Context: an optimization exercise on an open-source flow, tuned for small area. The choices shown serve that exercise and are no tape-out recipe.
Function was checked by simulation only, so behaviour that the tests miss may differ from the original.
The series may have gaps, and a smaller design here may also do less where the tests do not look.

[config.mk]
export PLATFORM = sky130hd
export DESIGN_NAME = router_top
export DESIGN_NICKNAME = router_top
export VERILOG_FILES = /design/flow/design.v
export SDC_FILE = /design/flow/constraint.sdc
export NUM_CORES = 4
export LEC_CHECK = 0
export CAP_MARGIN = 20
export CORE_MARGIN = 2
export CORE_UTILIZATION = 40
export SLEW_MARGIN = 20
[constraint.sdc]
create_clock -name core_clock -period 5.0 [get_ports {clk}]
set_input_delay 1.0000 -clock core_clock [delete_from_list [all_inputs] [get_ports {clk}]]
set_output_delay 1.0000 -clock core_clock [all_outputs]
set_load 0.01 [all_outputs]
[design.v]
module fifo (
    input clk,
    resetn,
    soft_reset,
    input read_en,
    write_en,
    input lfd_state,
    input [7:0] data_in,
    output reg [7:0] data_out,
    output empty,
    full
);
  reg [8:0] mem[15:0];
  reg [4:0] read_ptr, write_ptr;
  reg delay_lfd;
  reg [6:0] count;
  always @(posedge clk) begin
    if (~resetn || soft_reset) delay_lfd <= 1'b0;
    else delay_lfd <= lfd_state;
  end
  always @(posedge clk) begin
    if (~resetn || soft_reset) begin
      read_ptr  <= 5'b0;
      write_ptr <= 5'b0;
    end else begin
      if (read_en && ~empty) read_ptr <= read_ptr + 5'b1;
      else read_ptr <= read_ptr;
      if (write_en && ~full) write_ptr <= write_ptr + 5'b1;
      else write_ptr <= write_ptr;
    end
  end
  integer i;
  always @(posedge clk) begin
    if (~resetn || soft_reset) begin
      for (i = 0; i < 16; i = i + 1) begin
        mem[i] <= 0;
      end
    end else if (write_en && ~full) begin
      mem[write_ptr[3:0]] <= {delay_lfd, data_in};
    end
  end
  wire flag1;
  assign flag1 = ((count == 0) && (data_out != 0)) ? 1'b1 : 1'b0;
  always @(posedge clk) begin
    if (~resetn) data_out <= 8'b0;
    else if (soft_reset) data_out <= 8'b0;
    else if (flag1) data_out <= 8'b0;
    else if (read_en && ~empty) data_out <= mem[read_ptr[3:0]][7:0];
  end
  wire flag0;
  assign flag0 = (mem[read_ptr[3:0]][8] == 1'b1);
  always @(posedge clk) begin
    if (~resetn || soft_reset) count <= 7'b0;
    else if (read_en && ~empty) begin
      if (flag0) begin
        count <= mem[read_ptr[3:0]][7:2] + 7'b1;   
      end else if (count != 0) begin
        count <= count - 1'b1;
      end
    end else begin
      count <= count;
    end
  end
  assign empty = (read_ptr == write_ptr);
  assign full  = (read_ptr == {~write_ptr[4], write_ptr[3:0]});
endmodule
module synchronizer (
    input clk,
    resetn,
    read_en_0,
    read_en_1,
    read_en_2,
    full_0,
    full_1,
    full_2,
    empty_0,
    empty_1,
    empty_2,
    detect_add,
    write_en_reg,
    input [1:0] data_in,
    output valid_out_0,
    valid_out_1,
    valid_out_2,
    output reg soft_reset_0,
    output reg soft_reset_1,
    output reg soft_reset_2,
    output reg fifo_full,
    output reg [2:0] write_en
);
  reg [1:0] fifo_add;
  reg [4:0] count_fifo_0, count_fifo_1, count_fifo_2;
  reg [1:0] add;
  always @(posedge clk) begin
    if (~resetn) fifo_add <= 0;
    else if (detect_add) fifo_add <= data_in;
  end
  always @(posedge clk) begin
    if (~resetn) add <= 2'b00;
    else if (detect_add) add <= data_in;
    else add <= add;
  end
  always @(*) begin
    if (write_en_reg) begin
      case (add)
        2'b00:   write_en = 3'b001;
        2'b01:   write_en = 3'b010;
        2'b10:   write_en = 3'b100;
        default: write_en = 3'b000;
      endcase
    end else write_en = 3'b0;
  end
  always @(*) begin
    case (fifo_add)
      2'b00:   fifo_full = full_0;
      2'b01:   fifo_full = full_1;
      2'b10:   fifo_full = full_2;
      default: fifo_full = 0;
    endcase
  end
  assign valid_out_0 = ~empty_0;
  assign valid_out_1 = ~empty_1;
  assign valid_out_2 = ~empty_2;
  always @(posedge clk) begin
    if (~resetn) begin
      soft_reset_0 <= 1'b0;
      count_fifo_0 <= 5'b1;
    end else if (~valid_out_0) begin
      count_fifo_0 <= 5'b1;
    end else if (read_en_0) begin
      count_fifo_0 <= 5'b1;
    end else begin
      if (count_fifo_0 < 5'd30) begin
        soft_reset_0 <= 1'b0;
        count_fifo_0 <= count_fifo_0 + 1;
      end else begin
        soft_reset_0 <= 1'b1;
        count_fifo_0 <= 5'b1;
      end
    end
  end
  always @(posedge clk) begin
    if (~resetn) begin
      soft_reset_1 <= 1'b0;
      count_fifo_1 <= 5'b1;
    end else if (~valid_out_1) begin
      count_fifo_1 <= 5'b1;
    end else if (read_en_1) begin
      count_fifo_1 <= 5'b1;
    end else begin
      if (count_fifo_1 < 5'd30) begin
        soft_reset_1 <= 1'b0;
        count_fifo_1 <= count_fifo_1 + 1;
      end else begin
        soft_reset_1 <= 1'b1;
        count_fifo_1 <= 5'b1;
      end
    end
  end
  always @(posedge clk) begin
    if (~resetn) begin
      soft_reset_2 <= 1'b0;
      count_fifo_2 <= 5'b1;
    end else if (~valid_out_2) begin
      count_fifo_2 <= 5'b1;
    end else if (read_en_2) begin
      count_fifo_2 <= 5'b1;
    end else begin
      if (count_fifo_2 < 5'd30) begin
        soft_reset_2 <= 1'b0;
        count_fifo_2 <= count_fifo_2 + 1;
      end else begin
        soft_reset_2 <= 1'b1;
        count_fifo_2 <= 5'b1;
      end
    end
  end
endmodule
module fsm(
        input clk,resetn,
        input pkt_valid,
        input parity_done,
        input soft_reset_0,soft_reset_1,soft_reset_2,
        input fifo_empty_0,fifo_empty_1,fifo_empty_2,
        input fifo_full,
        input low_pkt_valid,
        input [1:0]data_in,
        output busy,
        output detect_add,
        output ld_state,lfd_state,laf_state,full_state,
        output write_en_reg,rst_int_reg
    );
    reg [2:0]present_state,next_state;
    reg [1:0]add;
    parameter DECODE_ADDRESS = 3'b000,
              LOAD_FIRST_DATA = 3'b001,
              LOAD_DATA = 3'b010,
              WAIT_TILL_EMPTY = 3'b011,
              FIFO_FULL_STATE = 3'b100,
              LOAD_AFTER_FULL = 3'b101,
              LOAD_PARITY = 3'b110,
              CHECK_PARITY_ERROR = 3'b111;
    always @ (posedge clk)
    begin
        if (~resetn)
            add <= 2'b0;
        else if (data_in == 1)
            add <= data_in;
        else
            add <= add;
    end
    always @ (posedge clk)
    begin
        if (~resetn)
            present_state <= DECODE_ADDRESS;
        else if (((soft_reset_0 == 1) && (data_in[1:0] == 2'b00 ))
                || ((soft_reset_1 == 1) && (data_in[1:0] == 2'b01 ))
                || ((soft_reset_2 == 1) && (data_in[1:0] == 2'b10 )) )
            present_state <= DECODE_ADDRESS;
        else
            present_state <= next_state;
    end
    always @ (*)
    begin
        case (present_state)
            DECODE_ADDRESS: begin
                                if ((pkt_valid & (data_in[1:0] == 2'b00) & fifo_empty_0) || 
                                    (pkt_valid & (data_in[1:0] == 2'b01) & fifo_empty_1) || 
                                    (pkt_valid & (data_in[1:0] == 2'b10) & fifo_empty_2) )
                                    next_state = LOAD_FIRST_DATA;
                                else if ((pkt_valid & (data_in[1:0] == 2'b00) & ~fifo_empty_0) || 
                                    (pkt_valid & (data_in[1:0] == 2'b01) & ~fifo_empty_1) || 
                                    (pkt_valid & (data_in[1:0] == 2'b10) & ~fifo_empty_2) )
                                    next_state = WAIT_TILL_EMPTY;
                                else
                                    next_state = DECODE_ADDRESS;
                            end
            LOAD_FIRST_DATA:  begin
                                next_state = LOAD_DATA;
                              end
            LOAD_DATA:        begin
                                if (fifo_full)
                                    next_state = FIFO_FULL_STATE;
                                else if(~fifo_full && ~pkt_valid)
                                    next_state = LOAD_PARITY;
                                else
                                    next_state = LOAD_DATA;
                              end
            WAIT_TILL_EMPTY:  begin
                                if ((fifo_empty_0 && (add == 0)) || 
                                    (fifo_empty_1 && (add == 1)) || 
                                    (fifo_empty_2 && (add == 2)))
                                    next_state = LOAD_FIRST_DATA;
                                else
                                    next_state = WAIT_TILL_EMPTY;
                              end
            FIFO_FULL_STATE:  begin
                                if (~fifo_full)
                                    next_state = LOAD_AFTER_FULL;
                                else
                                    next_state = FIFO_FULL_STATE;
                              end
            LOAD_AFTER_FULL:  begin
                                if (~parity_done && low_pkt_valid)
                                    next_state = LOAD_PARITY;
                                else if (~parity_done && ~low_pkt_valid )
                                    next_state = LOAD_DATA;
                                else if (parity_done)
                                    next_state = DECODE_ADDRESS;
                                else
                                    next_state = LOAD_AFTER_FULL;
                              end
            LOAD_PARITY:      begin
                                next_state = CHECK_PARITY_ERROR;
                              end
            CHECK_PARITY_ERROR:   begin
                                    if (fifo_full)
                                        next_state = FIFO_FULL_STATE;
                                    else if (~fifo_full)
                                        next_state = DECODE_ADDRESS;
                                    else
                                        next_state = CHECK_PARITY_ERROR;
                                  end
        endcase
    end
    assign busy = ((present_state == LOAD_DATA) | (present_state == DECODE_ADDRESS)) ? 1'b0 : 1'b1;
    assign detect_add = (present_state == DECODE_ADDRESS);
    assign lfd_state = (present_state == LOAD_FIRST_DATA);
    assign ld_state = (present_state == LOAD_DATA);
    assign laf_state = (present_state == LOAD_AFTER_FULL);
    assign full_state = (present_state == FIFO_FULL_STATE);
    assign write_en_reg = ((present_state == LOAD_DATA) || (present_state == LOAD_PARITY) || (present_state == LOAD_AFTER_FULL));
    assign rst_int_reg = (present_state == CHECK_PARITY_ERROR);
endmodule
module register (
    input clk,
    resetn,
    input pkt_valid,
    input fifo_full,
    input ld_state,
    full_state,
    laf_state,
    lfd_state,
    detect_add,
    rst_int_reg,
    input [7:0] data_in,
    output reg parity_done,
    output reg low_pkt_valid,
    output reg err,
    output reg [7:0] data_out
);
  reg [7:0] fifo_full_state_byte, header_byte, internal_parity, packet_parity;
  always @(posedge clk) begin
    if (~resetn || detect_add) parity_done <= 1'b0;
    else if ((ld_state && ~fifo_full && ~pkt_valid) || (laf_state && low_pkt_valid && ~parity_done))
      parity_done <= 1'b1;
    else parity_done <= parity_done;
  end
  always @(posedge clk) begin
    if (~resetn || rst_int_reg) low_pkt_valid <= 1'b0;
    else if (ld_state && ~pkt_valid) low_pkt_valid <= 1'b1;
    else low_pkt_valid <= low_pkt_valid;
  end
  always @(posedge clk) begin
    if (~resetn) begin
      data_out <= 8'b0;
      header_byte <= 8'b0;
      fifo_full_state_byte <= 8'b0;
    end else if (detect_add && pkt_valid) header_byte <= data_in;
    else if (lfd_state) data_out <= header_byte;
    else if (ld_state && ~fifo_full) data_out <= data_in;
    else if (fifo_full && ld_state) fifo_full_state_byte <= data_in;
    else if (laf_state) data_out <= fifo_full_state_byte;
    else data_out <= data_out;
  end
  always @(posedge clk) begin
    if (~resetn || detect_add) internal_parity <= 8'b0;
    else if (lfd_state && pkt_valid) internal_parity <= internal_parity ^ header_byte;
    else if (pkt_valid && ld_state && ~full_state) internal_parity <= internal_parity ^ data_in;
    else internal_parity <= internal_parity;
  end
  always @(posedge clk) begin
    if (~resetn || detect_add) packet_parity <= 8'b0;
    else if ((ld_state && ~fifo_full && ~pkt_valid) || (laf_state && low_pkt_valid && ~parity_done))
      packet_parity <= data_in;
    else packet_parity <= packet_parity;
  end
  always @(posedge clk) begin
    if (~resetn) err <= 1'b0;
    else if (parity_done) begin
      if (internal_parity == packet_parity) err <= 1'b0;
      else err <= 1'b1;
    end else err <= err;
  end
endmodule
module router_top(
    input clk,resetn,
    input read_en_0,read_en_1,read_en_2,
    input pkt_valid,
    input [7:0]data_in,
    output [7:0]data_out_0,data_out_1,data_out_2,
    output valid_out_0,valid_out_1,valid_out_2,
    output err,busy
    );
    wire wire_soft_reset_0, wire_soft_reset_1, wire_soft_reset_2;
    wire [2:0]wire_write_en;
    wire [7:0]wire_register_data_out;
    wire wire_lfd_state;
    wire wire_empty_0,wire_empty_1,wire_empty_2;
    wire wire_full_0,wire_full_1,wire_full_2;
    wire wire_fifo_full;
    wire wire_parity_done;
    wire wire_detect_add;
    wire wire_write_en_reg;
    wire wire_low_pkt_valid;
    wire wire_ld_state,wire_full_state,wire_laf_state;
    wire wire_rst_int_reg;
    fifo fifo_0 (
        .clk(clk),
        .resetn(resetn),
        .soft_reset(wire_soft_reset_0),
        .read_en(read_en_0),
        .write_en(wire_write_en[0]),
        .lfd_state(wire_lfd_state),
        .data_in(wire_register_data_out),
        .data_out(data_out_0),
        .empty(wire_empty_0),
        .full(wire_full_0)
    );
    fifo fifo_1 (
        .clk(clk),
        .resetn(resetn),
        .soft_reset(wire_soft_reset_1),
        .read_en(read_en_1),
        .write_en(wire_write_en[1]),
        .lfd_state(wire_lfd_state),
        .data_in(wire_register_data_out),
        .data_out(data_out_1),
        .empty(wire_empty_1),
        .full(wire_full_1)
    );
    fifo fifo_2 (
        .clk(clk),
        .resetn(resetn),
        .soft_reset(wire_soft_reset_2),
        .read_en(read_en_2),
        .write_en(wire_write_en[2]),
        .lfd_state(wire_lfd_state),
        .data_in(wire_register_data_out),
        .data_out(data_out_2),
        .empty(wire_empty_2),
        .full(wire_full_2)
    );
    synchronizer sync (
        .clk(clk),
        .resetn(resetn),
        .read_en_0(read_en_0),
        .read_en_1(read_en_1),
        .read_en_2(read_en_2),
        .full_0(wire_full_0),
        .full_1(wire_full_1),
        .full_2(wire_full_2),
        .empty_0(wire_empty_0),
        .empty_1(wire_empty_1),
        .empty_2(wire_empty_2),
        .detect_add(wire_detect_add),
        .write_en_reg(wire_write_en_reg),
        .data_in(data_in[1:0]),
        .valid_out_0(valid_out_0),
        .valid_out_1(valid_out_1),
        .valid_out_2(valid_out_2),
        .soft_reset_0(wire_soft_reset_0),
        .soft_reset_1(wire_soft_reset_1),
        .soft_reset_2(wire_soft_reset_2),
        .fifo_full(wire_fifo_full),
        .write_en(wire_write_en)
    ); 
        fsm fsm_ (
            .clk(clk),
            .resetn(resetn),
            .pkt_valid(pkt_valid),
            .parity_done(wire_parity_done),
            .soft_reset_0(wire_soft_reset_0),
            .soft_reset_1(wire_soft_reset_1),
            .soft_reset_2(wire_soft_reset_2),
            .fifo_empty_0(wire_empty_0),
            .fifo_empty_1(wire_empty_1),
            .fifo_empty_2(wire_empty_2),
            .fifo_full(wire_fifo_full),
            .low_pkt_valid(wire_low_pkt_valid),
            .data_in(data_in[1:0]),
            .busy(busy),
            .detect_add(wire_detect_add),
            .lfd_state(wire_lfd_state),
            .ld_state(wire_ld_state),
            .laf_state(wire_laf_state),
            .full_state(wire_full_state),
            .write_en_reg(wire_write_en_reg),
            .rst_int_reg(wire_rst_int_reg)
        );
    register regi (
        .clk(clk),
        .resetn(resetn),
        .pkt_valid(pkt_valid),
        .fifo_full(wire_fifo_full),
        .ld_state(wire_ld_state),
        .full_state(wire_full_state),
        .laf_state(wire_laf_state),
        .lfd_state(wire_lfd_state),
        .detect_add(wire_detect_add),
        .rst_int_reg(wire_rst_int_reg),
        .data_in(data_in),
        .parity_done(wire_parity_done),
        .low_pkt_valid(wire_low_pkt_valid),
        .err(err),
        .data_out(wire_register_data_out)
    );
endmodule
[run.sh]
#!/bin/bash
# synth_recipe.tcl (not shown) runs the flow's synth.tcl, then flattens the netlist and writes it again
# the make line also repeats each setting of config.mk as NAME=value (left out here)
make -C /OpenROAD-flow-scripts/flow DESIGN_CONFIG=/design/flow/config.mk WORK_HOME=/design/flow/orfs CLKGATE_MAP_FILE= SYNTH_SCRIPT=/design/flow/synth_recipe.tcl finish
Run 1, met1 routing:
The bar under the picture is 100 um long.
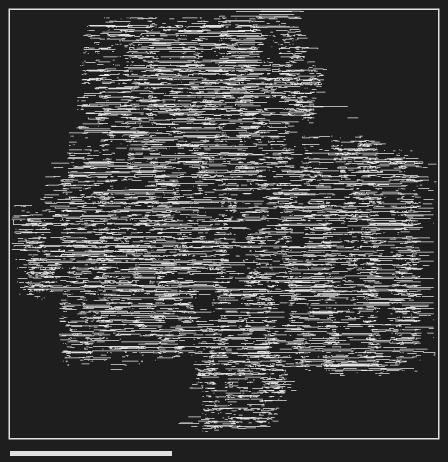
nets with wire on the layer: 2123
wire length on this layer: 29.9 mm

Run 1, nets reached from selected ports:
The bar under the picture is 100 um long.
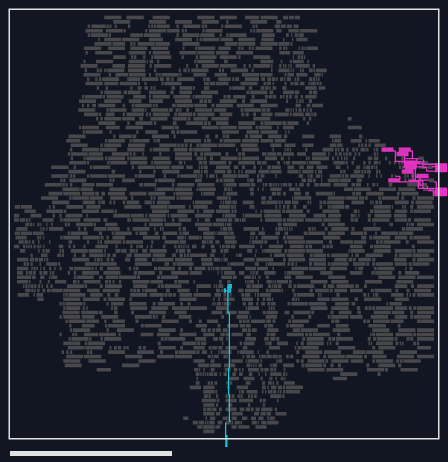
| color | port | direction | end cells | buffers | wire |
|---|---|---|---|---|---|
| cyan | `read_en_1` | input | 3 | 1 | 97.7 um |
| magenta | `data_out_2` | output | 8 | 8 | 227 um |
# port buffers: 42
IO Count: 43

==> summary.txt, run 1 <==
Reg-to-Reg Start: fsm_.present_state[0]
CP max stage cell: nor4_1
Setup TNS: 0 ns
Post-DRT Antenna Nets: 0
Largest family of logic cells by synthesized area: simple AND/OR/NAND/NOR gates
Req. time, crit path: 4.00 ns
Critical Path Sink Type: primary output
FF-to-FF End: fifo_0.mem[0][1]
Flop2flop setup slack: 1.14 ns
Post-layout instance area: 0.03047 mm2
CTS clk-pin slew, worst paths: 0.06 ns
Gr usage total: 19.92%
Setup crit start: fifo_2.write_ptr[2]
Resize count post-CTS: 0
Syn avg cell area: 12.45 um2
Achievable Freq: 0.2452 GHz
HP Class: reg -> reg
Synth Flop Type: edfxtp_1
Synth Instances: 2178
Critical Path Stages: 5
Setup Buffers After CTS: 0
Cell count after placement: 2961
Avg Vias per Cell: 5.853
Synth async-reset ratio: 0%
Post-synthesis register bit count: 590
Sequential area share after synthesis: 59.50%
Worst EP arrival: 3.08 ns
Worst Hold Slack: 0.4254 ns
Routing usage on met1: 27.80%
RSZ-0062 raised after global routing: no
Worst Setup EP: valid_out_2
Fillers: 5936
First-pass iteration count of the detailed router: 5
Post-synthesis cell area: 0.02712 mm2
Root Driver: clkbuf_16
Initial Util: 40.38%
Busiest layer in global routing: met2
Commonest non-fill, non-tap cell in the layout: edfxtp_1
Top-count cell post-synth: edfxtp_1
Buffers & Inverters on Critical Path: 2
Core Box Area: 0.06716 mm2
Largest regs: fifo_0.mem x144, fifo_1.mem x144, fifo_2.mem x144
Fin crit share: 81.58%
DIE AREA: 0.06990 mm2
Fraction of area in multi-input gates: 32.77%
DRC: 0
Clock-cell share of area: 6.895%
Slew Viols, Final: 0
Clock buf count: 91
DR WL/cell: 22.66 um
Simple-Gate Fraction of Synth Area: 16.35%
M3 GR Usage: 3.158%
YS warnings: 4
Final #Nets: 2198
M2 GR Usage: 32.34%
Non-CTS inverters: 39
M1 WL: 29930 um
Setup WS pre-CTS: 0.9322 ns
Adder-Cell Fraction of Synth Area: 1.246%
Sequential cell count: 590
Final Hold Viols: 0
Multi-input gate area: 0.009983 mm2
Max_slew headroom: 29.83%
Drt total wl: 69920 um
Post-synth EDFFs: 432
Post-synth cell types: 68
CTS tree: yes
Initial antenna violation count: 1
Max incr delay on CP: 0.70 ns
Count of multi-input gates: 1342
Setup Viol. Count Final: 0
H-tree lvl count: 3
Share of layout cells above drive strength 1: 14.16%
Max layer used: met4
Hold wc startpoint: fsm_.add[1]
Top cells by count, synth: 432 x edfxtp_1, 226 x nor3_1, 158 x dfxtp_1, 158 x nand2_1, 155 x clkbuf_1
Clock Tree Buf Depth: 3
Crit-path cells: xor2_1 > nor4_1 > and2_1 > inv_1 > clkdlybuf4s50_1
Critical path class: reg -> out
Well tap count: 873
Largest area contributor in the netlist: edfxtp_1
Vias in the first global route: 17496
CTS Hold Buffers Added: 0
Non-clock buffers: 118
Met3 routed WL: 4707 um
Worst Tran Pin Value: 1.051 ns
Non-Filler Instances: 3085
Final worst slack: 0.9210 ns
Max FO, Critical Path: 7
Crit path launch type: register
Cell row count: 95
Syn-to-layout area delta: 12.35%
HPWL Detailed: 44310 um
Clk latency of the worst-skew pair: 0.61 ns
Signal buffers share of area: 3.277%
Commonest non-fill, non-tap cells in the layout: 432 x edfxtp_1, 225 x nor3_1, 158 x nand2_1, 154 x dfxtp_1, 138 x and3_1
Routability congestion estimate: 0.8655
Vias: 18055
Result of the run: no timing/DRC/antenna violations
Worst Reg-to-Reg Cells: 7
Die X: 264.4 um
First-pass GRT wire length: 107300 um
Post-synth top area share: 47.83%
Max Cap Violations: 0
Cell area after placement: 0.02834 mm2
Largest cell class by area: registers
GRT overflow: 0
Largest net degree at the start of global routing: 46
Routed wl met2: 33670 um
Min Tclk post-route: 4.079 ns
Depth of the worst hold-timing path: 2
CP top delay family: simple AND/OR/NAND/NOR gates
CTS buffer count: 66
Synth Area in Compound Gates: 5.296%
Top cells by area, synth: edfxtp_1 48%, dfxtp_1 12%, mux4_2 9.8%
Die height: 264.4 um
Initial DRC count: 2050
Clock Skew: 0.02598 ns
Syn Nets: 2219
Proportion of synthesized area in mux cells: 11.64%
Hold Path Sink: fsm_.add[1]
Antenna diodes: 2
Clock sinks: 590
Xor/xnor cell area share of the yosys netlist: 2.187%
Run 1, clock distribution:
The bar under the picture is 100 um long.
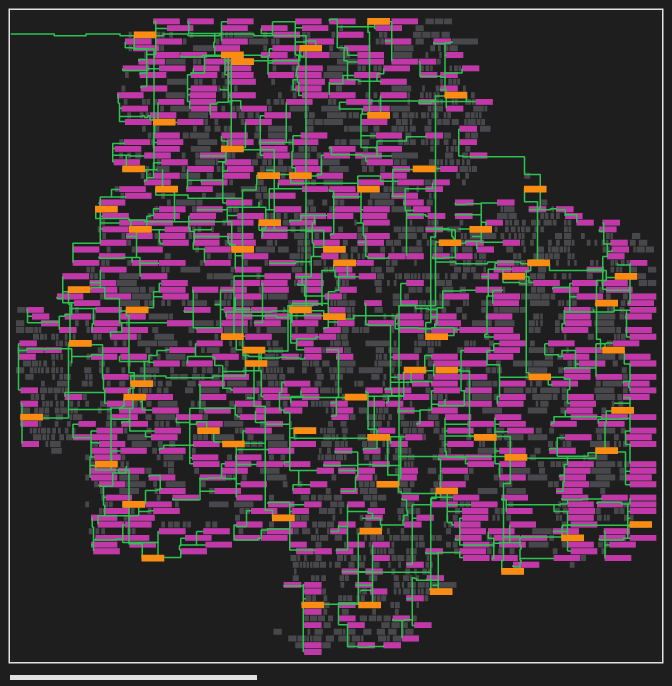
[orange] clock-net drivers | count: 66
[green] clock wires | length: 7460 um
[magenta] flip-flops | count: 590
routed clock nets: 67

Run 1, register map, names as in the netlist:
Other sequential cells in the stronger gray, the rest of the logic in the fainter gray.
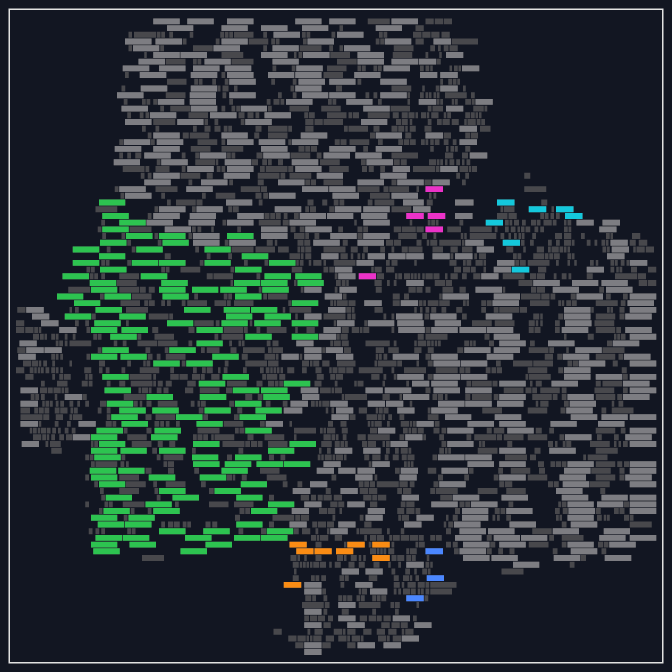
| color | name in the netlist | placed flops |
|---|---|---|
| green | `fifo_1.mem` | 144 |
| blue | `fsm_.present_state` | 3 |
| orange | `regi.header_byte` | 8 |
| cyan | `fifo_2.count` | 7 |
| magenta | `fifo_0.read_ptr` | 5 |
not colored: 423
Seq/total area: 52.98%
fin util: 45.37%
storage element area: 0.01614 mm2

Run 1, placement view:
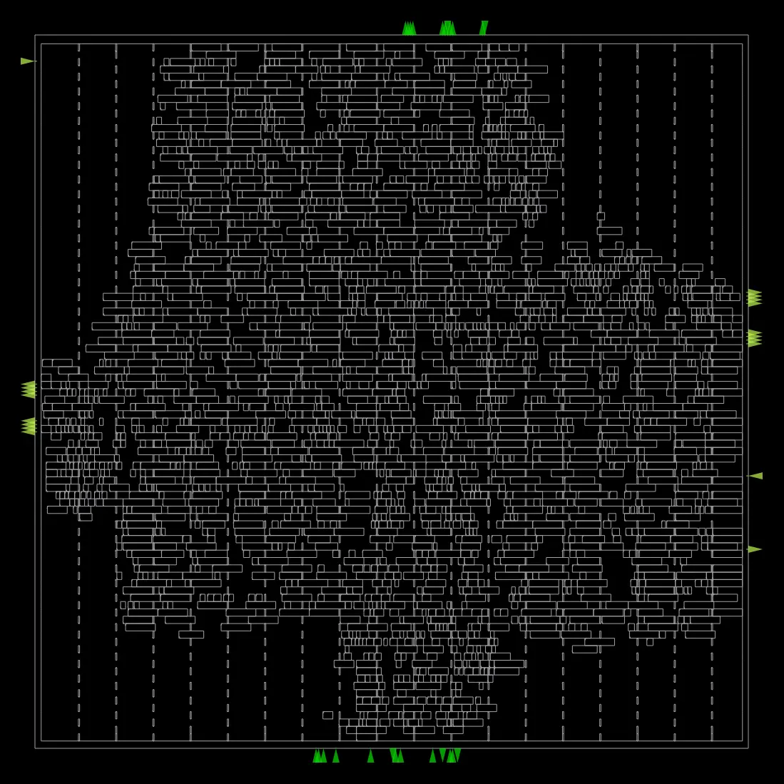

==> run 2: a larger rewrite; changed files in full <==
==> design.v <==
module fifo (
    input clk,
    resetn,
    soft_reset,
    input read_en,
    write_en,
    input lfd_state,
    input [7:0] data_in,
    output reg [7:0] data_out,
    output empty,
    full
);
  reg [143:0] mem;
  reg [4:0] occ;
  reg delay_lfd;
  reg [6:0] count;
  wire rst = ~resetn | soft_reset;
  assign empty = occ[4];
  assign full  = ~occ[4] & (&occ[3:0]);
  wire wr = write_en & ~full;
  wire rd = read_en & ~empty;
  wire [8:0] head = mem[occ[3:0]*9 +: 9];
  always @(posedge clk) begin
    if (rst) delay_lfd <= 1'b0;
    else delay_lfd <= lfd_state;
  end
  always @(posedge clk) begin
    if (rst) occ <= 5'b11111;
    else if (wr & ~rd) occ <= occ + 5'd1;
    else if (rd & ~wr) occ <= occ - 5'd1;
  end
  always @(posedge clk) begin
    if (wr) mem <= {mem[134:0], delay_lfd, data_in};
  end
  wire flag1 = (count == 0) && (data_out != 0);
  always @(posedge clk) begin
    if (rst) data_out <= 8'b0;
    else if (flag1) data_out <= 8'b0;
    else if (rd) data_out <= head[7:0];
  end
  always @(posedge clk) begin
    if (rst) count <= 7'b0;
    else if (rd) begin
      if (head[8]) count <= head[7:2] + 7'b1;
      else if (count != 0) count <= count - 1'b1;
    end
  end
endmodule
module synchronizer (
    input clk,
    resetn,
    read_en_0,
    read_en_1,
    read_en_2,
    full_0,
    full_1,
    full_2,
    empty_0,
    empty_1,
    empty_2,
    detect_add,
    write_en_reg,
    input [1:0] data_in,
    output valid_out_0,
    valid_out_1,
    valid_out_2,
    output reg soft_reset_0,
    output reg soft_reset_1,
    output reg soft_reset_2,
    output reg fifo_full,
    output reg [2:0] write_en
);
  reg [1:0] add;
  reg [4:0] count_fifo_0, count_fifo_1, count_fifo_2;
  always @(posedge clk) begin
    if (~resetn) add <= 2'b00;
    else if (detect_add) add <= data_in;
  end
  always @(*) begin
    case (add)
      2'b00:   write_en = {2'b00, write_en_reg};
      2'b01:   write_en = {1'b0, write_en_reg, 1'b0};
      2'b10:   write_en = {write_en_reg, 2'b00};
      default: write_en = 3'b000;
    endcase
  end
  always @(*) begin
    case (add)
      2'b00:   fifo_full = full_0;
      2'b01:   fifo_full = full_1;
      2'b10:   fifo_full = full_2;
      default: fifo_full = 1'b0;
    endcase
  end
  assign valid_out_0 = ~empty_0;
  assign valid_out_1 = ~empty_1;
  assign valid_out_2 = ~empty_2;
  always @(posedge clk) begin
    if (~resetn) begin
      soft_reset_0 <= 1'b0;
      count_fifo_0 <= 5'd1;
    end else if (~valid_out_0 | read_en_0) count_fifo_0 <= 5'd1;
    else if (count_fifo_0 < 5'd30) begin
      soft_reset_0 <= 1'b0;
      count_fifo_0 <= count_fifo_0 + 5'd1;
    end else begin
      soft_reset_0 <= 1'b1;
      count_fifo_0 <= 5'd1;
    end
  end
  always @(posedge clk) begin
    if (~resetn) begin
      soft_reset_1 <= 1'b0;
      count_fifo_1 <= 5'd1;
    end else if (~valid_out_1 | read_en_1) count_fifo_1 <= 5'd1;
    else if (count_fifo_1 < 5'd30) begin
      soft_reset_1 <= 1'b0;
      count_fifo_1 <= count_fifo_1 + 5'd1;
    end else begin
      soft_reset_1 <= 1'b1;
      count_fifo_1 <= 5'd1;
    end
  end
  always @(posedge clk) begin
    if (~resetn) begin
      soft_reset_2 <= 1'b0;
      count_fifo_2 <= 5'd1;
    end else if (~valid_out_2 | read_en_2) count_fifo_2 <= 5'd1;
    else if (count_fifo_2 < 5'd30) begin
      soft_reset_2 <= 1'b0;
      count_fifo_2 <= count_fifo_2 + 5'd1;
    end else begin
      soft_reset_2 <= 1'b1;
      count_fifo_2 <= 5'd1;
    end
  end
endmodule
module fsm (
    input clk,
    resetn,
    input pkt_valid,
    input parity_done,
    input soft_reset_0,
    soft_reset_1,
    soft_reset_2,
    input fifo_empty_0,
    fifo_empty_1,
    fifo_empty_2,
    input fifo_full,
    input low_pkt_valid,
    input [1:0] data_in,
    output busy,
    output detect_add,
    output ld_state,
    lfd_state,
    laf_state,
    full_state,
    output write_en_reg,
    rst_int_reg
);
  reg [2:0] present_state, next_state;
  reg seen1;   
  localparam DECODE_ADDRESS = 3'b000,
             LOAD_FIRST_DATA = 3'b001,
             LOAD_DATA = 3'b010,
             WAIT_TILL_EMPTY = 3'b011,
             FIFO_FULL_STATE = 3'b100,
             LOAD_AFTER_FULL = 3'b101,
             LOAD_PARITY = 3'b110,
             CHECK_PARITY_ERROR = 3'b111;
  always @(posedge clk) begin
    if (~resetn) seen1 <= 1'b0;
    else if (data_in == 2'b01) seen1 <= 1'b1;
  end
  wire sr_hit = (soft_reset_0 & (data_in == 2'b00)) |
                (soft_reset_1 & (data_in == 2'b01)) |
                (soft_reset_2 & (data_in == 2'b10));
  always @(posedge clk) begin
    if (~resetn | sr_hit) present_state <= DECODE_ADDRESS;
    else present_state <= next_state;
  end
  wire sel_empty = (data_in == 2'b00) ? fifo_empty_0 :
                   (data_in == 2'b01) ? fifo_empty_1 : fifo_empty_2;
  always @(*) begin
    case (present_state)
      DECODE_ADDRESS:
        if (pkt_valid & (data_in != 2'b11))
          next_state = sel_empty ? LOAD_FIRST_DATA : WAIT_TILL_EMPTY;
        else next_state = DECODE_ADDRESS;
      LOAD_FIRST_DATA: next_state = LOAD_DATA;
      LOAD_DATA:
        if (fifo_full) next_state = FIFO_FULL_STATE;
        else if (~pkt_valid) next_state = LOAD_PARITY;
        else next_state = LOAD_DATA;
      WAIT_TILL_EMPTY:
        if (seen1 ? fifo_empty_1 : fifo_empty_0) next_state = LOAD_FIRST_DATA;
        else next_state = WAIT_TILL_EMPTY;
      FIFO_FULL_STATE:
        if (~fifo_full) next_state = LOAD_AFTER_FULL;
        else next_state = FIFO_FULL_STATE;
      LOAD_AFTER_FULL:
        if (parity_done) next_state = DECODE_ADDRESS;
        else if (low_pkt_valid) next_state = LOAD_PARITY;
        else next_state = LOAD_DATA;
      LOAD_PARITY: next_state = CHECK_PARITY_ERROR;
      default:
        if (fifo_full) next_state = FIFO_FULL_STATE;
        else next_state = DECODE_ADDRESS;
    endcase
  end
  assign busy = ~((present_state == LOAD_DATA) | (present_state == DECODE_ADDRESS));
  assign detect_add = (present_state == DECODE_ADDRESS);
  assign lfd_state = (present_state == LOAD_FIRST_DATA);
  assign ld_state = (present_state == LOAD_DATA);
  assign laf_state = (present_state == LOAD_AFTER_FULL);
  assign full_state = (present_state == FIFO_FULL_STATE);
  assign write_en_reg = (present_state == LOAD_DATA) | (present_state == LOAD_PARITY) |
                        (present_state == LOAD_AFTER_FULL);
  assign rst_int_reg = (present_state == CHECK_PARITY_ERROR);
endmodule
module register (
    input clk,
    resetn,
    input pkt_valid,
    input fifo_full,
    input ld_state,
    full_state,
    laf_state,
    lfd_state,
    detect_add,
    rst_int_reg,
    input [7:0] data_in,
    output reg parity_done,
    output reg low_pkt_valid,
    output reg err,
    output reg [7:0] data_out
);
  reg [7:0] fifo_full_state_byte, parity_diff;
  wire parity_load = (ld_state & ~fifo_full & ~pkt_valid) |
                     (laf_state & low_pkt_valid & ~parity_done);
  always @(posedge clk) begin
    if (~resetn | detect_add) parity_done <= 1'b0;
    else if (parity_load) parity_done <= 1'b1;
  end
  always @(posedge clk) begin
    if (~resetn | rst_int_reg) low_pkt_valid <= 1'b0;
    else if (ld_state & ~pkt_valid) low_pkt_valid <= 1'b1;
  end
  always @(posedge clk) begin
    if (detect_add & pkt_valid) data_out <= data_in;
    else if (ld_state & ~fifo_full) data_out <= data_in;
    else if (laf_state) data_out <= fifo_full_state_byte;
  end
  always @(posedge clk) begin
    if (ld_state & fifo_full) fifo_full_state_byte <= data_in;
  end
  always @(posedge clk) begin
    if (~resetn | detect_add) parity_diff <= 8'b0;
    else if (lfd_state & pkt_valid) parity_diff <= parity_diff ^ data_out;
    else if ((ld_state & (pkt_valid | ~fifo_full)) | (laf_state & low_pkt_valid & ~parity_done))
      parity_diff <= parity_diff ^ data_in;
  end
  always @(posedge clk) begin
    if (~resetn) err <= 1'b0;
    else if (parity_done) err <= |parity_diff;
  end
endmodule
module router_top(
    input clk,resetn,
    input read_en_0,read_en_1,read_en_2,
    input pkt_valid,
    input [7:0]data_in,
    output [7:0]data_out_0,data_out_1,data_out_2,
    output valid_out_0,valid_out_1,valid_out_2,
    output err,busy
    );
    wire wire_soft_reset_0, wire_soft_reset_1, wire_soft_reset_2;
    wire [2:0]wire_write_en;
    wire [7:0]wire_register_data_out;
    wire wire_lfd_state;
    wire wire_empty_0,wire_empty_1,wire_empty_2;
    wire wire_full_0,wire_full_1,wire_full_2;
    wire wire_fifo_full;
    wire wire_parity_done;
    wire wire_detect_add;
    wire wire_write_en_reg;
    wire wire_low_pkt_valid;
    wire wire_ld_state,wire_full_state,wire_laf_state;
    wire wire_rst_int_reg;
    fifo fifo_0 (
        .clk(clk),
        .resetn(resetn),
        .soft_reset(wire_soft_reset_0),
        .read_en(read_en_0),
        .write_en(wire_write_en[0]),
        .lfd_state(wire_lfd_state),
        .data_in(wire_register_data_out),
        .data_out(data_out_0),
        .empty(wire_empty_0),
        .full(wire_full_0)
    );
    fifo fifo_1 (
        .clk(clk),
        .resetn(resetn),
        .soft_reset(wire_soft_reset_1),
        .read_en(read_en_1),
        .write_en(wire_write_en[1]),
        .lfd_state(wire_lfd_state),
        .data_in(wire_register_data_out),
        .data_out(data_out_1),
        .empty(wire_empty_1),
        .full(wire_full_1)
    );
    fifo fifo_2 (
        .clk(clk),
        .resetn(resetn),
        .soft_reset(wire_soft_reset_2),
        .read_en(read_en_2),
        .write_en(wire_write_en[2]),
        .lfd_state(wire_lfd_state),
        .data_in(wire_register_data_out),
        .data_out(data_out_2),
        .empty(wire_empty_2),
        .full(wire_full_2)
    );
    synchronizer sync (
        .clk(clk),
        .resetn(resetn),
        .read_en_0(read_en_0),
        .read_en_1(read_en_1),
        .read_en_2(read_en_2),
        .full_0(wire_full_0),
        .full_1(wire_full_1),
        .full_2(wire_full_2),
        .empty_0(wire_empty_0),
        .empty_1(wire_empty_1),
        .empty_2(wire_empty_2),
        .detect_add(wire_detect_add),
        .write_en_reg(wire_write_en_reg),
        .data_in(data_in[1:0]),
        .valid_out_0(valid_out_0),
        .valid_out_1(valid_out_1),
        .valid_out_2(valid_out_2),
        .soft_reset_0(wire_soft_reset_0),
        .soft_reset_1(wire_soft_reset_1),
        .soft_reset_2(wire_soft_reset_2),
        .fifo_full(wire_fifo_full),
        .write_en(wire_write_en)
    ); 
        fsm fsm_ (
            .clk(clk),
            .resetn(resetn),
            .pkt_valid(pkt_valid),
            .parity_done(wire_parity_done),
            .soft_reset_0(wire_soft_reset_0),
            .soft_reset_1(wire_soft_reset_1),
            .soft_reset_2(wire_soft_reset_2),
            .fifo_empty_0(wire_empty_0),
            .fifo_empty_1(wire_empty_1),
            .fifo_empty_2(wire_empty_2),
            .fifo_full(wire_fifo_full),
            .low_pkt_valid(wire_low_pkt_valid),
            .data_in(data_in[1:0]),
            .busy(busy),
            .detect_add(wire_detect_add),
            .lfd_state(wire_lfd_state),
            .ld_state(wire_ld_state),
            .laf_state(wire_laf_state),
            .full_state(wire_full_state),
            .write_en_reg(wire_write_en_reg),
            .rst_int_reg(wire_rst_int_reg)
        );
    register regi (
        .clk(clk),
        .resetn(resetn),
        .pkt_valid(pkt_valid),
        .fifo_full(wire_fifo_full),
        .ld_state(wire_ld_state),
        .full_state(wire_full_state),
        .laf_state(wire_laf_state),
        .lfd_state(wire_lfd_state),
        .detect_add(wire_detect_add),
        .rst_int_reg(wire_rst_int_reg),
        .data_in(data_in),
        .parity_done(wire_parity_done),
        .low_pkt_valid(wire_low_pkt_valid),
        .err(err),
        .data_out(wire_register_data_out)
    );
endmodule
Run 2, placement view:
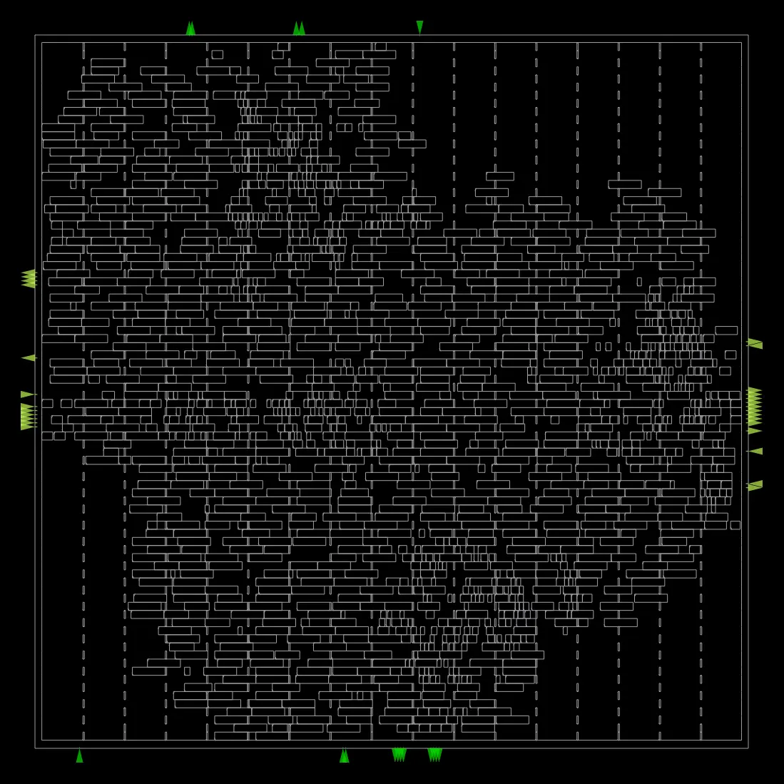
Non-Filler Instances: 2126
fillers: 4676
cell row count: 86

Run 2, clock distribution:
The bar under the picture is 50 um long.
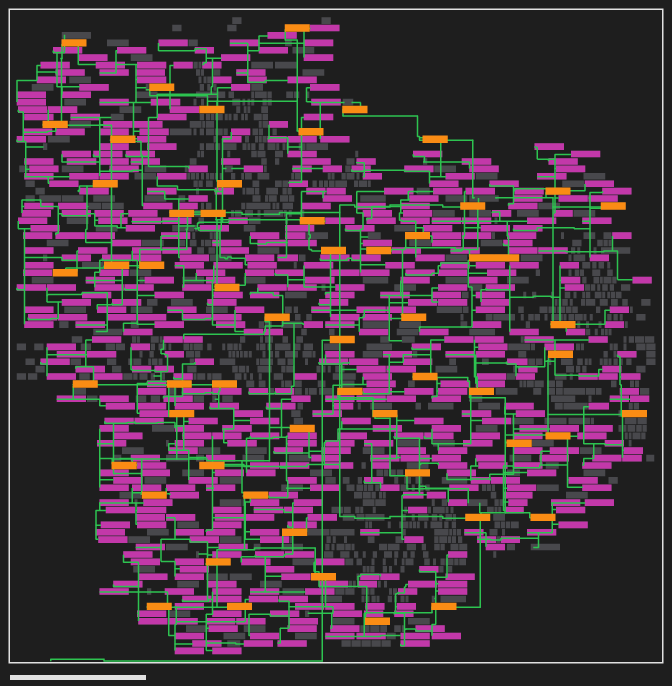
clk latency of the worst-skew pair: 0.63 ns
Clock Skew: 0.04434 ns

==> run 2 against run 1 <==
  * Final cell count shrank 31%
  * Register-to-register slack gained 0.50 ns
  * Via count shrank 36%
  * Flip-flop and latch count shrank 44
  * Still clean on timing, DRC and antenna
  * Sequential share of layout area grew 7.8 points
  * Utilization grew 0.88 points
  * Largest cell class unchanged
==> summary.txt, run 2 <==
Slew Viols, Final: 0 (unchanged)
Adder-Cell Fraction of Synth Area: 1.686% (was 1.246%)
Fraction of area in multi-input gates: 25.13% (was 32.77%)
# port buffers: 42 (unchanged)
Worst Hold Slack: 0.4053 ns (was 0.4254 ns)
Critical Path Sink Type: register (was primary output)
FF-to-FF End: fifo_1.mem[41] (was fifo_0.mem[0][1])
Fin crit share: 67.26% (was 81.58%)
Seq/total area: 60.77% (was 52.98%)
Critical path class: reg -> reg (was reg -> out)
Antenna diodes: 0 (was 2)
Post-synth EDFFs: 448 (was 432)
Min Tclk post-route: 3.363 ns (was 4.079 ns)
HPWL Detailed: 25970 um (was 44310 um)
Simple-Gate Fraction of Synth Area: 6.029% (was 16.35%)
Clock sinks: 546 (was 590)
Setup WS pre-CTS: 1.231 ns (was 0.9322 ns)
Largest area contributor in the netlist: edfxtp_1 (unchanged)
Post-synthesis register bit count: 546 (was 590)
Avg Vias per Cell: 5.431 (was 5.853)
RSZ-0062 raised after global routing: no (unchanged)
Worst EP arrival: 3.59 ns (was 3.08 ns)
Hold Path Sink: fifo_0.mem[8] (was fsm_.add[1])
Depth of the worst hold-timing path: 0 (was 2)
Critical Path Stages: 5 (unchanged)
Reg-to-Reg Start: fsm_.present_state[0] (unchanged)
Initial Util: 40.31% (was 40.38%)
Crit-path cells: nor2b_4 > a21oi_4 > nor4b_4 > buf_4 > buf_4 (was xor2_1 > nor4_1 > and2_1 > inv_1 > clkdlybuf4s50_1)
Top cells by area, synth: edfxtp_1 61%, mux4_2 12%, dfxtp_1 8.9% (was edfxtp_1 48%, dfxtp_1 12%, mux4_2 9.8%)
Cell area after placement: 0.02342 mm2 (was 0.02834 mm2)
GRT overflow: 0 (unchanged)
DR WL/cell: 19.67 um (was 22.66 um)
Crit path launch type: register (unchanged)
Non-clock buffers: 64 (was 118)
CTS Hold Buffers Added: 0 (unchanged)
Post-synth cell types: 67 (was 68)
Gr usage total: 14.82% (was 19.92%)
IO Count: 43 (unchanged)
CTS buffer count: 57 (was 66)
M1 WL: 20620 um (was 29930 um)
Commonest non-fill, non-tap cell in the layout: edfxtp_1 (unchanged)
Initial DRC count: 1026 (was 2050)
Final Hold Viols: 0 (unchanged)
Synth Area in Compound Gates: 4.316% (was 5.296%)
First-pass iteration count of the detailed router: 5 (unchanged)
Resize count post-CTS: 0 (unchanged)
HP Class: reg -> reg (unchanged)
Flop2flop setup slack: 1.64 ns (was 1.14 ns)
Proportion of synthesized area in mux cells: 14.45% (was 11.64%)
CP top delay family: buffers and inverters (was simple AND/OR/NAND/NOR gates)
Clock Tree Buf Depth: 3 (unchanged)
Synth Instances: 1305 (was 2178)
Sequential area share after synthesis: 69.68% (was 59.50%)
Syn avg cell area: 16.95 um2 (was 12.45 um2)
Syn Nets: 1347 (was 2219)
Top cell by count, worst path: buf_4
Max incr delay on CP: 0.89 ns (was 0.70 ns)
Share of layout cells above drive strength 1: 19.90% (was 14.16%)
DIE AREA: 0.05720 mm2 (was 0.06990 mm2)
Largest regs: fifo_0.mem x144, fifo_1.mem x144, fifo_2.mem x144 (unchanged)
Buffers & Inverters on Critical Path: 2 (unchanged)
Hold wc startpoint: fifo_0.delay_lfd (was fsm_.add[1])
Non-CTS inverters: 36 (was 39)
Clock-cell share of area: 7.729% (was 6.895%)
Multi-input gate area: 0.006379 mm2 (was 0.009983 mm2)
Fin util: 46.25% (was 45.37%)
Clock buf count: 77 (was 91)
Storage element area: 0.01542 mm2 (was 0.01614 mm2)
Setup Buffers After CTS: 0 (unchanged)
Setup Viol. Count Final: 0 (unchanged)
Initial antenna violation count: 1 (unchanged)
CTS clk-pin slew, worst paths: 0.06 ns (about the same)
Synth Flop Type: edfxtp_1 (unchanged)
Setup TNS: 0 ns (unchanged)
Largest family of logic cells by synthesized area: multiplexers (was simple AND/OR/NAND/NOR gates)
Met3 routed WL: 2110 um (was 4707 um)
CTS tree: yes (unchanged)
Sequential cell count: 546 (was 590)
Routing usage on met1: 22.60% (was 27.80%)
Top-count cell post-synth: edfxtp_1 (unchanged)
Final #Nets: 1415 (was 2198)
Root Driver: clkbuf_16 (unchanged)
Max FO, Critical Path: 81 (was 7)
Count of multi-input gates: 668 (was 1342)
Syn-to-layout area delta: 14.75% (was 12.35%)
Post-DRT Antenna Nets: 0 (unchanged)
First-pass GRT wire length: 66040 um (was 107300 um)
M2 GR Usage: 21.47% (was 32.34%)
Die X: 239.2 um (was 264.4 um)
Max layer used: met5 (was met4)
Setup crit start: fsm_.present_state[0] (was fifo_2.write_ptr[2])
M3 GR Usage: 2.968% (was 3.158%)
Max_slew headroom: 34.38% (was 29.83%)
Xor/xnor cell area share of the yosys netlist: 1.702% (was 2.187%)
Top cells by count, synth: 448 x edfxtp_1, 117 x mux4_2, 109 x nand2_1 (was 432 x edfxtp_1, 226 x nor3_1, 158 x dfxtp_1, 158 x nand2_1, 155 x clkbuf_1)
YS warnings: 4 (unchanged)
Post-synth top area share: 60.81% (was 47.83%)
Worst Setup EP: fifo_1.mem[41] (was valid_out_2)
Well tap count: 704 (was 873)
Busiest layer in global routing: met1 (was met2)
Req. time, crit path: 5.23 ns (was 4.00 ns)
Signal buffers share of area: 2.371% (was 3.277%)
Commonest non-fill, non-tap cells in the layout: 448 x edfxtp_1, 117 x mux4_2, 108 x nand2_1, 92 x dfxtp_1, 65 x nor2_1 (was 432 x edfxtp_1, 225 x nor3_1, 158 x nand2_1, 154 x dfxtp_1, 138 x and3_1)
Largest cell class by area: registers (unchanged)
Largest net degree at the start of global routing: 145 (was 46)
Die height: 239.2 um (was 264.4 um)
Worst Tran Pin Value: 0.9843 ns (was 1.051 ns)
Synth async-reset ratio: 0% (unchanged)
DRC: 0 (unchanged)
Cell count after placement: 2018 (was 2961)
Post-layout instance area: 0.02538 mm2 (was 0.03047 mm2)
Routed wl met2: 18130 um (was 33670 um)
Core Box Area: 0.05488 mm2 (was 0.06716 mm2)
Result of the run: no timing/DRC/antenna violations (unchanged)
H-tree lvl count: 2 (was 3)
Final worst slack: 1.637 ns (was 0.9210 ns)
Max Cap Violations: 0 (unchanged)
Vias: 11546 (was 18055)
Routability congestion estimate: 0.8154 (was 0.8655)
Achievable Freq: 0.2974 GHz (was 0.2452 GHz)
Worst Reg-to-Reg Cells: 5 (was 7)
Post-synthesis cell area: 0.02212 mm2 (was 0.02712 mm2)
Drt total wl: 41810 um (was 69920 um)
CP max stage cell: buf_4 (was nor4_1)
Vias in the first global route: 11484 (was 17496)
Run 2, met1 routing:
The bar under the picture is 50 um long.
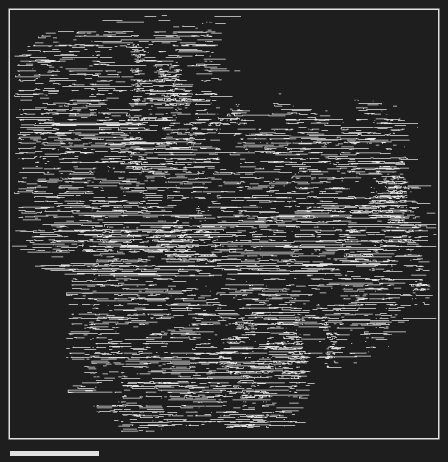

## Run 3: what changed since run 2
--- a/design.v
+++ b/design.v
@@ -13,7 +13,8 @@
   reg [143:0] mem;
   reg [4:0] occ;
   reg delay_lfd;
-  reg [6:0] count;
+  reg count_zero;
+  reg [5:0] count_m1;
   wire rst = ~resetn | soft_reset;
   assign empty = occ[4];
   assign full  = ~occ[4] & (&occ[3:0]);
@@ -32,17 +33,22 @@
   always @(posedge clk) begin
     if (wr) mem <= {mem[134:0], delay_lfd, data_in};
   end
-  wire flag1 = (count == 0) && (data_out != 0);
+  wire flag1 = count_zero & (|data_out);
   always @(posedge clk) begin
     if (rst) data_out <= 8'b0;
     else if (flag1) data_out <= 8'b0;
     else if (rd) data_out <= head[7:0];
   end
   always @(posedge clk) begin
-    if (rst) count <= 7'b0;
+    if (rst) count_zero <= 1'b1;
     else if (rd) begin
-      if (head[8]) count <= head[7:2] + 7'b1;
-      else if (count != 0) count <= count - 1'b1;
+      if (head[8]) begin
+        count_zero <= 1'b0;
+        count_m1 <= head[7:2];
+      end else if (~count_zero) begin
+        if (count_m1 == 6'd0) count_zero <= 1'b1;
+        else count_m1 <= count_m1 - 6'd1;
+      end
     end
   end
 endmodule
@@ -71,7 +77,8 @@
     output reg [2:0] write_en
 );
   reg [1:0] add;
-  reg [4:0] count_fifo_0, count_fifo_1, count_fifo_2;
+  reg [4:0] timer_0, timer_1, timer_2;
+  localparam [4:0] T_START = 5'd1, T_END = 5'd8;
   always @(posedge clk) begin
     if (~resetn) add <= 2'b00;
     else if (detect_add) add <= data_in;
@@ -98,40 +105,40 @@
   always @(posedge clk) begin
     if (~resetn) begin
       soft_reset_0 <= 1'b0;
-      count_fifo_0 <= 5'd1;
-    end else if (~valid_out_0 | read_en_0) count_fifo_0 <= 5'd1;
-    else if (count_fifo_0 < 5'd30) begin
+      timer_0 <= T_START;
+    end else if (~valid_out_0 | read_en_0) timer_0 <= T_START;
+    else if (timer_0 != T_END) begin
       soft_reset_0 <= 1'b0;
-      count_fifo_0 <= count_fifo_0 + 5'd1;
+      timer_0 <= {timer_0[3:0], timer_0[4] ^ timer_0[2]};
     end else begin
       soft_reset_0 <= 1'b1;
-      count_fifo_0 <= 5'd1;
+      timer_0 <= T_START;
     end
   end
   always @(posedge clk) begin
     if (~resetn) begin
       soft_reset_1 <= 1'b0;
-      count_fifo_1 <= 5'd1;
-    end else if (~valid_out_1 | read_en_1) count_fifo_1 <= 5'd1;
-    else if (count_fifo_1 < 5'd30) begin
+      timer_1 <= T_START;
+    end else if (~valid_out_1 | read_en_1) timer_1 <= T_START;
+    else if (timer_1 != T_END) begin
       soft_reset_1 <= 1'b0;
-      count_fifo_1 <= count_fifo_1 + 5'd1;
+      timer_1 <= {timer_1[3:0], timer_1[4] ^ timer_1[2]};
     end else begin
       soft_reset_1 <= 1'b1;
-      count_fifo_1 <= 5'd1;
+      timer_1 <= T_START;
     end
   end
   always @(posedge clk) begin
     if (~resetn) begin
       soft_reset_2 <= 1'b0;
-      count_fifo_2 <= 5'd1;
-    end else if (~valid_out_2 | read_en_2) count_fifo_2 <= 5'd1;
-    else if (count_fifo_2 < 5'd30) begin
+      timer_2 <= T_START;
+    end else if (~valid_out_2 | read_en_2) timer_2 <= T_START;
+    else if (timer_2 != T_END) begin
       soft_reset_2 <= 1'b0;
-      count_fifo_2 <= count_fifo_2 + 5'd1;
+      timer_2 <= {timer_2[3:0], timer_2[4] ^ timer_2[2]};
     end else begin
       soft_reset_2 <= 1'b1;
-      count_fifo_2 <= 5'd1;
+      timer_2 <= T_START;
     end
   end
 endmodule
@@ -247,16 +254,15 @@
     else if (ld_state & ~pkt_valid) low_pkt_valid <= 1'b1;
   end
   always @(posedge clk) begin
-    if (detect_add & pkt_valid) data_out <= data_in;
-    else if (ld_state & ~fifo_full) data_out <= data_in;
+    if (detect_add | (ld_state & ~fifo_full)) data_out <= data_in;
     else if (laf_state) data_out <= fifo_full_state_byte;
   end
   always @(posedge clk) begin
-    if (ld_state & fifo_full) fifo_full_state_byte <= data_in;
+    if (ld_state) fifo_full_state_byte <= data_in;
   end
   always @(posedge clk) begin
-    if (~resetn | detect_add) parity_diff <= 8'b0;
-    else if (lfd_state & pkt_valid) parity_diff <= parity_diff ^ data_out;
+    if (detect_add) parity_diff <= data_in;
+    else if (lfd_state & ~pkt_valid) parity_diff <= 8'b0;
     else if ((ld_state & (pkt_valid | ~fifo_full)) | (laf_state & low_pkt_valid & ~parity_done))
       parity_diff <= parity_diff ^ data_in;
   end
--- a/config.mk
+++ b/config.mk
@@ -8,4 +8,5 @@
 export CAP_MARGIN = 20
 export CORE_MARGIN = 2
 export CORE_UTILIZATION = 40
+export CTS_BUF_LIST = sky130_fd_sc_hd__clkbuf_4
 export SLEW_MARGIN = 20
Run 3, met1 routing:
The bar under the picture is 50 um long.
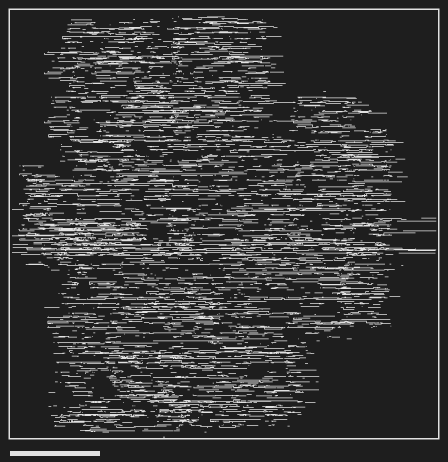
routing usage on met1: 21.19%
drt total wl: 40610 um
vias: 11226

Run 3, nets reached from selected ports:
The bar under the picture is 50 um long.
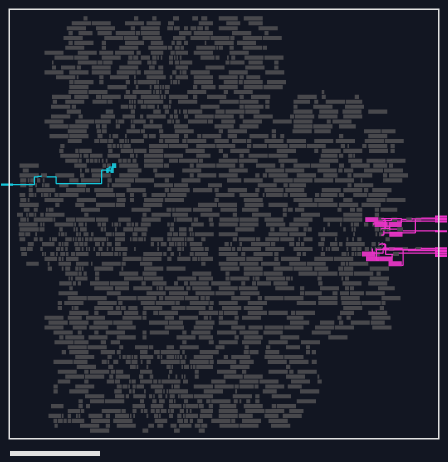
| color | port | direction | end cells | buffers | wire |
|---|---|---|---|---|---|
| magenta | `data_out_2` | output | 8 | 8 | 308 um |
| cyan | `read_en_1` | input | 3 | 1 | 73.4 um |

==> run 3 against run 2 <==
  * Final cell count rose by 1.1%
  * Global-route usage rose by 0.13 points
  * Maximum frequency rose by 0.86%
  * Wire length fell by 2.9%
  * Critical path type is now reg -> out
  * Largest cell class unchanged
  * Count of clock-buffer cells in the layout rose by 154
  * Critical path depth fell by 2
  * Sequential share of layout area rose by 2.0 points
==> summary.txt, run 3 <==
Result of the run: no timing/DRC/antenna violations (unchanged)
CP top delay family: buffers and inverters (unchanged)
Clock sinks: 546 (unchanged)
M3 GR Usage: 4.924% (was 2.968%)
RSZ-0062 raised after global routing: no (unchanged)
Max FO, Critical Path: 11 (was 81)
Routability congestion estimate: 0.7889 (was 0.8154)
Core Box Area: 0.05381 mm2 (was 0.05488 mm2)
Clock buf count: 231 (was 77)
Sequential area share after synthesis: 72.06% (was 69.68%)
Seq/total area: 62.75% (was 60.77%)
IO Count: 43 (unchanged)
Final Hold Viols: 0 (unchanged)
Resize count post-CTS: 0 (unchanged)
Largest family of logic cells by synthesized area: multiplexers (unchanged)
Post-layout instance area: 0.02499 mm2 (was 0.02538 mm2)
H-tree lvl count: 4 (was 2)
CTS clk-pin slew, worst paths: 0.06 ns (about the same)
CTS Hold Buffers Added: 0 (unchanged)
DR WL/cell: 18.90 um (was 19.67 um)
DIE AREA: 0.05626 mm2 (was 0.05720 mm2)
Largest net degree at the start of global routing: 145 (unchanged)
Clock Skew: 0.04182 ns (was 0.04434 ns)
Well tap count: 696 (was 704)
Synth Area in Compound Gates: 5.741% (was 4.316%)
Initial antenna violation count: 1 (unchanged)
Sequential cell count: 546 (unchanged)
Buffers & Inverters on Critical Path: 2 (unchanged)
Adder-Cell Fraction of Synth Area: 1.369% (was 1.686%)
HPWL Detailed: 24430 um (was 25970 um)
Multi-input gate area: 0.005817 mm2 (was 0.006379 mm2)
Proportion of synthesized area in mux cells: 12.80% (was 14.45%)
Flop2flop setup slack: 1.89 ns (was 1.64 ns)
Syn avg cell area: 18.40 um2 (was 16.95 um2)
Largest area contributor in the netlist: edfxtp_1 (unchanged)
Syn-to-layout area delta: 14.89% (was 14.75%)
Fraction of area in multi-input gates: 23.28% (was 25.13%)
Syn Nets: 1218 (was 1347)
Worst Setup EP: busy (was fifo_1.mem[41])
Share of layout cells above drive strength 1: 28.79% (was 19.90%)
YS warnings: 4 (unchanged)
Clock-cell share of area: 7.640% (was 7.729%)
Top cells by count, synth: 474 x edfxtp_1, 84 x mux4_2, 82 x nand2_1 (was 448 x edfxtp_1, 117 x mux4_2, 109 x nand2_1)
Largest regs: fifo_0.mem x144, fifo_1.mem x144, fifo_2.mem x144 (unchanged)
Slew Viols, Final: 0 (unchanged)
Non-Filler Instances: 2149 (was 2126)
Post-synth EDFFs: 474 (was 448)
Clock Tree Buf Depth: 3 (unchanged)
Critical Path Stages: 3 (was 5)
Routed wl met2: 18430 um (was 18130 um)
Busiest layer in global routing: met2 (was met1)
Synth async-reset ratio: 0% (unchanged)
Reg-to-Reg Start: fsm_.present_state[1] (was fsm_.present_state[0])
Setup Buffers After CTS: 0 (unchanged)
Count of multi-input gates: 563 (was 668)
Setup WS pre-CTS: 1.271 ns (was 1.231 ns)
FF-to-FF End: fifo_2.mem[118] (was fifo_1.mem[41])
Synth Flop Type: edfxtp_1 (unchanged)
DRC: 0 (unchanged)
GRT overflow: 0 (unchanged)
Initial DRC count: 985 (was 1026)
Synth Instances: 1182 (was 1305)
Worst EP arrival: 2.33 ns (was 3.59 ns)
Depth of the worst hold-timing path: 0 (unchanged)
Post-synthesis register bit count: 546 (unchanged)
Top cells by area, synth: edfxtp_1 65%, mux4_2 8.7%, dfxtp_1 6.6% (was edfxtp_1 61%, mux4_2 12%, dfxtp_1 8.9%)
Critical path class: reg -> out (was reg -> reg)
Min Tclk post-route: 3.334 ns (was 3.363 ns)
Top-count cell post-synth: edfxtp_1 (unchanged)
Critical Path Sink Type: primary output (was register)
Max incr delay on CP: 0.56 ns (was 0.89 ns)
Cell area after placement: 0.02307 mm2 (was 0.02342 mm2)
Achievable Freq: 0.2999 GHz (was 0.2974 GHz)
Initial Util: 40.42% (was 40.31%)
# port buffers: 42 (unchanged)
Crit path launch type: register (unchanged)
Antenna diodes: 1 (was 0)
Xor/xnor cell area share of the yosys netlist: 1.369% (was 1.702%)
First-pass iteration count of the detailed router: 5 (unchanged)
HP Class: reg -> reg (unchanged)
Non-CTS inverters: 21 (was 36)
Post-synth top area share: 65.44% (was 60.81%)
Fin crit share: 66.68% (was 67.26%)
Setup crit start: fsm_.present_state[0] (unchanged)
Worst Reg-to-Reg Cells: 6 (was 5)
Signal buffers share of area: 2.498% (was 2.371%)
Max layer used: met4 (was met5)
First-pass GRT wire length: 64840 um (was 66040 um)
CTS buffer count: 145 (was 57)
Cell count after placement: 1893 (was 2018)
Run 3, placement view:
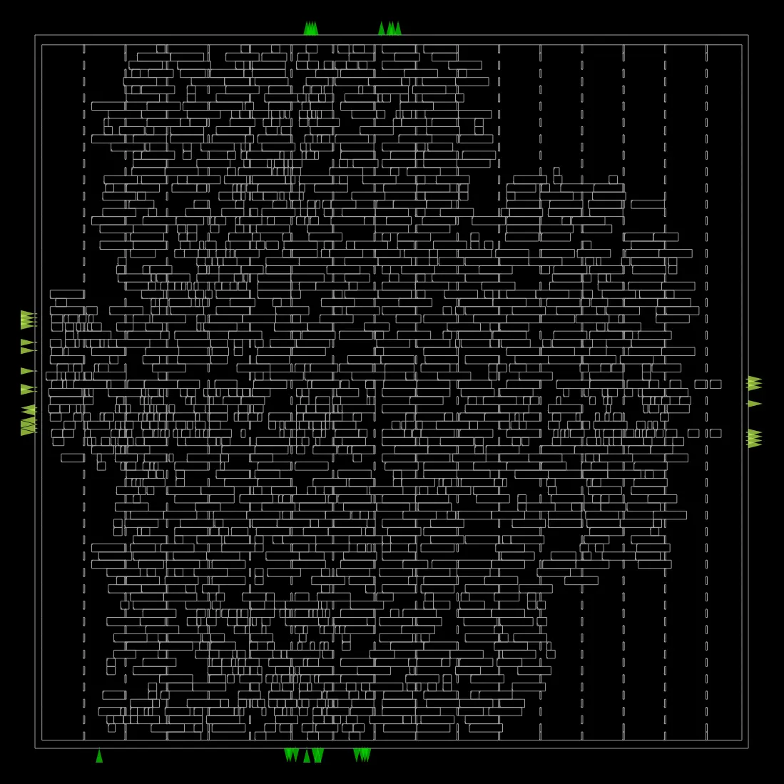

## Run 4: what changed since run 3
--- a/config.mk
+++ b/config.mk
@@ -8,5 +8,6 @@
 export CAP_MARGIN = 20
 export CORE_MARGIN = 2
 export CORE_UTILIZATION = 40
-export CTS_BUF_LIST = sky130_fd_sc_hd__clkbuf_4
+export CTS_BUF_LIST = sky130_fd_sc_hd__clkbuf_8
+export CTS_CLUSTER_SIZE = 24
 export SLEW_MARGIN = 20
Run 4, placement view:
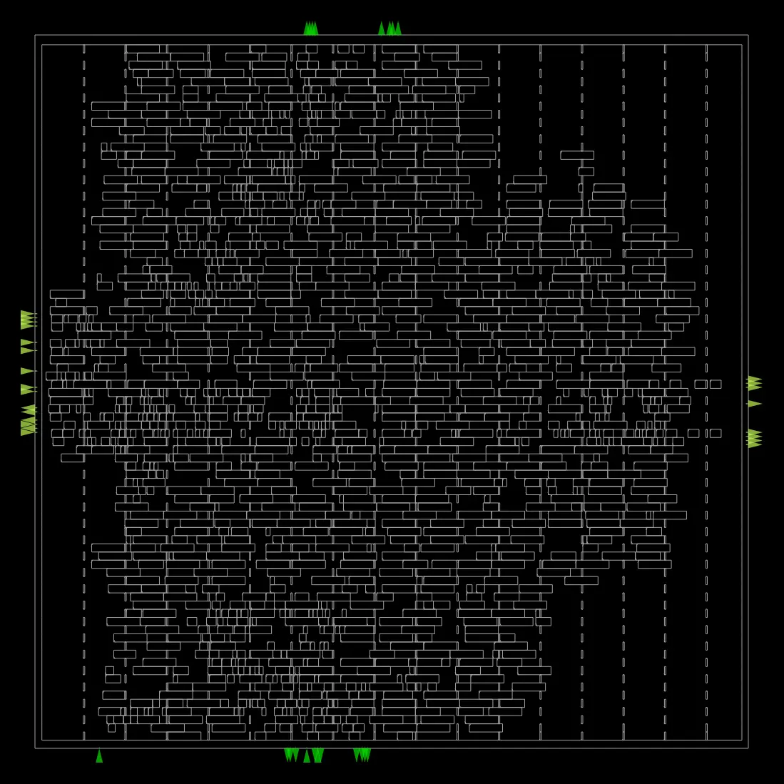
sequential cell count: 546
Non-Filler Instances: 2058
fillers: 4633
fin util: 45.97%

Run 4, register map, names as in the netlist:
Other sequential cells in the stronger gray, the rest of the logic in the fainter gray.
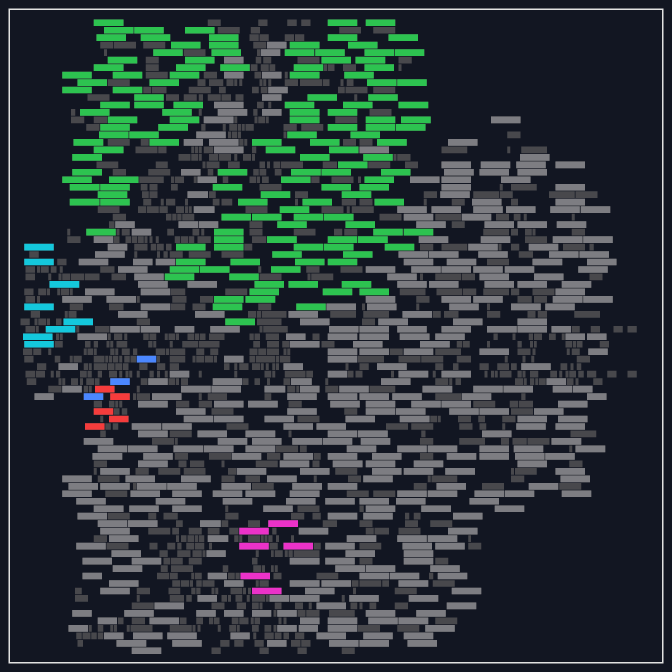
| color | name in the netlist | placed flops |
|---|---|---|
| blue | `fsm_.present_state` | 3 |
| cyan | `regi.parity_diff` | 8 |
| magenta | `fifo_0.count_m1` | 6 |
| red | `sync.timer_2` | 5 |
| green | `fifo_1.mem` | 144 |

==> run 4 against run 3 <==
  * Highest routed layer unchanged
  * Sequential share of layout area is 0.64 points higher
  * Count of clock-buffer cells in the layout fell by 130
  * Clock skew fell by 0.018 ns
  * First-iteration DRC count is 1.7% higher
  * Utilization is 0.47 points lower
  * Final cell count is 4.2% lower
  * Synthesized area unchanged
  * Maximum frequency increased by 5.6%
  * Flip-flop and latch count did not move
==> summary.txt, run 4 <==
Worst Hold Slack: 0.4047 ns (was 0.4029 ns)
CP max stage cell: clkdlybuf4s50_1 (unchanged)
Clock buf count: 101 (was 231)
Well tap count: 696 (unchanged)
Reg-to-Reg Start: fsm_.present_state[1] (unchanged)
Depth of the worst hold-timing path: 0 (unchanged)
Synth async-reset ratio: 0% (unchanged)
Gr usage total: 14.45% (was 14.95%)
Initial Util: 40.42% (unchanged)
Routability congestion estimate: 0.7889 (unchanged)
Largest area contributor in the netlist: edfxtp_1 (unchanged)
Critical Path Stages: 11 (was 3)
Post-synthesis register bit count: 546 (unchanged)
First-pass iteration count of the detailed router: 8 (was 5)
Max incr delay on CP: 0.56 ns (about the same)
H-tree lvl count: 3 (was 4)
Vias: 10904 (was 11226)
Antenna diodes: 1 (unchanged)
Syn Nets: 1218 (unchanged)
Avg Vias per Cell: 5.298 (was 5.224)
Post-synth top area share: 65.44% (unchanged)
Hold Path Sink: fifo_0.mem[8] (was fifo_1.mem[8])
Worst Tran Pin Value: 1.019 ns (was 1.085 ns)
Largest family of logic cells by synthesized area: multiplexers (unchanged)
Sequential area share after synthesis: 72.06% (unchanged)
Result of the run: no timing/DRC/antenna violations (unchanged)
Fin crit share: 63.16% (was 66.68%)
Hold wc startpoint: fifo_0.delay_lfd (was fifo_1.delay_lfd)
M3 GR Usage: 3.356% (was 4.924%)
Largest net degree at the start of global routing: 145 (unchanged)
Drt total wl: 40000 um (was 40610 um)
Signal buffers share of area: 2.524% (was 2.498%)
Simple-Gate Fraction of Synth Area: 4.849% (unchanged)
Slew Viols, Final: 0 (unchanged)
Critical path class: in -> reg (was reg -> out)
Post-DRT Antenna Nets: 0 (unchanged)
DR WL/cell: 19.44 um (was 18.90 um)
Largest cell class by area: registers (unchanged)
Die height: 237.2 um (unchanged)
Worst Reg-to-Reg Cells: 6 (unchanged)
First-pass GRT wire length: 63440 um (was 64840 um)
Worst EP arrival: 3.73 ns (was 2.33 ns)
Die X: 237.2 um (unchanged)
Met3 routed WL: 2340 um (was 2187 um)
IO Count: 43 (unchanged)
DIE AREA: 0.05626 mm2 (unchanged)
Min Tclk post-route: 3.158 ns (was 3.334 ns)
Synth Area in Compound Gates: 5.741% (unchanged)
CTS buffer count: 90 (was 145)
CTS clk-pin slew, worst paths: 0.06 ns (about the same)
Resize count post-CTS: 0 (unchanged)
Busiest layer in global routing: met1 (was met2)
Max Cap Violations: 0 (unchanged)
Final worst slack: 1.842 ns (was 1.666 ns)
Top-count cell post-synth: edfxtp_1 (unchanged)
Count of multi-input gates: 563 (unchanged)
Post-synth cell types: 61 (unchanged)
Crit-path cells: clkdlybuf4s50_1 > nor2b_1 > inv_1 > ha_1 > inv_2 > ha_4 > nor2b_1 > o21a_1 > or3_1 > a21oi_2 > mux2i_1 (was nor2_1 > inv_1 > clkdlybuf4s50_1)
Setup WS pre-CTS: 1.271 ns (unchanged)
M1 WL: 18830 um (was 19260 um)
Final #Nets: 1325 (was 1380)
Post-synth EDFFs: 474 (unchanged)
Largest regs: fifo_0.mem x144, fifo_1.mem x144, fifo_2.mem x144 (unchanged)
Clock Tree Buf Depth: 3 (unchanged)
Share of layout cells above drive strength 1: 21.23% (was 28.79%)
Run 4, clock distribution:
The bar under the picture is 50 um long.
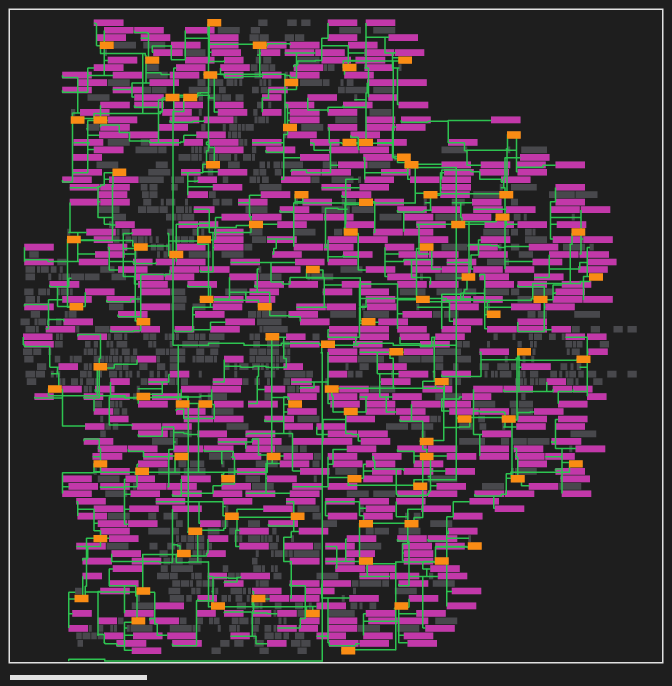

## Run 5: what changed since run 4
--- a/config.mk
+++ b/config.mk
@@ -8,6 +8,7 @@
 export CAP_MARGIN = 20
 export CORE_MARGIN = 2
 export CORE_UTILIZATION = 40
-export CTS_BUF_LIST = sky130_fd_sc_hd__clkbuf_8
-export CTS_CLUSTER_SIZE = 24
+export CTS_BUF_LIST = sky130_fd_sc_hd__clkbuf_16
+export CTS_CLUSTER_DIAMETER = 70
+export CTS_CLUSTER_SIZE = 30
 export SLEW_MARGIN = 20
Run 5, clock distribution:
The bar under the picture is 50 um long.
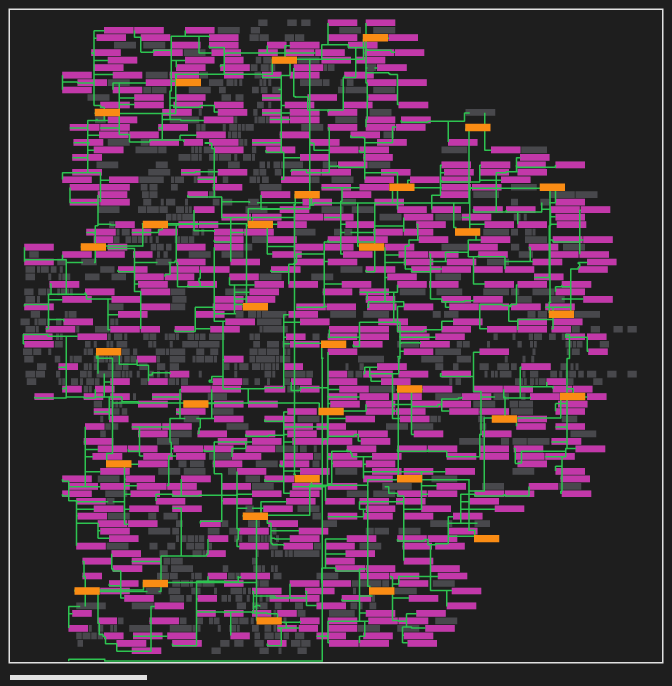
[green] clock wires | length: 6050 um
[magenta] flip-flops | count: 546
[orange] clock-net drivers | count: 31
routed clock nets: 32
flops lie: spread over the die

==> run 5 against run 4 <==
  * Still clean on timing, DRC and antenna
  * Non-clock buffer count did not move
  * Largest cell class unchanged
  * Critical endpoint is now fifo_2.mem[77]
  * Sequential share of layout area is 1.3 points higher
  * Clock skew increased by 0.0071 ns
  * Count of clock-buffer cells in the layout shrank 70
  * Critical path depth down 5
  * Utilization shrank 0.93 points
  * Wire length down 2.9%
  * Design area shrank 2.0%
==> summary.txt, run 5 <==
Routability congestion estimate: 0.7889 (unchanged)
Critical path class: reg -> reg (was in -> reg)
CP top delay family: buffers and inverters (was simple AND/OR/NAND/NOR gates)
Antenna diodes: 0 (was 1)
Vias in the first global route: 10613 (was 11134)
Worst Hold Slack: 0.4092 ns (was 0.4047 ns)
Cell area after placement: 0.02307 mm2 (unchanged)
# port buffers: 42 (unchanged)
Fillers: 4601 (was 4633)
Req. time, crit path: 5.23 ns (was 5.57 ns)
Multi-input gate area: 0.005817 mm2 (was 0.005822 mm2)
Synth Flop Type: edfxtp_1 (unchanged)
Max_slew headroom: 22.28% (was 32.09%)
Hold wc startpoint: fifo_1.delay_lfd (was fifo_0.delay_lfd)
Clock-cell share of area: 4.780% (was 6.672%)
Adder-Cell Fraction of Synth Area: 1.369% (unchanged)
Clock sinks: 546 (unchanged)
Critical Path Stages: 6 (was 11)
Crit-path cells: inv_6 > nor2_2 > nor2_4 > nor3_4 > buf_4 > buf_4 (was clkdlybuf4s50_1 > nor2b_1 > inv_1 > ha_1 > inv_2 > ha_4 > nor2b_1 > o21a_1 > or3_1 > a21oi_2 > mux2i_1)
Initial DRC count: 1032 (was 1002)
Commonest non-fill, non-tap cell in the layout: edfxtp_1 (unchanged)
Die height: 237.2 um (unchanged)
Hold Path Sink: fifo_1.mem[8] (was fifo_0.mem[8])
Syn avg cell area: 18.40 um2 (unchanged)
Largest regs: fifo_0.mem x144, fifo_1.mem x144, fifo_2.mem x144 (unchanged)
Vias: 10495 (was 10904)
Largest cell class by area: registers (unchanged)
Result of the run: no timing/DRC/antenna violations (unchanged)
First-pass GRT wire length: 61690 um (was 63440 um)
Root Driver: clkbuf_16 (was clkbuf_8)
Sequential area share after synthesis: 72.06% (unchanged)
Simple-Gate Fraction of Synth Area: 4.849% (unchanged)
Busiest layer in global routing: met1 (unchanged)
M2 GR Usage: 20.76% (was 20.83%)
CTS tree: yes (unchanged)
DIE AREA: 0.05626 mm2 (unchanged)
Worst EP arrival: 3.36 ns (was 3.73 ns)
Core Box Area: 0.05381 mm2 (unchanged)
Min Tclk post-route: 3.132 ns (was 3.158 ns)
Non-Filler Instances: 1950 (was 2058)
Top cells by count, synth: 474 x edfxtp_1, 84 x mux4_2, 82 x nand2_1 (unchanged)
Depth of the worst hold-timing path: 0 (unchanged)
Gr usage total: 13.81% (was 14.45%)
Resize count post-CTS: 0 (unchanged)
Synth Area in Compound Gates: 5.741% (unchanged)
Final Hold Viols: 0 (unchanged)
Crit path launch type: register (was input port)
Post-synthesis register bit count: 546 (unchanged)
Setup Buffers After CTS: 0 (unchanged)
First-pass iteration count of the detailed router: 4 (was 8)
Non-clock buffers: 67 (unchanged)
Routed wl met2: 17610 um (was 17800 um)
FF-to-FF End: fifo_2.mem[77] (was fifo_2.mem[133])
HPWL Detailed: 24430 um (unchanged)
M3 GR Usage: 1.986% (was 3.356%)
Top cell by count, worst path: buf_4 (was nor2b_1)
Worst Setup EP: fifo_2.mem[77] (was fifo_2.occ[4])
Initial antenna violation count: 0 (was 1)
CTS Hold Buffers Added: 0 (unchanged)
Xor/xnor cell area share of the yosys netlist: 1.369% (unchanged)
Synth async-reset ratio: 0% (unchanged)
Clock buf count: 31 (was 101)
Cell row count: 85 (unchanged)
DR WL/cell: 19.91 um (was 19.44 um)
Post-synth top area share: 65.44% (unchanged)
Sequential cell count: 546 (unchanged)
Initial Util: 40.42% (unchanged)
Slew Viols, Final: 0 (unchanged)
Post-synthesis cell area: 0.02175 mm2 (unchanged)
CTS clk-pin slew, worst paths: 0.10 ns (was 0.06 ns)
Post-synth EDFFs: 474 (unchanged)
Final worst slack: 1.868 ns (was 1.842 ns)
Run 5, register map, names as in the netlist:
Other sequential cells in the stronger gray, the rest of the logic in the fainter gray.
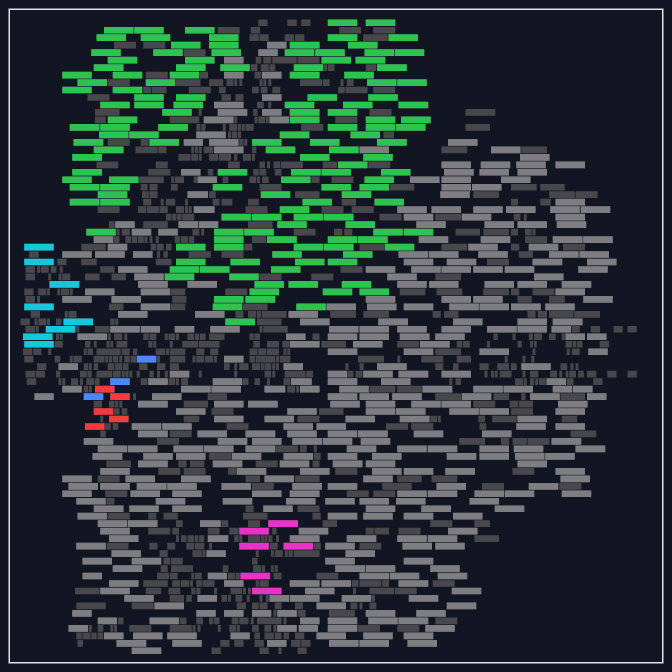
| color | name in the netlist | placed flops |
|---|---|---|
| green | `fifo_1.mem` | 144 |
| red | `sync.timer_2` | 5 |
| blue | `fsm_.present_state` | 3 |
| cyan | `regi.parity_diff` | 8 |
| magenta | `fifo_0.count_m1` | 6 |
not colored: 380
fin util: 45.04%
Seq/total area: 64.70%
storage element area: 0.01568 mm2

Run 5, met1 routing:
The bar under the picture is 50 um long.
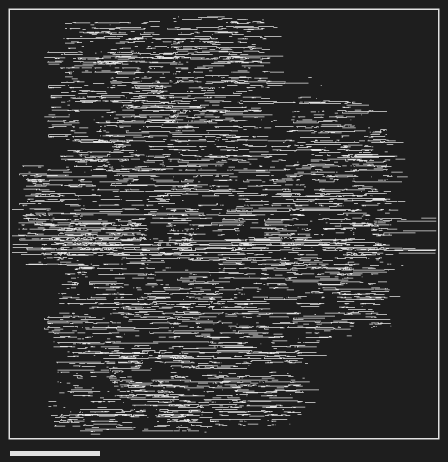

## Run 6: what changed since run 5
--- a/config.mk
+++ b/config.mk
@@ -9,6 +9,6 @@
 export CORE_MARGIN = 2
 export CORE_UTILIZATION = 40
 export CTS_BUF_LIST = sky130_fd_sc_hd__clkbuf_16
-export CTS_CLUSTER_DIAMETER = 70
-export CTS_CLUSTER_SIZE = 30
+export CTS_CLUSTER_DIAMETER = 100
+export CTS_CLUSTER_SIZE = 25
 export SLEW_MARGIN = 20
Run 6, met1 routing:
The bar under the picture is 50 um long.
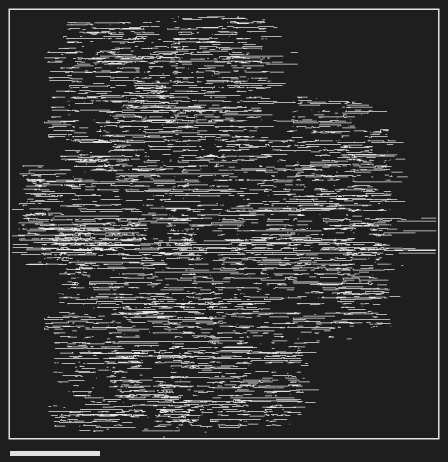
vias: 10398
drt total wl: 38580 um
routing usage on met1: 21.35%

Run 6, nets reached from selected ports:
The bar under the picture is 50 um long.
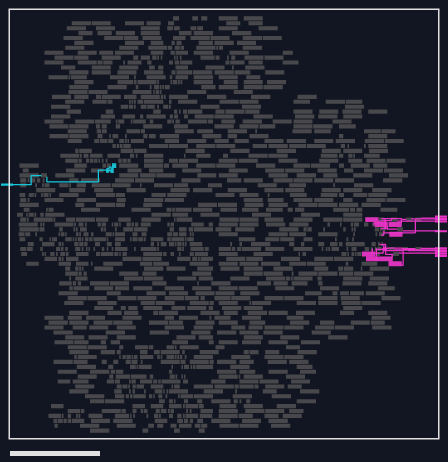
| color | port | direction | end cells | buffers | wire |
|---|---|---|---|---|---|
| magenta | `data_out_2` | output | 8 | 8 | 305 um |
| cyan | `read_en_1` | input | 3 | 1 | 71.3 um |

==> run 6 against run 5 <==
  * Register-to-register slack better by 0.07 ns
  * First-iteration DRC count shrank 10%
  * Still clean
  * Design area down 1.4%
  * Non-clock buffer count stayed put
  * Flip-flop and latch count unchanged
  * Worst setup slack worse by 0.045 ns
==> summary.txt, run 6 <==
Clock buf count: 29 (was 31)
Busiest layer in global routing: met1 (unchanged)
Hold Path Sink: fifo_0.mem[8] (was fifo_1.mem[8])
DIE AREA: 0.05626 mm2 (unchanged)
Die X: 237.2 um (unchanged)
Well tap count: 696 (unchanged)
Cell area after placement: 0.02307 mm2 (unchanged)
Syn-to-layout area delta: 9.825% (was 11.42%)
Synth Flop Type: edfxtp_1 (unchanged)
CTS tree: yes (unchanged)
Setup TNS: 0 ns (unchanged)
DRC: 0 (unchanged)
GRT overflow: 0 (unchanged)
Cell row count: 85 (unchanged)
Crit path launch type: input port (was register)
Post-synth cell types: 61 (unchanged)
Largest area contributor in the netlist: edfxtp_1 (unchanged)
Top cell by count, worst path: nor2b_1 (was buf_4)
CP max stage cell: clkdlybuf4s50_1 (was buf_4)
Achievable Freq: 0.3148 GHz (was 0.3193 GHz)
Sequential cell count: 546 (unchanged)
CTS buffer count: 26 (was 31)
Largest cell class by area: registers (unchanged)
Storage element area: 0.01568 mm2 (unchanged)
Met3 routed WL: 1595 um (was 1616 um)
RSZ-0062 raised after global routing: no (unchanged)
Req. time, crit path: 5.50 ns (was 5.23 ns)
Largest family of logic cells by synthesized area: multiplexers (unchanged)
Non-Filler Instances: 1941 (was 1950)
Non-CTS inverters: 21 (unchanged)
Commonest non-fill, non-tap cells in the layout: 474 x edfxtp_1, 84 x mux4_2, 82 x nand2_1, 66 x dfxtp_1, 65 x nor2_1 (unchanged)
Largest regs: fifo_0.mem x144, fifo_1.mem x144, fifo_2.mem x144 (unchanged)
FF-to-FF End: fifo_2.mem[118] (was fifo_2.mem[77])
IO Count: 43 (unchanged)
First-pass iteration count of the detailed router: 4 (unchanged)
Initial antenna violation count: 0 (unchanged)
Worst Reg-to-Reg Cells: 6 (unchanged)
CTS clk-pin slew, worst paths: 0.10 ns (about the same)
Flop2flop setup slack: 1.94 ns (was 1.87 ns)
Root Driver: clkbuf_16 (unchanged)
Setup WS pre-CTS: 1.271 ns (unchanged)
Clock-cell share of area: 3.394% (was 4.780%)
Clock sinks: 546 (unchanged)
DR WL/cell: 19.88 um (was 19.91 um)
Reg-to-Reg Start: fsm_.present_state[1] (unchanged)
Fin crit share: 63.53% (was 62.63%)
Simple-Gate Fraction of Synth Area: 4.849% (unchanged)
Fraction of area in multi-input gates: 24.35% (was 24.00%)
Setup crit start: read_en_2 (was fsm_.present_state[1])
Max Cap Violations: 0 (unchanged)
Seq/total area: 65.65% (was 64.70%)
Post-synth top area share: 65.44% (unchanged)
Commonest non-fill, non-tap cell in the layout: edfxtp_1 (unchanged)
Fillers: 4634 (was 4601)
CP top delay family: simple AND/OR/NAND/NOR gates (was buffers and inverters)
Post-DRT Antenna Nets: 0 (unchanged)
Worst Hold Slack: 0.4151 ns (was 0.4092 ns)
Die height: 237.2 um (unchanged)
Antenna diodes: 0 (unchanged)
Top cells by area, synth: edfxtp_1 65%, mux4_2 8.7%, dfxtp_1 6.6% (unchanged)
Share of layout cells above drive strength 1: 16.47% (was 18.26%)
Final #Nets: 1261 (was 1266)
Worst Setup EP: fifo_2.occ[4] (was fifo_2.mem[77])
Clock Skew: 0.02008 ns (was 0.03116 ns)
Setup Buffers After CTS: 0 (unchanged)
Slew Viols, Final: 0 (unchanged)
Critical Path Sink Type: register (unchanged)
Final Hold Viols: 0 (unchanged)
HPWL Detailed: 24430 um (unchanged)
Core Box Area: 0.05381 mm2 (unchanged)
Largest net degree at the start of global routing: 145 (unchanged)
Setup Viol. Count Final: 0 (unchanged)
Post-synthesis cell area: 0.02175 mm2 (unchanged)
CTS Hold Buffers Added: 0 (unchanged)
Initial DRC count: 924 (was 1032)
Non-clock buffers: 67 (unchanged)
Max incr delay on CP: 0.58 ns (was 0.88 ns)
Worst EP arrival: 3.68 ns (was 3.36 ns)
Top-count cell post-synth: edfxtp_1 (unchanged)
Routed wl met2: 17500 um (was 17610 um)
Max FO, Critical Path: 5 (was 81)
Max_slew headroom: 27.04% (was 22.28%)
Synth Instances: 1182 (unchanged)
Buffers & Inverters on Critical Path: 3 (unchanged)
Count of multi-input gates: 563 (unchanged)
Routability congestion estimate: 0.7889 (unchanged)
Crit-path cells: clkdlybuf4s50_1 > nor2b_1 > inv_1 > ha_1 > inv_2 > ha_4 > nor2b_1 > o21a_1 > or3_1 > a21oi_2 > mux2i_1 (was inv_6 > nor2_2 > nor2_4 > nor3_4 > buf_4 > buf_4)
Sequential area share after synthesis: 72.06% (unchanged)
Clock Tree Buf Depth: 3 (unchanged)
Gr usage total: 13.67% (was 13.81%)
Syn Nets: 1218 (unchanged)
Max layer used: met4 (unchanged)
M2 GR Usage: 20.73% (was 20.76%)
Syn avg cell area: 18.40 um2 (unchanged)
Worst Tran Pin Value: 1.086 ns (was 1.157 ns)
Avg Vias per Cell: 5.357 (was 5.382)
Post-layout instance area: 0.02389 mm2 (was 0.02424 mm2)
H-tree lvl count: 1 (unchanged)
Xor/xnor cell area share of the yosys netlist: 1.369% (unchanged)
Synth Area in Compound Gates: 5.741% (unchanged)
Hold wc startpoint: fifo_0.delay_lfd (was fifo_1.delay_lfd)
Result of the run: no timing/DRC/antenna violations (unchanged)
Cell count after placement: 1893 (unchanged)
M3 GR Usage: 1.788% (was 1.986%)
Top cells by count, synth: 474 x edfxtp_1, 84 x mux4_2, 82 x nand2_1 (unchanged)
Min Tclk post-route: 3.176 ns (was 3.132 ns)
Post-synth EDFFs: 474 (unchanged)
Post-synthesis register bit count: 546 (unchanged)
Fin util: 44.39% (was 45.04%)
Adder-Cell Fraction of Synth Area: 1.369% (unchanged)
Critical path class: in -> reg (was reg -> reg)
Clk latency of the worst-skew pair: 0.58 ns (was 0.61 ns)
Vias in the first global route: 10463 (was 10613)
Run 6, placement view:
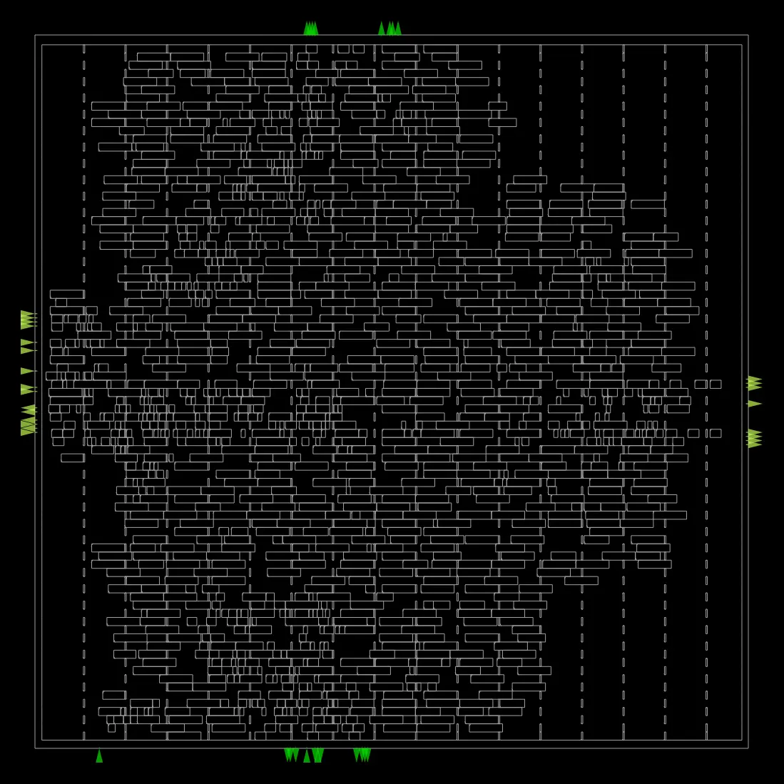

## Run 7: what changed since run 6
--- a/config.mk
+++ b/config.mk
@@ -7,8 +7,9 @@
 export LEC_CHECK = 0
 export CAP_MARGIN = 20
 export CORE_MARGIN = 2
-export CORE_UTILIZATION = 40
+export CORE_UTILIZATION = 65
 export CTS_BUF_LIST = sky130_fd_sc_hd__clkbuf_16
 export CTS_CLUSTER_DIAMETER = 100
 export CTS_CLUSTER_SIZE = 25
+export PLACE_DENSITY = 0.75
 export SLEW_MARGIN = 20
Run 7, placement view:
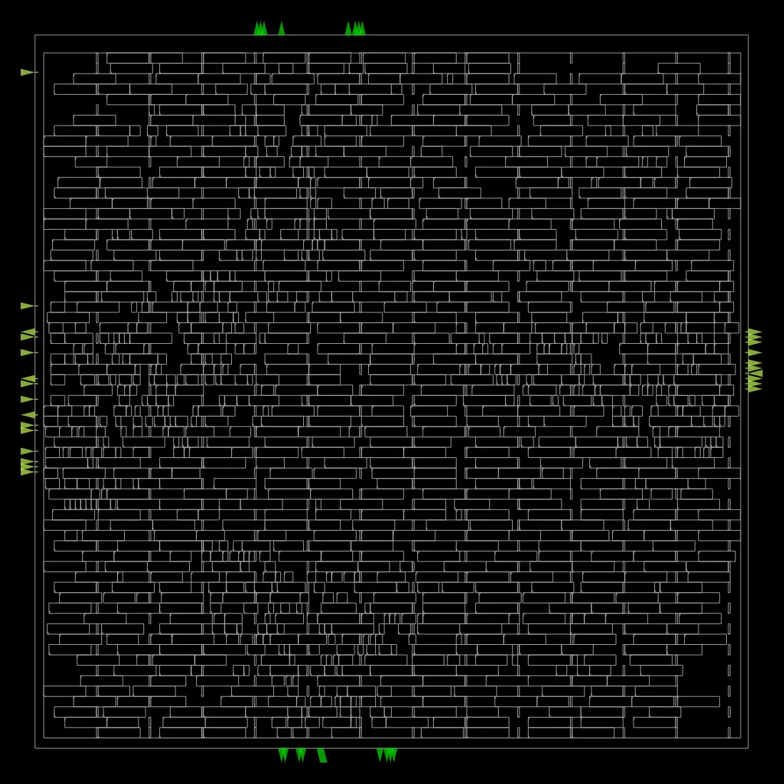
Core Box Area: 0.03278 mm2
fin util: 71.55%
Seq/total area: 66.86%
Non-Filler Instances: 1681

==> run 7 against run 6 <==
  * Register-to-register slack got worse by 0.16 ns
  * Critical path depth fell by 5
  * Non-clock buffer count is 3 lower
  * First-iteration DRC count increased by 11%
  * Synthesized area is the same
  * Final cell count shrank 13%
  * Sequential share of layout area up 1.2 points
  * Via count increased by 0.75%
  * Synthesized cell count unchanged
  * Flip-flop and latch count is the same
  * Highest routed layer unchanged
==> summary.txt, run 7 <==
CTS Hold Buffers Added: 0 (unchanged)
Worst Tran Pin Value: 1.043 ns (was 1.086 ns)
Critical Path Stages: 6 (was 11)
Synth Flop Type: edfxtp_1 (unchanged)
Routed wl met2: 17230 um (was 17500 um)
H-tree lvl count: 1 (unchanged)
Clock sinks: 546 (unchanged)
Depth of the worst hold-timing path: 0 (unchanged)
Max layer used: met4 (unchanged)
Final worst slack: 1.779 ns (was 1.824 ns)
Synth async-reset ratio: 0% (unchanged)
Fin crit share: 64.42% (was 63.53%)
CP top delay family: buffers and inverters (was simple AND/OR/NAND/NOR gates)
Syn Nets: 1218 (unchanged)
Root Driver: clkbuf_16 (unchanged)
Fillers: 2027 (was 4634)
Simple-Gate Fraction of Synth Area: 4.849% (unchanged)
Die height: 186.9 um (was 237.2 um)
DR WL/cell: 21.94 um (was 19.88 um)
Req. time, crit path: 5.18 ns (was 5.50 ns)
GRT overflow: 0 (unchanged)
Flop2flop setup slack: 1.78 ns (was 1.94 ns)
Result of the run: no timing/DRC/antenna violations (unchanged)
Post-synth cell types: 61 (unchanged)
Sequential area share after synthesis: 72.06% (unchanged)
Final #Nets: 1257 (was 1261)
Share of layout cells above drive strength 1: 15.90% (was 16.47%)
Top-count cell post-synth: edfxtp_1 (unchanged)
YS warnings: 4 (unchanged)
Syn-to-layout area delta: 7.834% (was 9.825%)
# port buffers: 42 (unchanged)
Clock Tree Buf Depth: 3 (unchanged)
Worst Hold Slack: 0.4157 ns (was 0.4151 ns)
Critical path class: reg -> reg (was in -> reg)
Xor/xnor cell area share of the yosys netlist: 1.369% (unchanged)
M1 WL: 17590 um (was 19070 um)
Non-CTS inverters: 21 (unchanged)
IO Count: 43 (unchanged)
Syn avg cell area: 18.40 um2 (unchanged)
CP max stage cell: buf_4 (was clkdlybuf4s50_1)
Cell count after placement: 1636 (was 1893)
Post-synth top area share: 65.44% (unchanged)
Setup TNS: 0 ns (unchanged)
Gr usage total: 21.28% (was 13.67%)
Initial DRC count: 1025 (was 924)
Setup Viol. Count Final: 0 (unchanged)
Commonest non-fill, non-tap cells in the layout: 474 x edfxtp_1, 84 x mux4_2, 82 x nand2_1, 66 x dfxtp_1, 65 x nor2_1 (unchanged)
CTS buffer count: 25 (was 26)
Cell row count: 66 (was 85)
Max FO, Critical Path: 83 (was 5)
Largest net degree at the start of global routing: 145 (unchanged)
CTS clk-pin slew, worst paths: 0.10 ns (about the same)
Well tap count: 442 (was 696)
Adder-Cell Fraction of Synth Area: 1.369% (unchanged)
Worst EP arrival: 3.40 ns (was 3.68 ns)
Setup crit start: fsm_.present_state[1] (was read_en_2)
Post-DRT Antenna Nets: 0 (unchanged)
Achievable Freq: 0.3104 GHz (was 0.3148 GHz)
Met3 routed WL: 1654 um (was 1595 um)
Top cells by area, synth: edfxtp_1 65%, mux4_2 8.7%, dfxtp_1 6.6% (unchanged)
Busiest layer in global routing: met1 (unchanged)
Synth Area in Compound Gates: 5.741% (unchanged)
Top cell by count, worst path: buf_4 (was nor2b_1)
Clk latency of the worst-skew pair: 0.56 ns (was 0.58 ns)
Hold wc startpoint: fifo_1.delay_lfd (was fifo_0.delay_lfd)
Initial antenna violation count: 1 (was 0)
HP Class: reg -> reg (unchanged)
Signal buffers share of area: 2.550% (was 2.614%)
Routability congestion estimate: 0.8405 (was 0.7889)
M3 GR Usage: 2.458% (was 1.788%)
Min Tclk post-route: 3.221 ns (was 3.176 ns)
Max Cap Violations: 0 (unchanged)
DIE AREA: 0.03494 mm2 (was 0.05626 mm2)
Largest cell class by area: registers (unchanged)
Top cells by count, synth: 474 x edfxtp_1, 84 x mux4_2, 82 x nand2_1 (unchanged)
Resize count post-CTS: 0 (unchanged)
Avg Vias per Cell: 6.232 (was 5.357)
Max_slew headroom: 30.44% (was 27.04%)
Worst Reg-to-Reg Cells: 6 (unchanged)
Crit path launch type: register (was input port)
Post-layout instance area: 0.02346 mm2 (was 0.02389 mm2)
Run 7, clock distribution:
The bar under the picture is 50 um long.
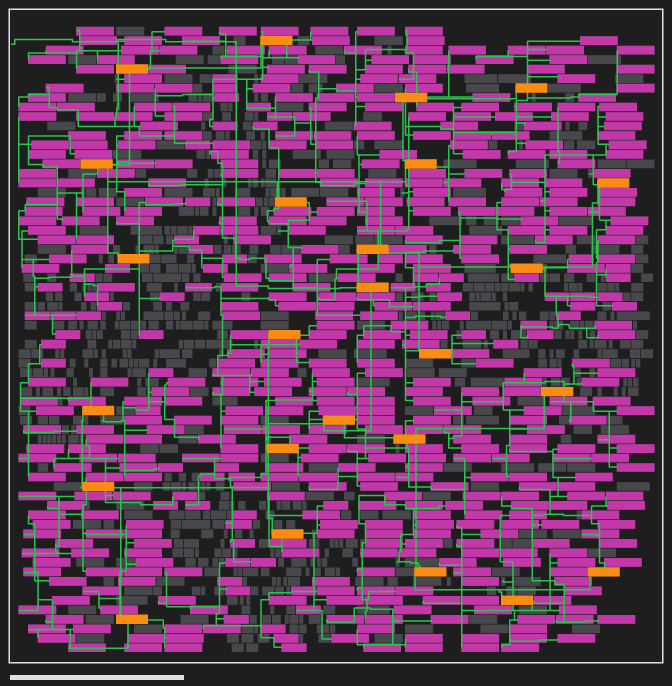
Clock Skew: 0.01687 ns

Run 7, register map, names as in the netlist:
Other sequential cells in the stronger gray, the rest of the logic in the fainter gray.
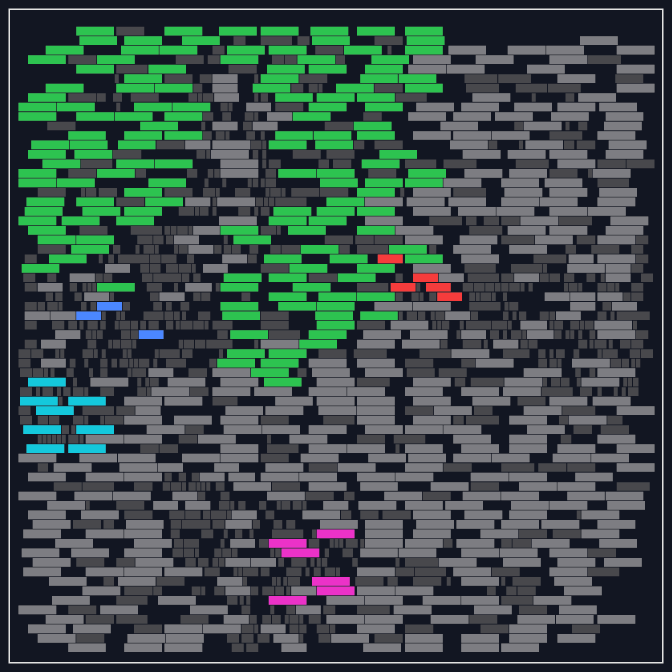

## Run 8: what changed since run 7
==> flow/run.sh (new file) <==
#!/bin/bash
# The standard layout (standard.sh), with these changes:
#  - synthesis: the standard flow's script, but ABC maps with flow/abc_area.script
#    (area recovery in &nf); everything before and after ABC, and so every
#    register, is as in the standard synthesis;
#  - clock tree: clkbuf_16 leaf buffers in clusters of up to 25 flip-flops,
#    without dummy loads;
#  - port buffers: buf_1.
set -euo pipefail
HERE=$(pwd)
sed "s#source \$::env(SCRIPTS_DIR)/synth_preamble.tcl#source \$::env(SCRIPTS_DIR)/synth_preamble.tcl\nset abc_args [lreplace \$abc_args 1 1 $HERE/flow/abc_area.script]#" \
  "$FLOW_HOME/scripts/synth.tcl" > synth_abc.tcl
sed "s#source \$::env(SCRIPTS_DIR)/synth.tcl#source $HERE/synth_abc.tcl#" synth_recipe.tcl > synth_recipe_abc.tcl
sed "s#SYNTH_SCRIPT=[^ ]*#SYNTH_SCRIPT=$HERE/synth_recipe_abc.tcl#" standard.sh > standard_abc.sh
export CTS_ARGS="-sink_clustering_enable -repair_clock_nets -dont_use_dummy_load -sink_clustering_size 32 -sink_clustering_max_diameter 70 -buf_list sky130_fd_sc_hd__clkbuf_16"
export BUFFER_PORTS_ARGS="-buffer_cell sky130_fd_sc_hd__buf_1"
bash standard_abc.sh > standard.log 2>&1
==> flow/abc_area.script (new file) <==
&get -n
&st
&dch
&nf -R 1000
&st
&syn2
&if -g -K 6
&synch2
&nf -R 1000
&st
&syn2
&if -g -K 6
&synch2
&nf -R 1000
&put
==> standard.sh (new file) <==
#!/bin/bash
# synth_recipe.tcl (not shown) runs the flow's synth.tcl, then flattens the netlist and writes it again
# the make line also repeats each setting of config.mk as NAME=value (left out here)
make -C /OpenROAD-flow-scripts/flow DESIGN_CONFIG=/design/flow/config.mk WORK_HOME=/design/flow/orfs CLKGATE_MAP_FILE= SYNTH_SCRIPT=/design/flow/synth_recipe.tcl "${@:-finish}"
--- a/config.mk
+++ b/config.mk
@@ -8,8 +8,5 @@
 export CAP_MARGIN = 20
 export CORE_MARGIN = 2
 export CORE_UTILIZATION = 65
-export CTS_BUF_LIST = sky130_fd_sc_hd__clkbuf_16
-export CTS_CLUSTER_DIAMETER = 100
-export CTS_CLUSTER_SIZE = 25
 export PLACE_DENSITY = 0.75
 export SLEW_MARGIN = 20
removed: run.sh
Run 8, register map, names as in the netlist:
Other sequential cells in the stronger gray, the rest of the logic in the fainter gray.
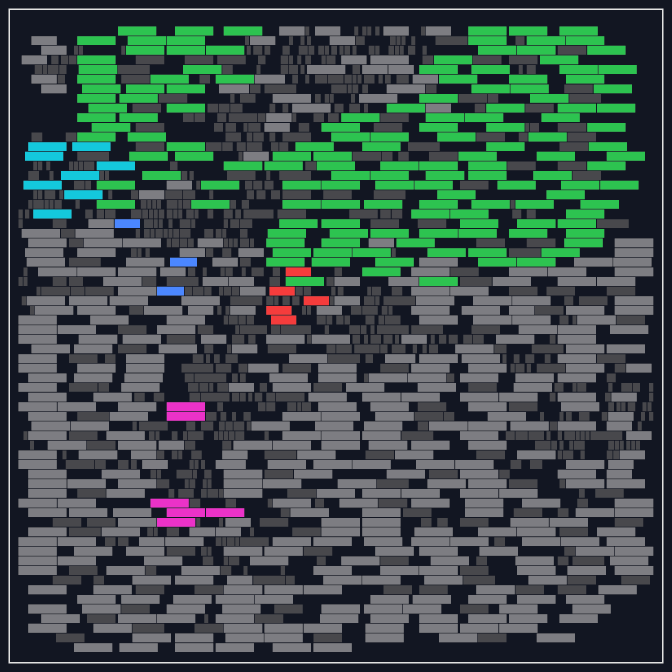
| color | name in the netlist | placed flops |
|---|---|---|
| magenta | `fifo_0.count_m1` | 6 |
| blue | `fsm_.present_state` | 3 |
| green | `fifo_1.mem` | 144 |
| cyan | `regi.parity_diff` | 8 |
| red | `sync.timer_2` | 5 |

==> run 8 against run 7 <==
  * Still clean
  * First-iteration DRC count decreased by 5.3%
  * Worst hold slack worse by 0.0068 ns
  * Critical path depth down 1
  * Highest routed layer unchanged
==> summary.txt, run 8 <==
Largest cell class by area: registers (unchanged)
CP max stage cell: buf_4 (unchanged)
Clock-cell share of area: 3.082% (was 3.078%)
Root Driver: clkbuf_16 (unchanged)
Core Box Area: 0.03172 mm2 (was 0.03278 mm2)
Post-synth top area share: 67.52% (was 65.44%)
Vias in the first global route: 10276 (was 10286)
Reg-to-Reg Start: fifo_2.occ[0] (was fsm_.present_state[1])
Synth async-reset ratio: 0% (unchanged)
Drt total wl: 37260 um (was 36880 um)
Top cells by area, synth: edfxtp_1 68%, mux4_2 12%, dfxtp_1 6.8% (was edfxtp_1 65%, mux4_2 8.7%, dfxtp_1 6.6%)
Post-synth EDFFs: 474 (unchanged)
Top-count cell post-synth: edfxtp_1 (unchanged)
Worst Tran Pin Value: 1.048 ns (was 1.043 ns)
Antenna diodes: 1 (was 0)
Final worst slack: 1.772 ns (was 1.779 ns)
Routed wl met2: 17320 um (was 17230 um)
Largest net degree at the start of global routing: 89 (was 145)
Max incr delay on CP: 0.87 ns (was 0.90 ns)
Crit-path cells: nand4_1 > nor2_2 > nor4b_4 > buf_4 > buf_4 (was inv_6 > nor2_2 > nor2_4 > nor3_4 > buf_4 > buf_4)
Depth of the worst hold-timing path: 0 (unchanged)
HPWL Detailed: 23480 um (was 23550 um)
Flop2flop setup slack: 1.77 ns (was 1.78 ns)
Fillers: 1953 (was 2027)
Share of layout cells above drive strength 1: 15.17% (was 15.90%)
M2 GR Usage: 34.07% (was 32.20%)
Setup crit start: fifo_2.occ[0] (was fsm_.present_state[1])
Req. time, crit path: 5.17 ns (was 5.18 ns)
Clock sinks: 546 (unchanged)
RSZ-0062 raised after global routing: no (unchanged)
Top cells by count, synth: 474 x edfxtp_1, 108 x mux4_2, 79 x nand2_1 (was 474 x edfxtp_1, 84 x mux4_2, 82 x nand2_1)
Worst EP arrival: 3.40 ns (about the same)
Hold wc startpoint: fifo_2.delay_lfd (was fifo_1.delay_lfd)
Clk latency of the worst-skew pair: 0.59 ns (was 0.56 ns)
Fraction of area in multi-input gates: 23.99% (was 24.80%)
Post-DRT Antenna Nets: 0 (unchanged)
Setup WS pre-CTS: 1.726 ns (was 1.384 ns)
Routing usage on met1: 36.95% (was 34.74%)
FF-to-FF End: fifo_2.mem[130] (was fifo_2.mem[124])
Proportion of synthesized area in mux cells: 12.64% (was 12.80%)
First-pass GRT wire length: 58870 um (was 58660 um)
GRT overflow: 0 (unchanged)
Final #Nets: 1251 (was 1257)
Post-layout instance area: 0.02273 mm2 (was 0.02346 mm2)
Die height: 184.1 um (was 186.9 um)
Initial Util: 66.47% (was 66.35%)
Min Tclk post-route: 3.228 ns (was 3.221 ns)
CP top delay family: buffers and inverters (unchanged)
IO Count: 43 (unchanged)
Final Hold Viols: 0 (unchanged)
Met3 routed WL: 1781 um (was 1654 um)
Achievable Freq: 0.3098 GHz (was 0.3104 GHz)
DR WL/cell: 23.05 um (was 21.94 um)
Cell count after placement: 1586 (was 1636)
Buffers & Inverters on Critical Path: 2 (was 3)
Critical Path Stages: 5 (was 6)
Multi-input gate area: 0.005453 mm2 (was 0.005817 mm2)
Max_slew headroom: 30.13% (was 30.44%)
Critical Path Sink Type: register (unchanged)
Cell area after placement: 0.02202 mm2 (was 0.02273 mm2)
Top cell by count, worst path: buf_4 (unchanged)
Result of the run: no timing/DRC/antenna violations (unchanged)
Fin util: 71.67% (was 71.55%)
Vias: 10495 (was 10476)
Non-Filler Instances: 1616 (was 1681)
M3 GR Usage: 2.746% (was 2.458%)
Run 8, nets reached from selected ports:
The bar under the picture is 50 um long.
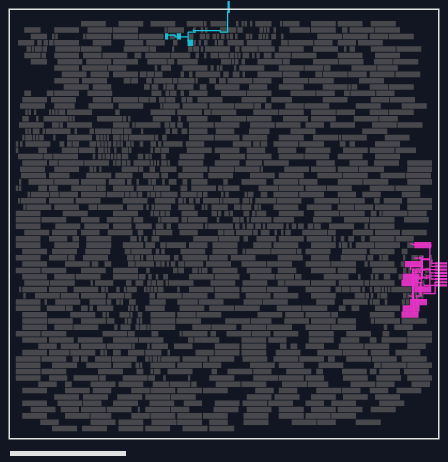
| color | port | direction | end cells | buffers | wire |
|---|---|---|---|---|---|
| magenta | `data_out_2` | output | 8 | 8 | 196 um |
| cyan | `read_en_1` | input | 3 | 1 | 43.9 um |

Run 8, placement view:
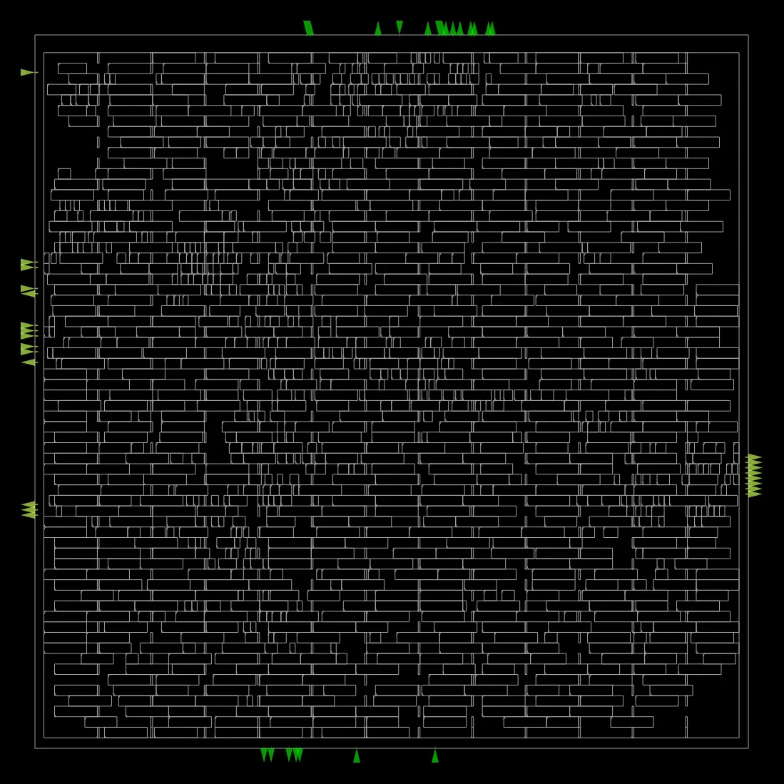

## Run 9: what changed since run 8
--- a/flow/run.sh
+++ b/flow/run.sh
@@ -12,6 +12,6 @@
   "$FLOW_HOME/scripts/synth.tcl" > synth_abc.tcl
 sed "s#source \$::env(SCRIPTS_DIR)/synth.tcl#source $HERE/synth_abc.tcl#" synth_recipe.tcl > synth_recipe_abc.tcl
 sed "s#SYNTH_SCRIPT=[^ ]*#SYNTH_SCRIPT=$HERE/synth_recipe_abc.tcl#" standard.sh > standard_abc.sh
-export CTS_ARGS="-sink_clustering_enable -repair_clock_nets -dont_use_dummy_load -sink_clustering_size 32 -sink_clustering_max_diameter 70 -buf_list sky130_fd_sc_hd__clkbuf_16"
+export CTS_ARGS="-sink_clustering_enable -repair_clock_nets -dont_use_dummy_load -sink_clustering_size 16 -sink_clustering_max_diameter 60 -buf_list sky130_fd_sc_hd__clkbuf_8"
 export BUFFER_PORTS_ARGS="-buffer_cell sky130_fd_sc_hd__buf_1"
 bash standard_abc.sh > standard.log 2>&1
Run 9, placement view:
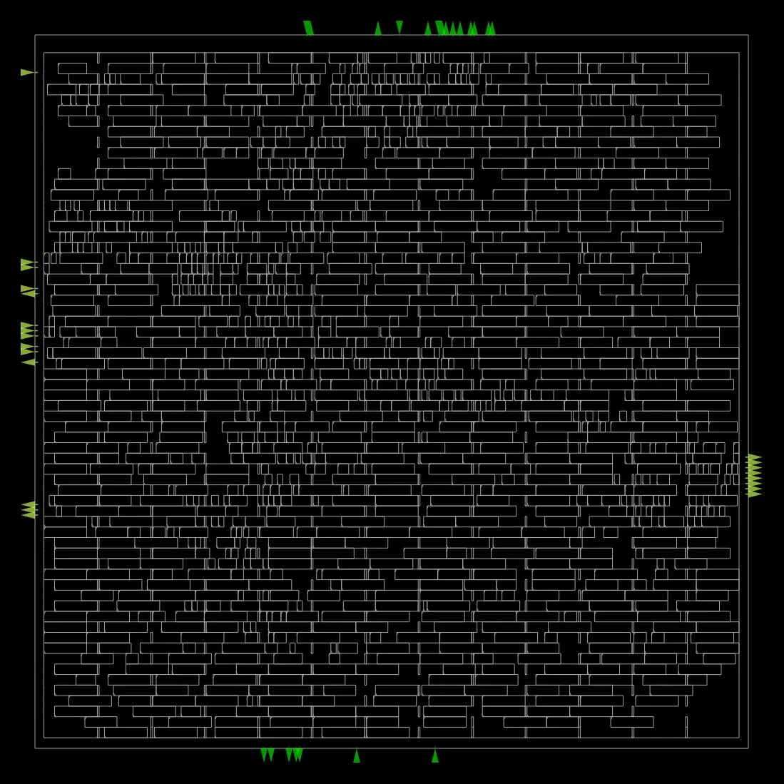
Non-Filler Instances: 1629
Seq/total area: 69.48%

==> run 9 against run 8 <==
  * Critical path type unchanged
  * Count of clock-buffer cells in the layout increased by 13
  * Largest cell class unchanged
  * Synthesized area did not move
  * Design area down 0.60%
  * Die area unchanged
  * Still clean on timing, DRC and antenna
  * Worst setup slack lost 0.0026 ns
  * Synthesized cell count unchanged
  * Utilization is 0.43 points lower
  * Critical path depth did not move
  * First-iteration DRC count down 1.0%
  * Final cell count is 0.80% higher
==> summary.txt, run 9 <==
Result of the run: no timing/DRC/antenna violations (unchanged)
Met3 routed WL: 1863 um (was 1781 um)
Routed wl met2: 17110 um (was 17320 um)
Non-CTS inverters: 23 (unchanged)
Avg Vias per Cell: 6.424 (was 6.494)
Signal buffers share of area: 1.251% (was 1.244%)
Initial antenna violation count: 0 (unchanged)
Hold wc startpoint: fifo_0.delay_lfd (was fifo_2.delay_lfd)
Syn avg cell area: 18.72 um2 (unchanged)
Setup Buffers After CTS: 0 (unchanged)
Top cells by area, synth: edfxtp_1 68%, mux4_2 12%, dfxtp_1 6.8% (unchanged)
Xor/xnor cell area share of the yosys netlist: 1.454% (unchanged)
Final #Nets: 1264 (was 1251)
Initial Util: 66.47% (unchanged)
Worst Setup EP: fifo_1.mem[100] (was fifo_2.mem[130])
Flop2flop setup slack: 1.77 ns (about the same)
Simple-Gate Fraction of Synth Area: 4.890% (unchanged)
Drt total wl: 37140 um (was 37260 um)
Post-layout instance area: 0.02260 mm2 (was 0.02273 mm2)
Final worst slack: 1.770 ns (was 1.772 ns)
Commonest non-fill, non-tap cells in the layout: 474 x edfxtp_1, 108 x mux4_2, 78 x nand2_1, 64 x dfxtp_1, 58 x nor2_1 (unchanged)
CTS Hold Buffers Added: 0 (unchanged)
Die X: 184.1 um (unchanged)
Top cells by count, synth: 474 x edfxtp_1, 108 x mux4_2, 79 x nand2_1 (unchanged)
Commonest non-fill, non-tap cell in the layout: edfxtp_1 (unchanged)
Share of layout cells above drive strength 1: 16.07% (was 15.17%)
CTS clk-pin slew, worst paths: 0.10 ns (was 0.11 ns)
Syn Nets: 1162 (unchanged)
CTS buffer count: 41 (was 28)
DR WL/cell: 22.80 um (was 23.05 um)
Count of multi-input gates: 557 (unchanged)
M2 GR Usage: 33.69% (was 34.07%)
Clk latency of the worst-skew pair: 0.58 ns (was 0.59 ns)
Post-DRT Antenna Nets: 0 (unchanged)
Synth async-reset ratio: 0% (unchanged)
Worst EP arrival: 3.42 ns (was 3.40 ns)
Final Hold Viols: 0 (unchanged)
Post-synthesis register bit count: 546 (unchanged)
Largest regs: fifo_0.mem x144, fifo_1.mem x144, fifo_2.mem x144 (unchanged)
Post-synth cell types: 38 (unchanged)
Antenna diodes: 1 (unchanged)
Proportion of synthesized area in mux cells: 12.64% (unchanged)
Fraction of area in multi-input gates: 24.13% (was 23.99%)
Critical Path Sink Type: register (unchanged)
FF-to-FF End: fifo_1.mem[100] (was fifo_2.mem[130])
Root Driver: clkbuf_8 (was clkbuf_16)
Cell count after placement: 1586 (unchanged)
Setup TNS: 0 ns (unchanged)
Cell row count: 65 (unchanged)
Max_slew headroom: 30.14% (was 30.13%)
Critical Path Stages: 5 (unchanged)
Worst Hold Slack: 0.4196 ns (was 0.4089 ns)
Syn-to-layout area delta: 7.181% (was 7.828%)
H-tree lvl count: 2 (was 1)
First-pass GRT wire length: 58400 um (was 58870 um)
Synth Instances: 1126 (unchanged)
Adder-Cell Fraction of Synth Area: 1.413% (unchanged)
Reg-to-Reg Start: fifo_1.occ[0] (was fifo_2.occ[0])
Largest area contributor in the netlist: edfxtp_1 (unchanged)
Clock-cell share of area: 2.497% (was 3.082%)
Sequential cell count: 546 (unchanged)
Non-clock buffers: 59 (unchanged)
Setup WS pre-CTS: 1.726 ns (unchanged)
HP Class: reg -> reg (unchanged)
Achievable Freq: 0.3096 GHz (was 0.3098 GHz)
Largest family of logic cells by synthesized area: multiplexers (unchanged)
Top-count cell post-synth: edfxtp_1 (unchanged)
CP max stage cell: buf_4 (unchanged)
Run 9, clock distribution:
The bar under the picture is 50 um long.
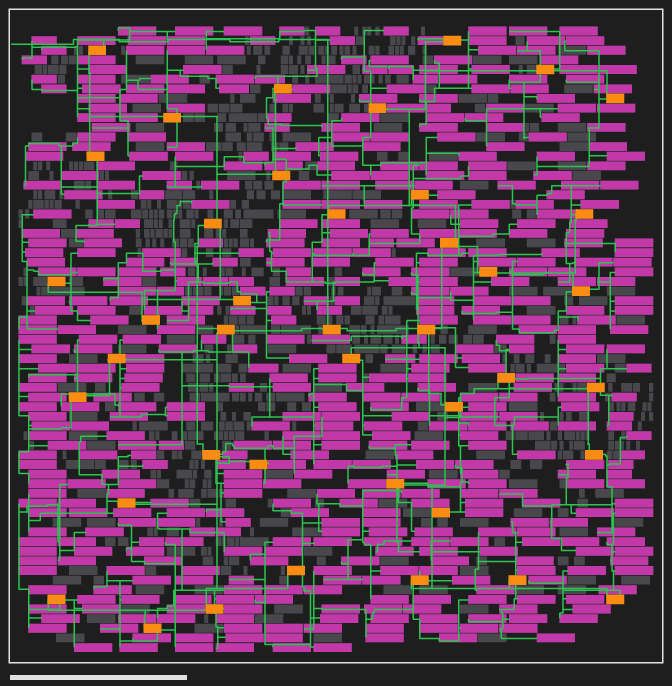
[orange] clock-net drivers | count: 41
[green] clock wires | length: 5490 um
[magenta] flip-flops | count: 546
routed clock nets: 42

Run 9, nets reached from selected ports:
The bar under the picture is 50 um long.
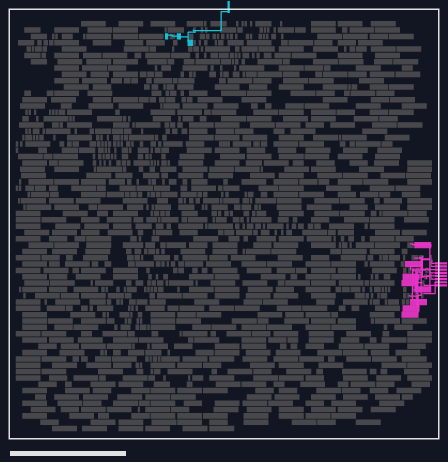

## Run 10: what changed since run 9
==> config.mk (replaced) <==
export PLATFORM = sky130hd
export DESIGN_NAME = router_top
export DESIGN_NICKNAME = router_top
export VERILOG_FILES = /design/flow/design.v
export SDC_FILE = /design/flow/constraint.sdc
export NUM_CORES = 4
export LEC_CHECK = 0
export CAP_MARGIN = 0
export CORE_MARGIN = 2
export CORE_UTILIZATION = 80
export PLACE_DENSITY = 0.88
export SLEW_MARGIN = 0
Run 10, nets reached from selected ports:
The bar under the picture is 50 um long.
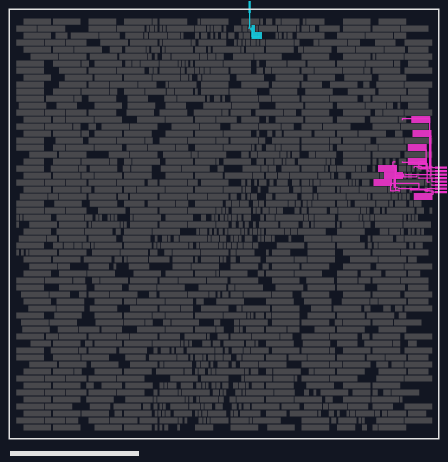
| color | port | direction | end cells | buffers | wire |
|---|---|---|---|---|---|
| cyan | `read_en_1` | input | 3 | 1 | 14.7 um |
| magenta | `data_out_2` | output | 8 | 8 | 210 um |

==> run 10 against run 9 <==
  * Critical endpoint is now fifo_1.mem[116]
  * Worst hold slack got worse by 0.015 ns
  * Still clean
  * Sequential share of layout area increased by 0.38 points
==> summary.txt, run 10 <==
Result of the run: no timing/DRC/antenna violations (unchanged)
Routing usage on met1: 44.35% (was 36.71%)
Largest cell class by area: registers (unchanged)
Avg Vias per Cell: 7.042 (was 6.424)
DRC: 0 (unchanged)
Post-synth top area share: 67.52% (unchanged)
IO Count: 43 (unchanged)
Synth async-reset ratio: 0% (unchanged)
Vias in the first global route: 10975 (was 10233)
Depth of the worst hold-timing path: 0 (unchanged)
Initial antenna violation count: 4 (was 0)
Fillers: 1039 (was 2006)
Post-layout instance area: 0.02247 mm2 (was 0.02260 mm2)
Crit path launch type: register (unchanged)
Root Driver: clkbuf_8 (unchanged)
Initial DRC count: 1563 (was 961)
Signal buffers share of area: 1.102% (was 1.251%)
Adder-Cell Fraction of Synth Area: 1.413% (unchanged)
Max Cap Violations: 0 (unchanged)
Max incr delay on CP: 0.86 ns (was 0.82 ns)
H-tree lvl count: 2 (unchanged)
Clock Tree Buf Depth: 3 (unchanged)
Setup WS pre-CTS: 1.740 ns (was 1.726 ns)
Setup Viol. Count Final: 0 (unchanged)
First-pass iteration count of the detailed router: 5 (unchanged)
Top cell by count, worst path: buf_4 (unchanged)
DR WL/cell: 25.86 um (was 22.80 um)
Slew Viols, Final: 0 (unchanged)
Hold wc startpoint: fifo_0.delay_lfd (unchanged)
Cell area after placement: 0.02191 mm2 (was 0.02202 mm2)
Storage element area: 0.01570 mm2 (unchanged)
Clk latency of the worst-skew pair: 0.58 ns (about the same)
CTS Hold Buffers Added: 0 (unchanged)
Clock sinks: 546 (unchanged)
CP max stage cell: buf_4 (unchanged)
Proportion of synthesized area in mux cells: 12.64% (unchanged)
Final worst slack: 1.783 ns (was 1.770 ns)
RSZ-0062 raised after global routing: no (unchanged)
Setup crit start: fifo_1.occ[0] (unchanged)
DIE AREA: 0.02767 mm2 (was 0.03389 mm2)
Commonest non-fill, non-tap cell in the layout: edfxtp_1 (unchanged)
Setup TNS: 0 ns (unchanged)
Share of layout cells above drive strength 1: 15.66% (was 16.07%)
YS warnings: 4 (unchanged)
Achievable Freq: 0.3109 GHz (was 0.3096 GHz)
CTS buffer count: 40 (was 41)
FF-to-FF End: fifo_1.mem[116] (was fifo_1.mem[100])
Core Box Area: 0.02598 mm2 (was 0.03172 mm2)
GRT overflow: 0 (unchanged)
M2 GR Usage: 46.53% (was 33.69%)
Final Hold Viols: 0 (unchanged)
Post-DRT Antenna Nets: 0 (unchanged)
Sequential area share after synthesis: 74.35% (unchanged)
Fraction of area in multi-input gates: 24.26% (was 24.13%)
Top-count cell post-synth: edfxtp_1 (unchanged)
Clock-cell share of area: 2.450% (was 2.497%)
Post-synth cell types: 38 (unchanged)
Resize count post-CTS: 0 (unchanged)
Crit-path cells: nand4_1 > nor2_2 > nor4b_4 > buf_4 > buf_4 (unchanged)
# port buffers: 42 (unchanged)
First-pass GRT wire length: 62580 um (was 58400 um)
Multi-input gate area: 0.005453 mm2 (unchanged)
Vias: 10985 (was 10464)
Worst Hold Slack: 0.4043 ns (was 0.4196 ns)
Largest regs: fifo_0.mem x144, fifo_1.mem x144, fifo_2.mem x144 (unchanged)
Non-clock buffers: 54 (was 59)
Setup Buffers After CTS: 0 (unchanged)
Post-synthesis register bit count: 546 (unchanged)
Syn avg cell area: 18.72 um2 (unchanged)
Count of multi-input gates: 557 (unchanged)
Final #Nets: 1258 (was 1264)
Reg-to-Reg Start: fifo_1.occ[0] (unchanged)
Max FO, Critical Path: 88 (was 79)
Synth Area in Compound Gates: 4.843% (unchanged)
Worst Setup EP: fifo_1.mem[116] (was fifo_1.mem[100])
Flop2flop setup slack: 1.78 ns (was 1.77 ns)
Top cells by area, synth: edfxtp_1 68%, mux4_2 12%, dfxtp_1 6.8% (unchanged)
Clock buf count: 40 (was 41)
Largest family of logic cells by synthesized area: multiplexers (unchanged)
Critical Path Stages: 5 (unchanged)
Buffers & Inverters on Critical Path: 2 (unchanged)
Non-CTS inverters: 23 (unchanged)
Hold Path Sink: fifo_0.mem[8] (unchanged)
Sequential cell count: 546 (unchanged)
Seq/total area: 69.86% (was 69.48%)
Clock Skew: 0.04485 ns (was 0.03925 ns)
Cell count after placement: 1515 (was 1586)
Req. time, crit path: 5.20 ns (was 5.19 ns)
CTS clk-pin slew, worst paths: 0.10 ns (about the same)
Synth Flop Type: edfxtp_1 (unchanged)
Die X: 166.3 um (was 184.1 um)
Non-Filler Instances: 1560 (was 1629)
Busiest layer in global routing: met2 (was met1)
Xor/xnor cell area share of the yosys netlist: 1.454% (unchanged)
Die height: 166.3 um (was 184.1 um)
Simple-Gate Fraction of Synth Area: 4.890% (unchanged)
HPWL Detailed: 26590 um (was 23480 um)
Fin crit share: 64.33% (was 64.60%)
Run 10, clock distribution:
The bar under the picture is 50 um long.
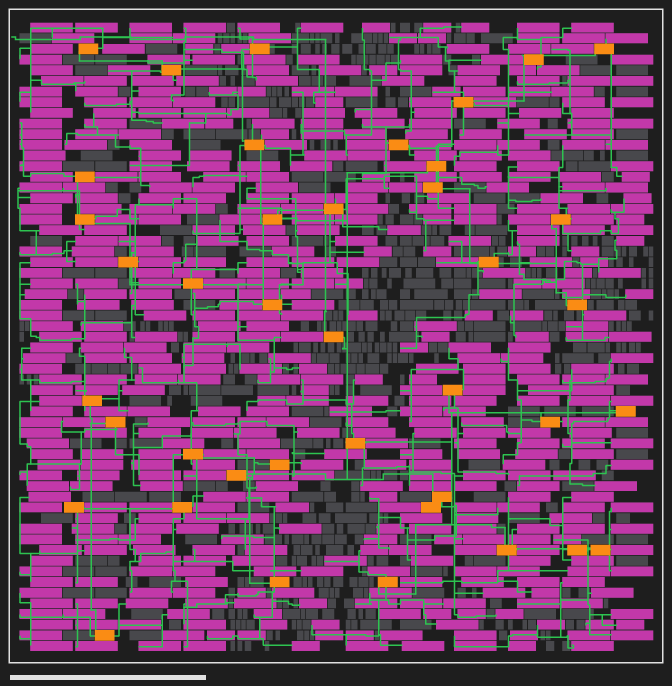
[green] clock wires | length: 5030 um
[magenta] flip-flops | count: 546
[orange] clock-net drivers | count: 40
flops lie: spread over the die
routed clock nets: 41

-- what the ideal ports hide --
Ports are ideal in the flow. The routed layouts listed here were re-timed in OpenROAD. Step 1 (the two cells are an assumption about what drives the block):
set clk [get_ports {clk}]
set_driving_cell -lib_cell sky130_fd_sc_hd__clkbuf_16 $clk
set_driving_cell -lib_cell sky130_fd_sc_hd__buf_2 [delete_from_list [all_inputs] $clk]
Step 2, shift: input delay + t, output delay - t, t = (earliest + latest rising clock arrival at the registers) / 2. This alone moves slack from input paths to output paths. Three values: ideal ports, drivers, drivers and shift; two values: the first two.
| run | t (ns) | slack for setup (ns) | worst hold slack (ns) | worst setup path after step 2 | worst register clock-pin slew, ns |
|---|---|---|---|---|---|
| run 1 | 0.657 | 0.921 / 0.859 / 0.814 | 0.425 / 0.425 / 0.425 | input to register | 0.07 / 0.07 |
| run 2 | 0.661 | 1.637 / 1.637 / 1.181 | 0.405 / 0.405 / 0.405 | input to register | 0.07 / 0.07 |
| run 3 | 0.948 | 1.666 / 1.618 / 1.231 | 0.403 / 0.403 / 0.403 | input to register | 0.07 / 0.07 |
| run 4 | 0.680 | 1.842 / 1.860 / 1.186 | 0.405 / 0.405 / 0.405 | input to register | 0.07 / 0.07 |
| run 5 | 0.651 | 1.868 / 1.868 / 1.246 | 0.409 / 0.409 / 0.409 | input to register | 0.11 / 0.11 |
| run 6 | 0.624 | 1.824 / 1.852 / 1.228 | 0.415 / 0.415 / 0.415 | input to register | 0.10 / 0.10 |
| run 7 | 0.601 | 1.779 / 1.779 / 1.336 | 0.416 / 0.416 / 0.416 | input to register | 0.10 / 0.10 |
| run 8 | 0.619 | 1.772 / 1.772 / 1.650 | 0.409 / 0.409 / 0.409 | input to register | 0.12 / 0.12 |
| run 9 | 0.614 | 1.770 / 1.770 / 1.659 | 0.420 / 0.420 / 0.420 | input to register | 0.10 / 0.10 |
| run 10 | 0.607 | 1.783 / 1.783 / 1.783 | 0.404 / 0.404 / 0.404 | register to register | 0.10 / 0.10 |
After both steps setup and hold are still met in every run listed. The setup slack of run 4, which loses most, moves by +0.018 ns with the drivers and by -0.656 ns with both steps.
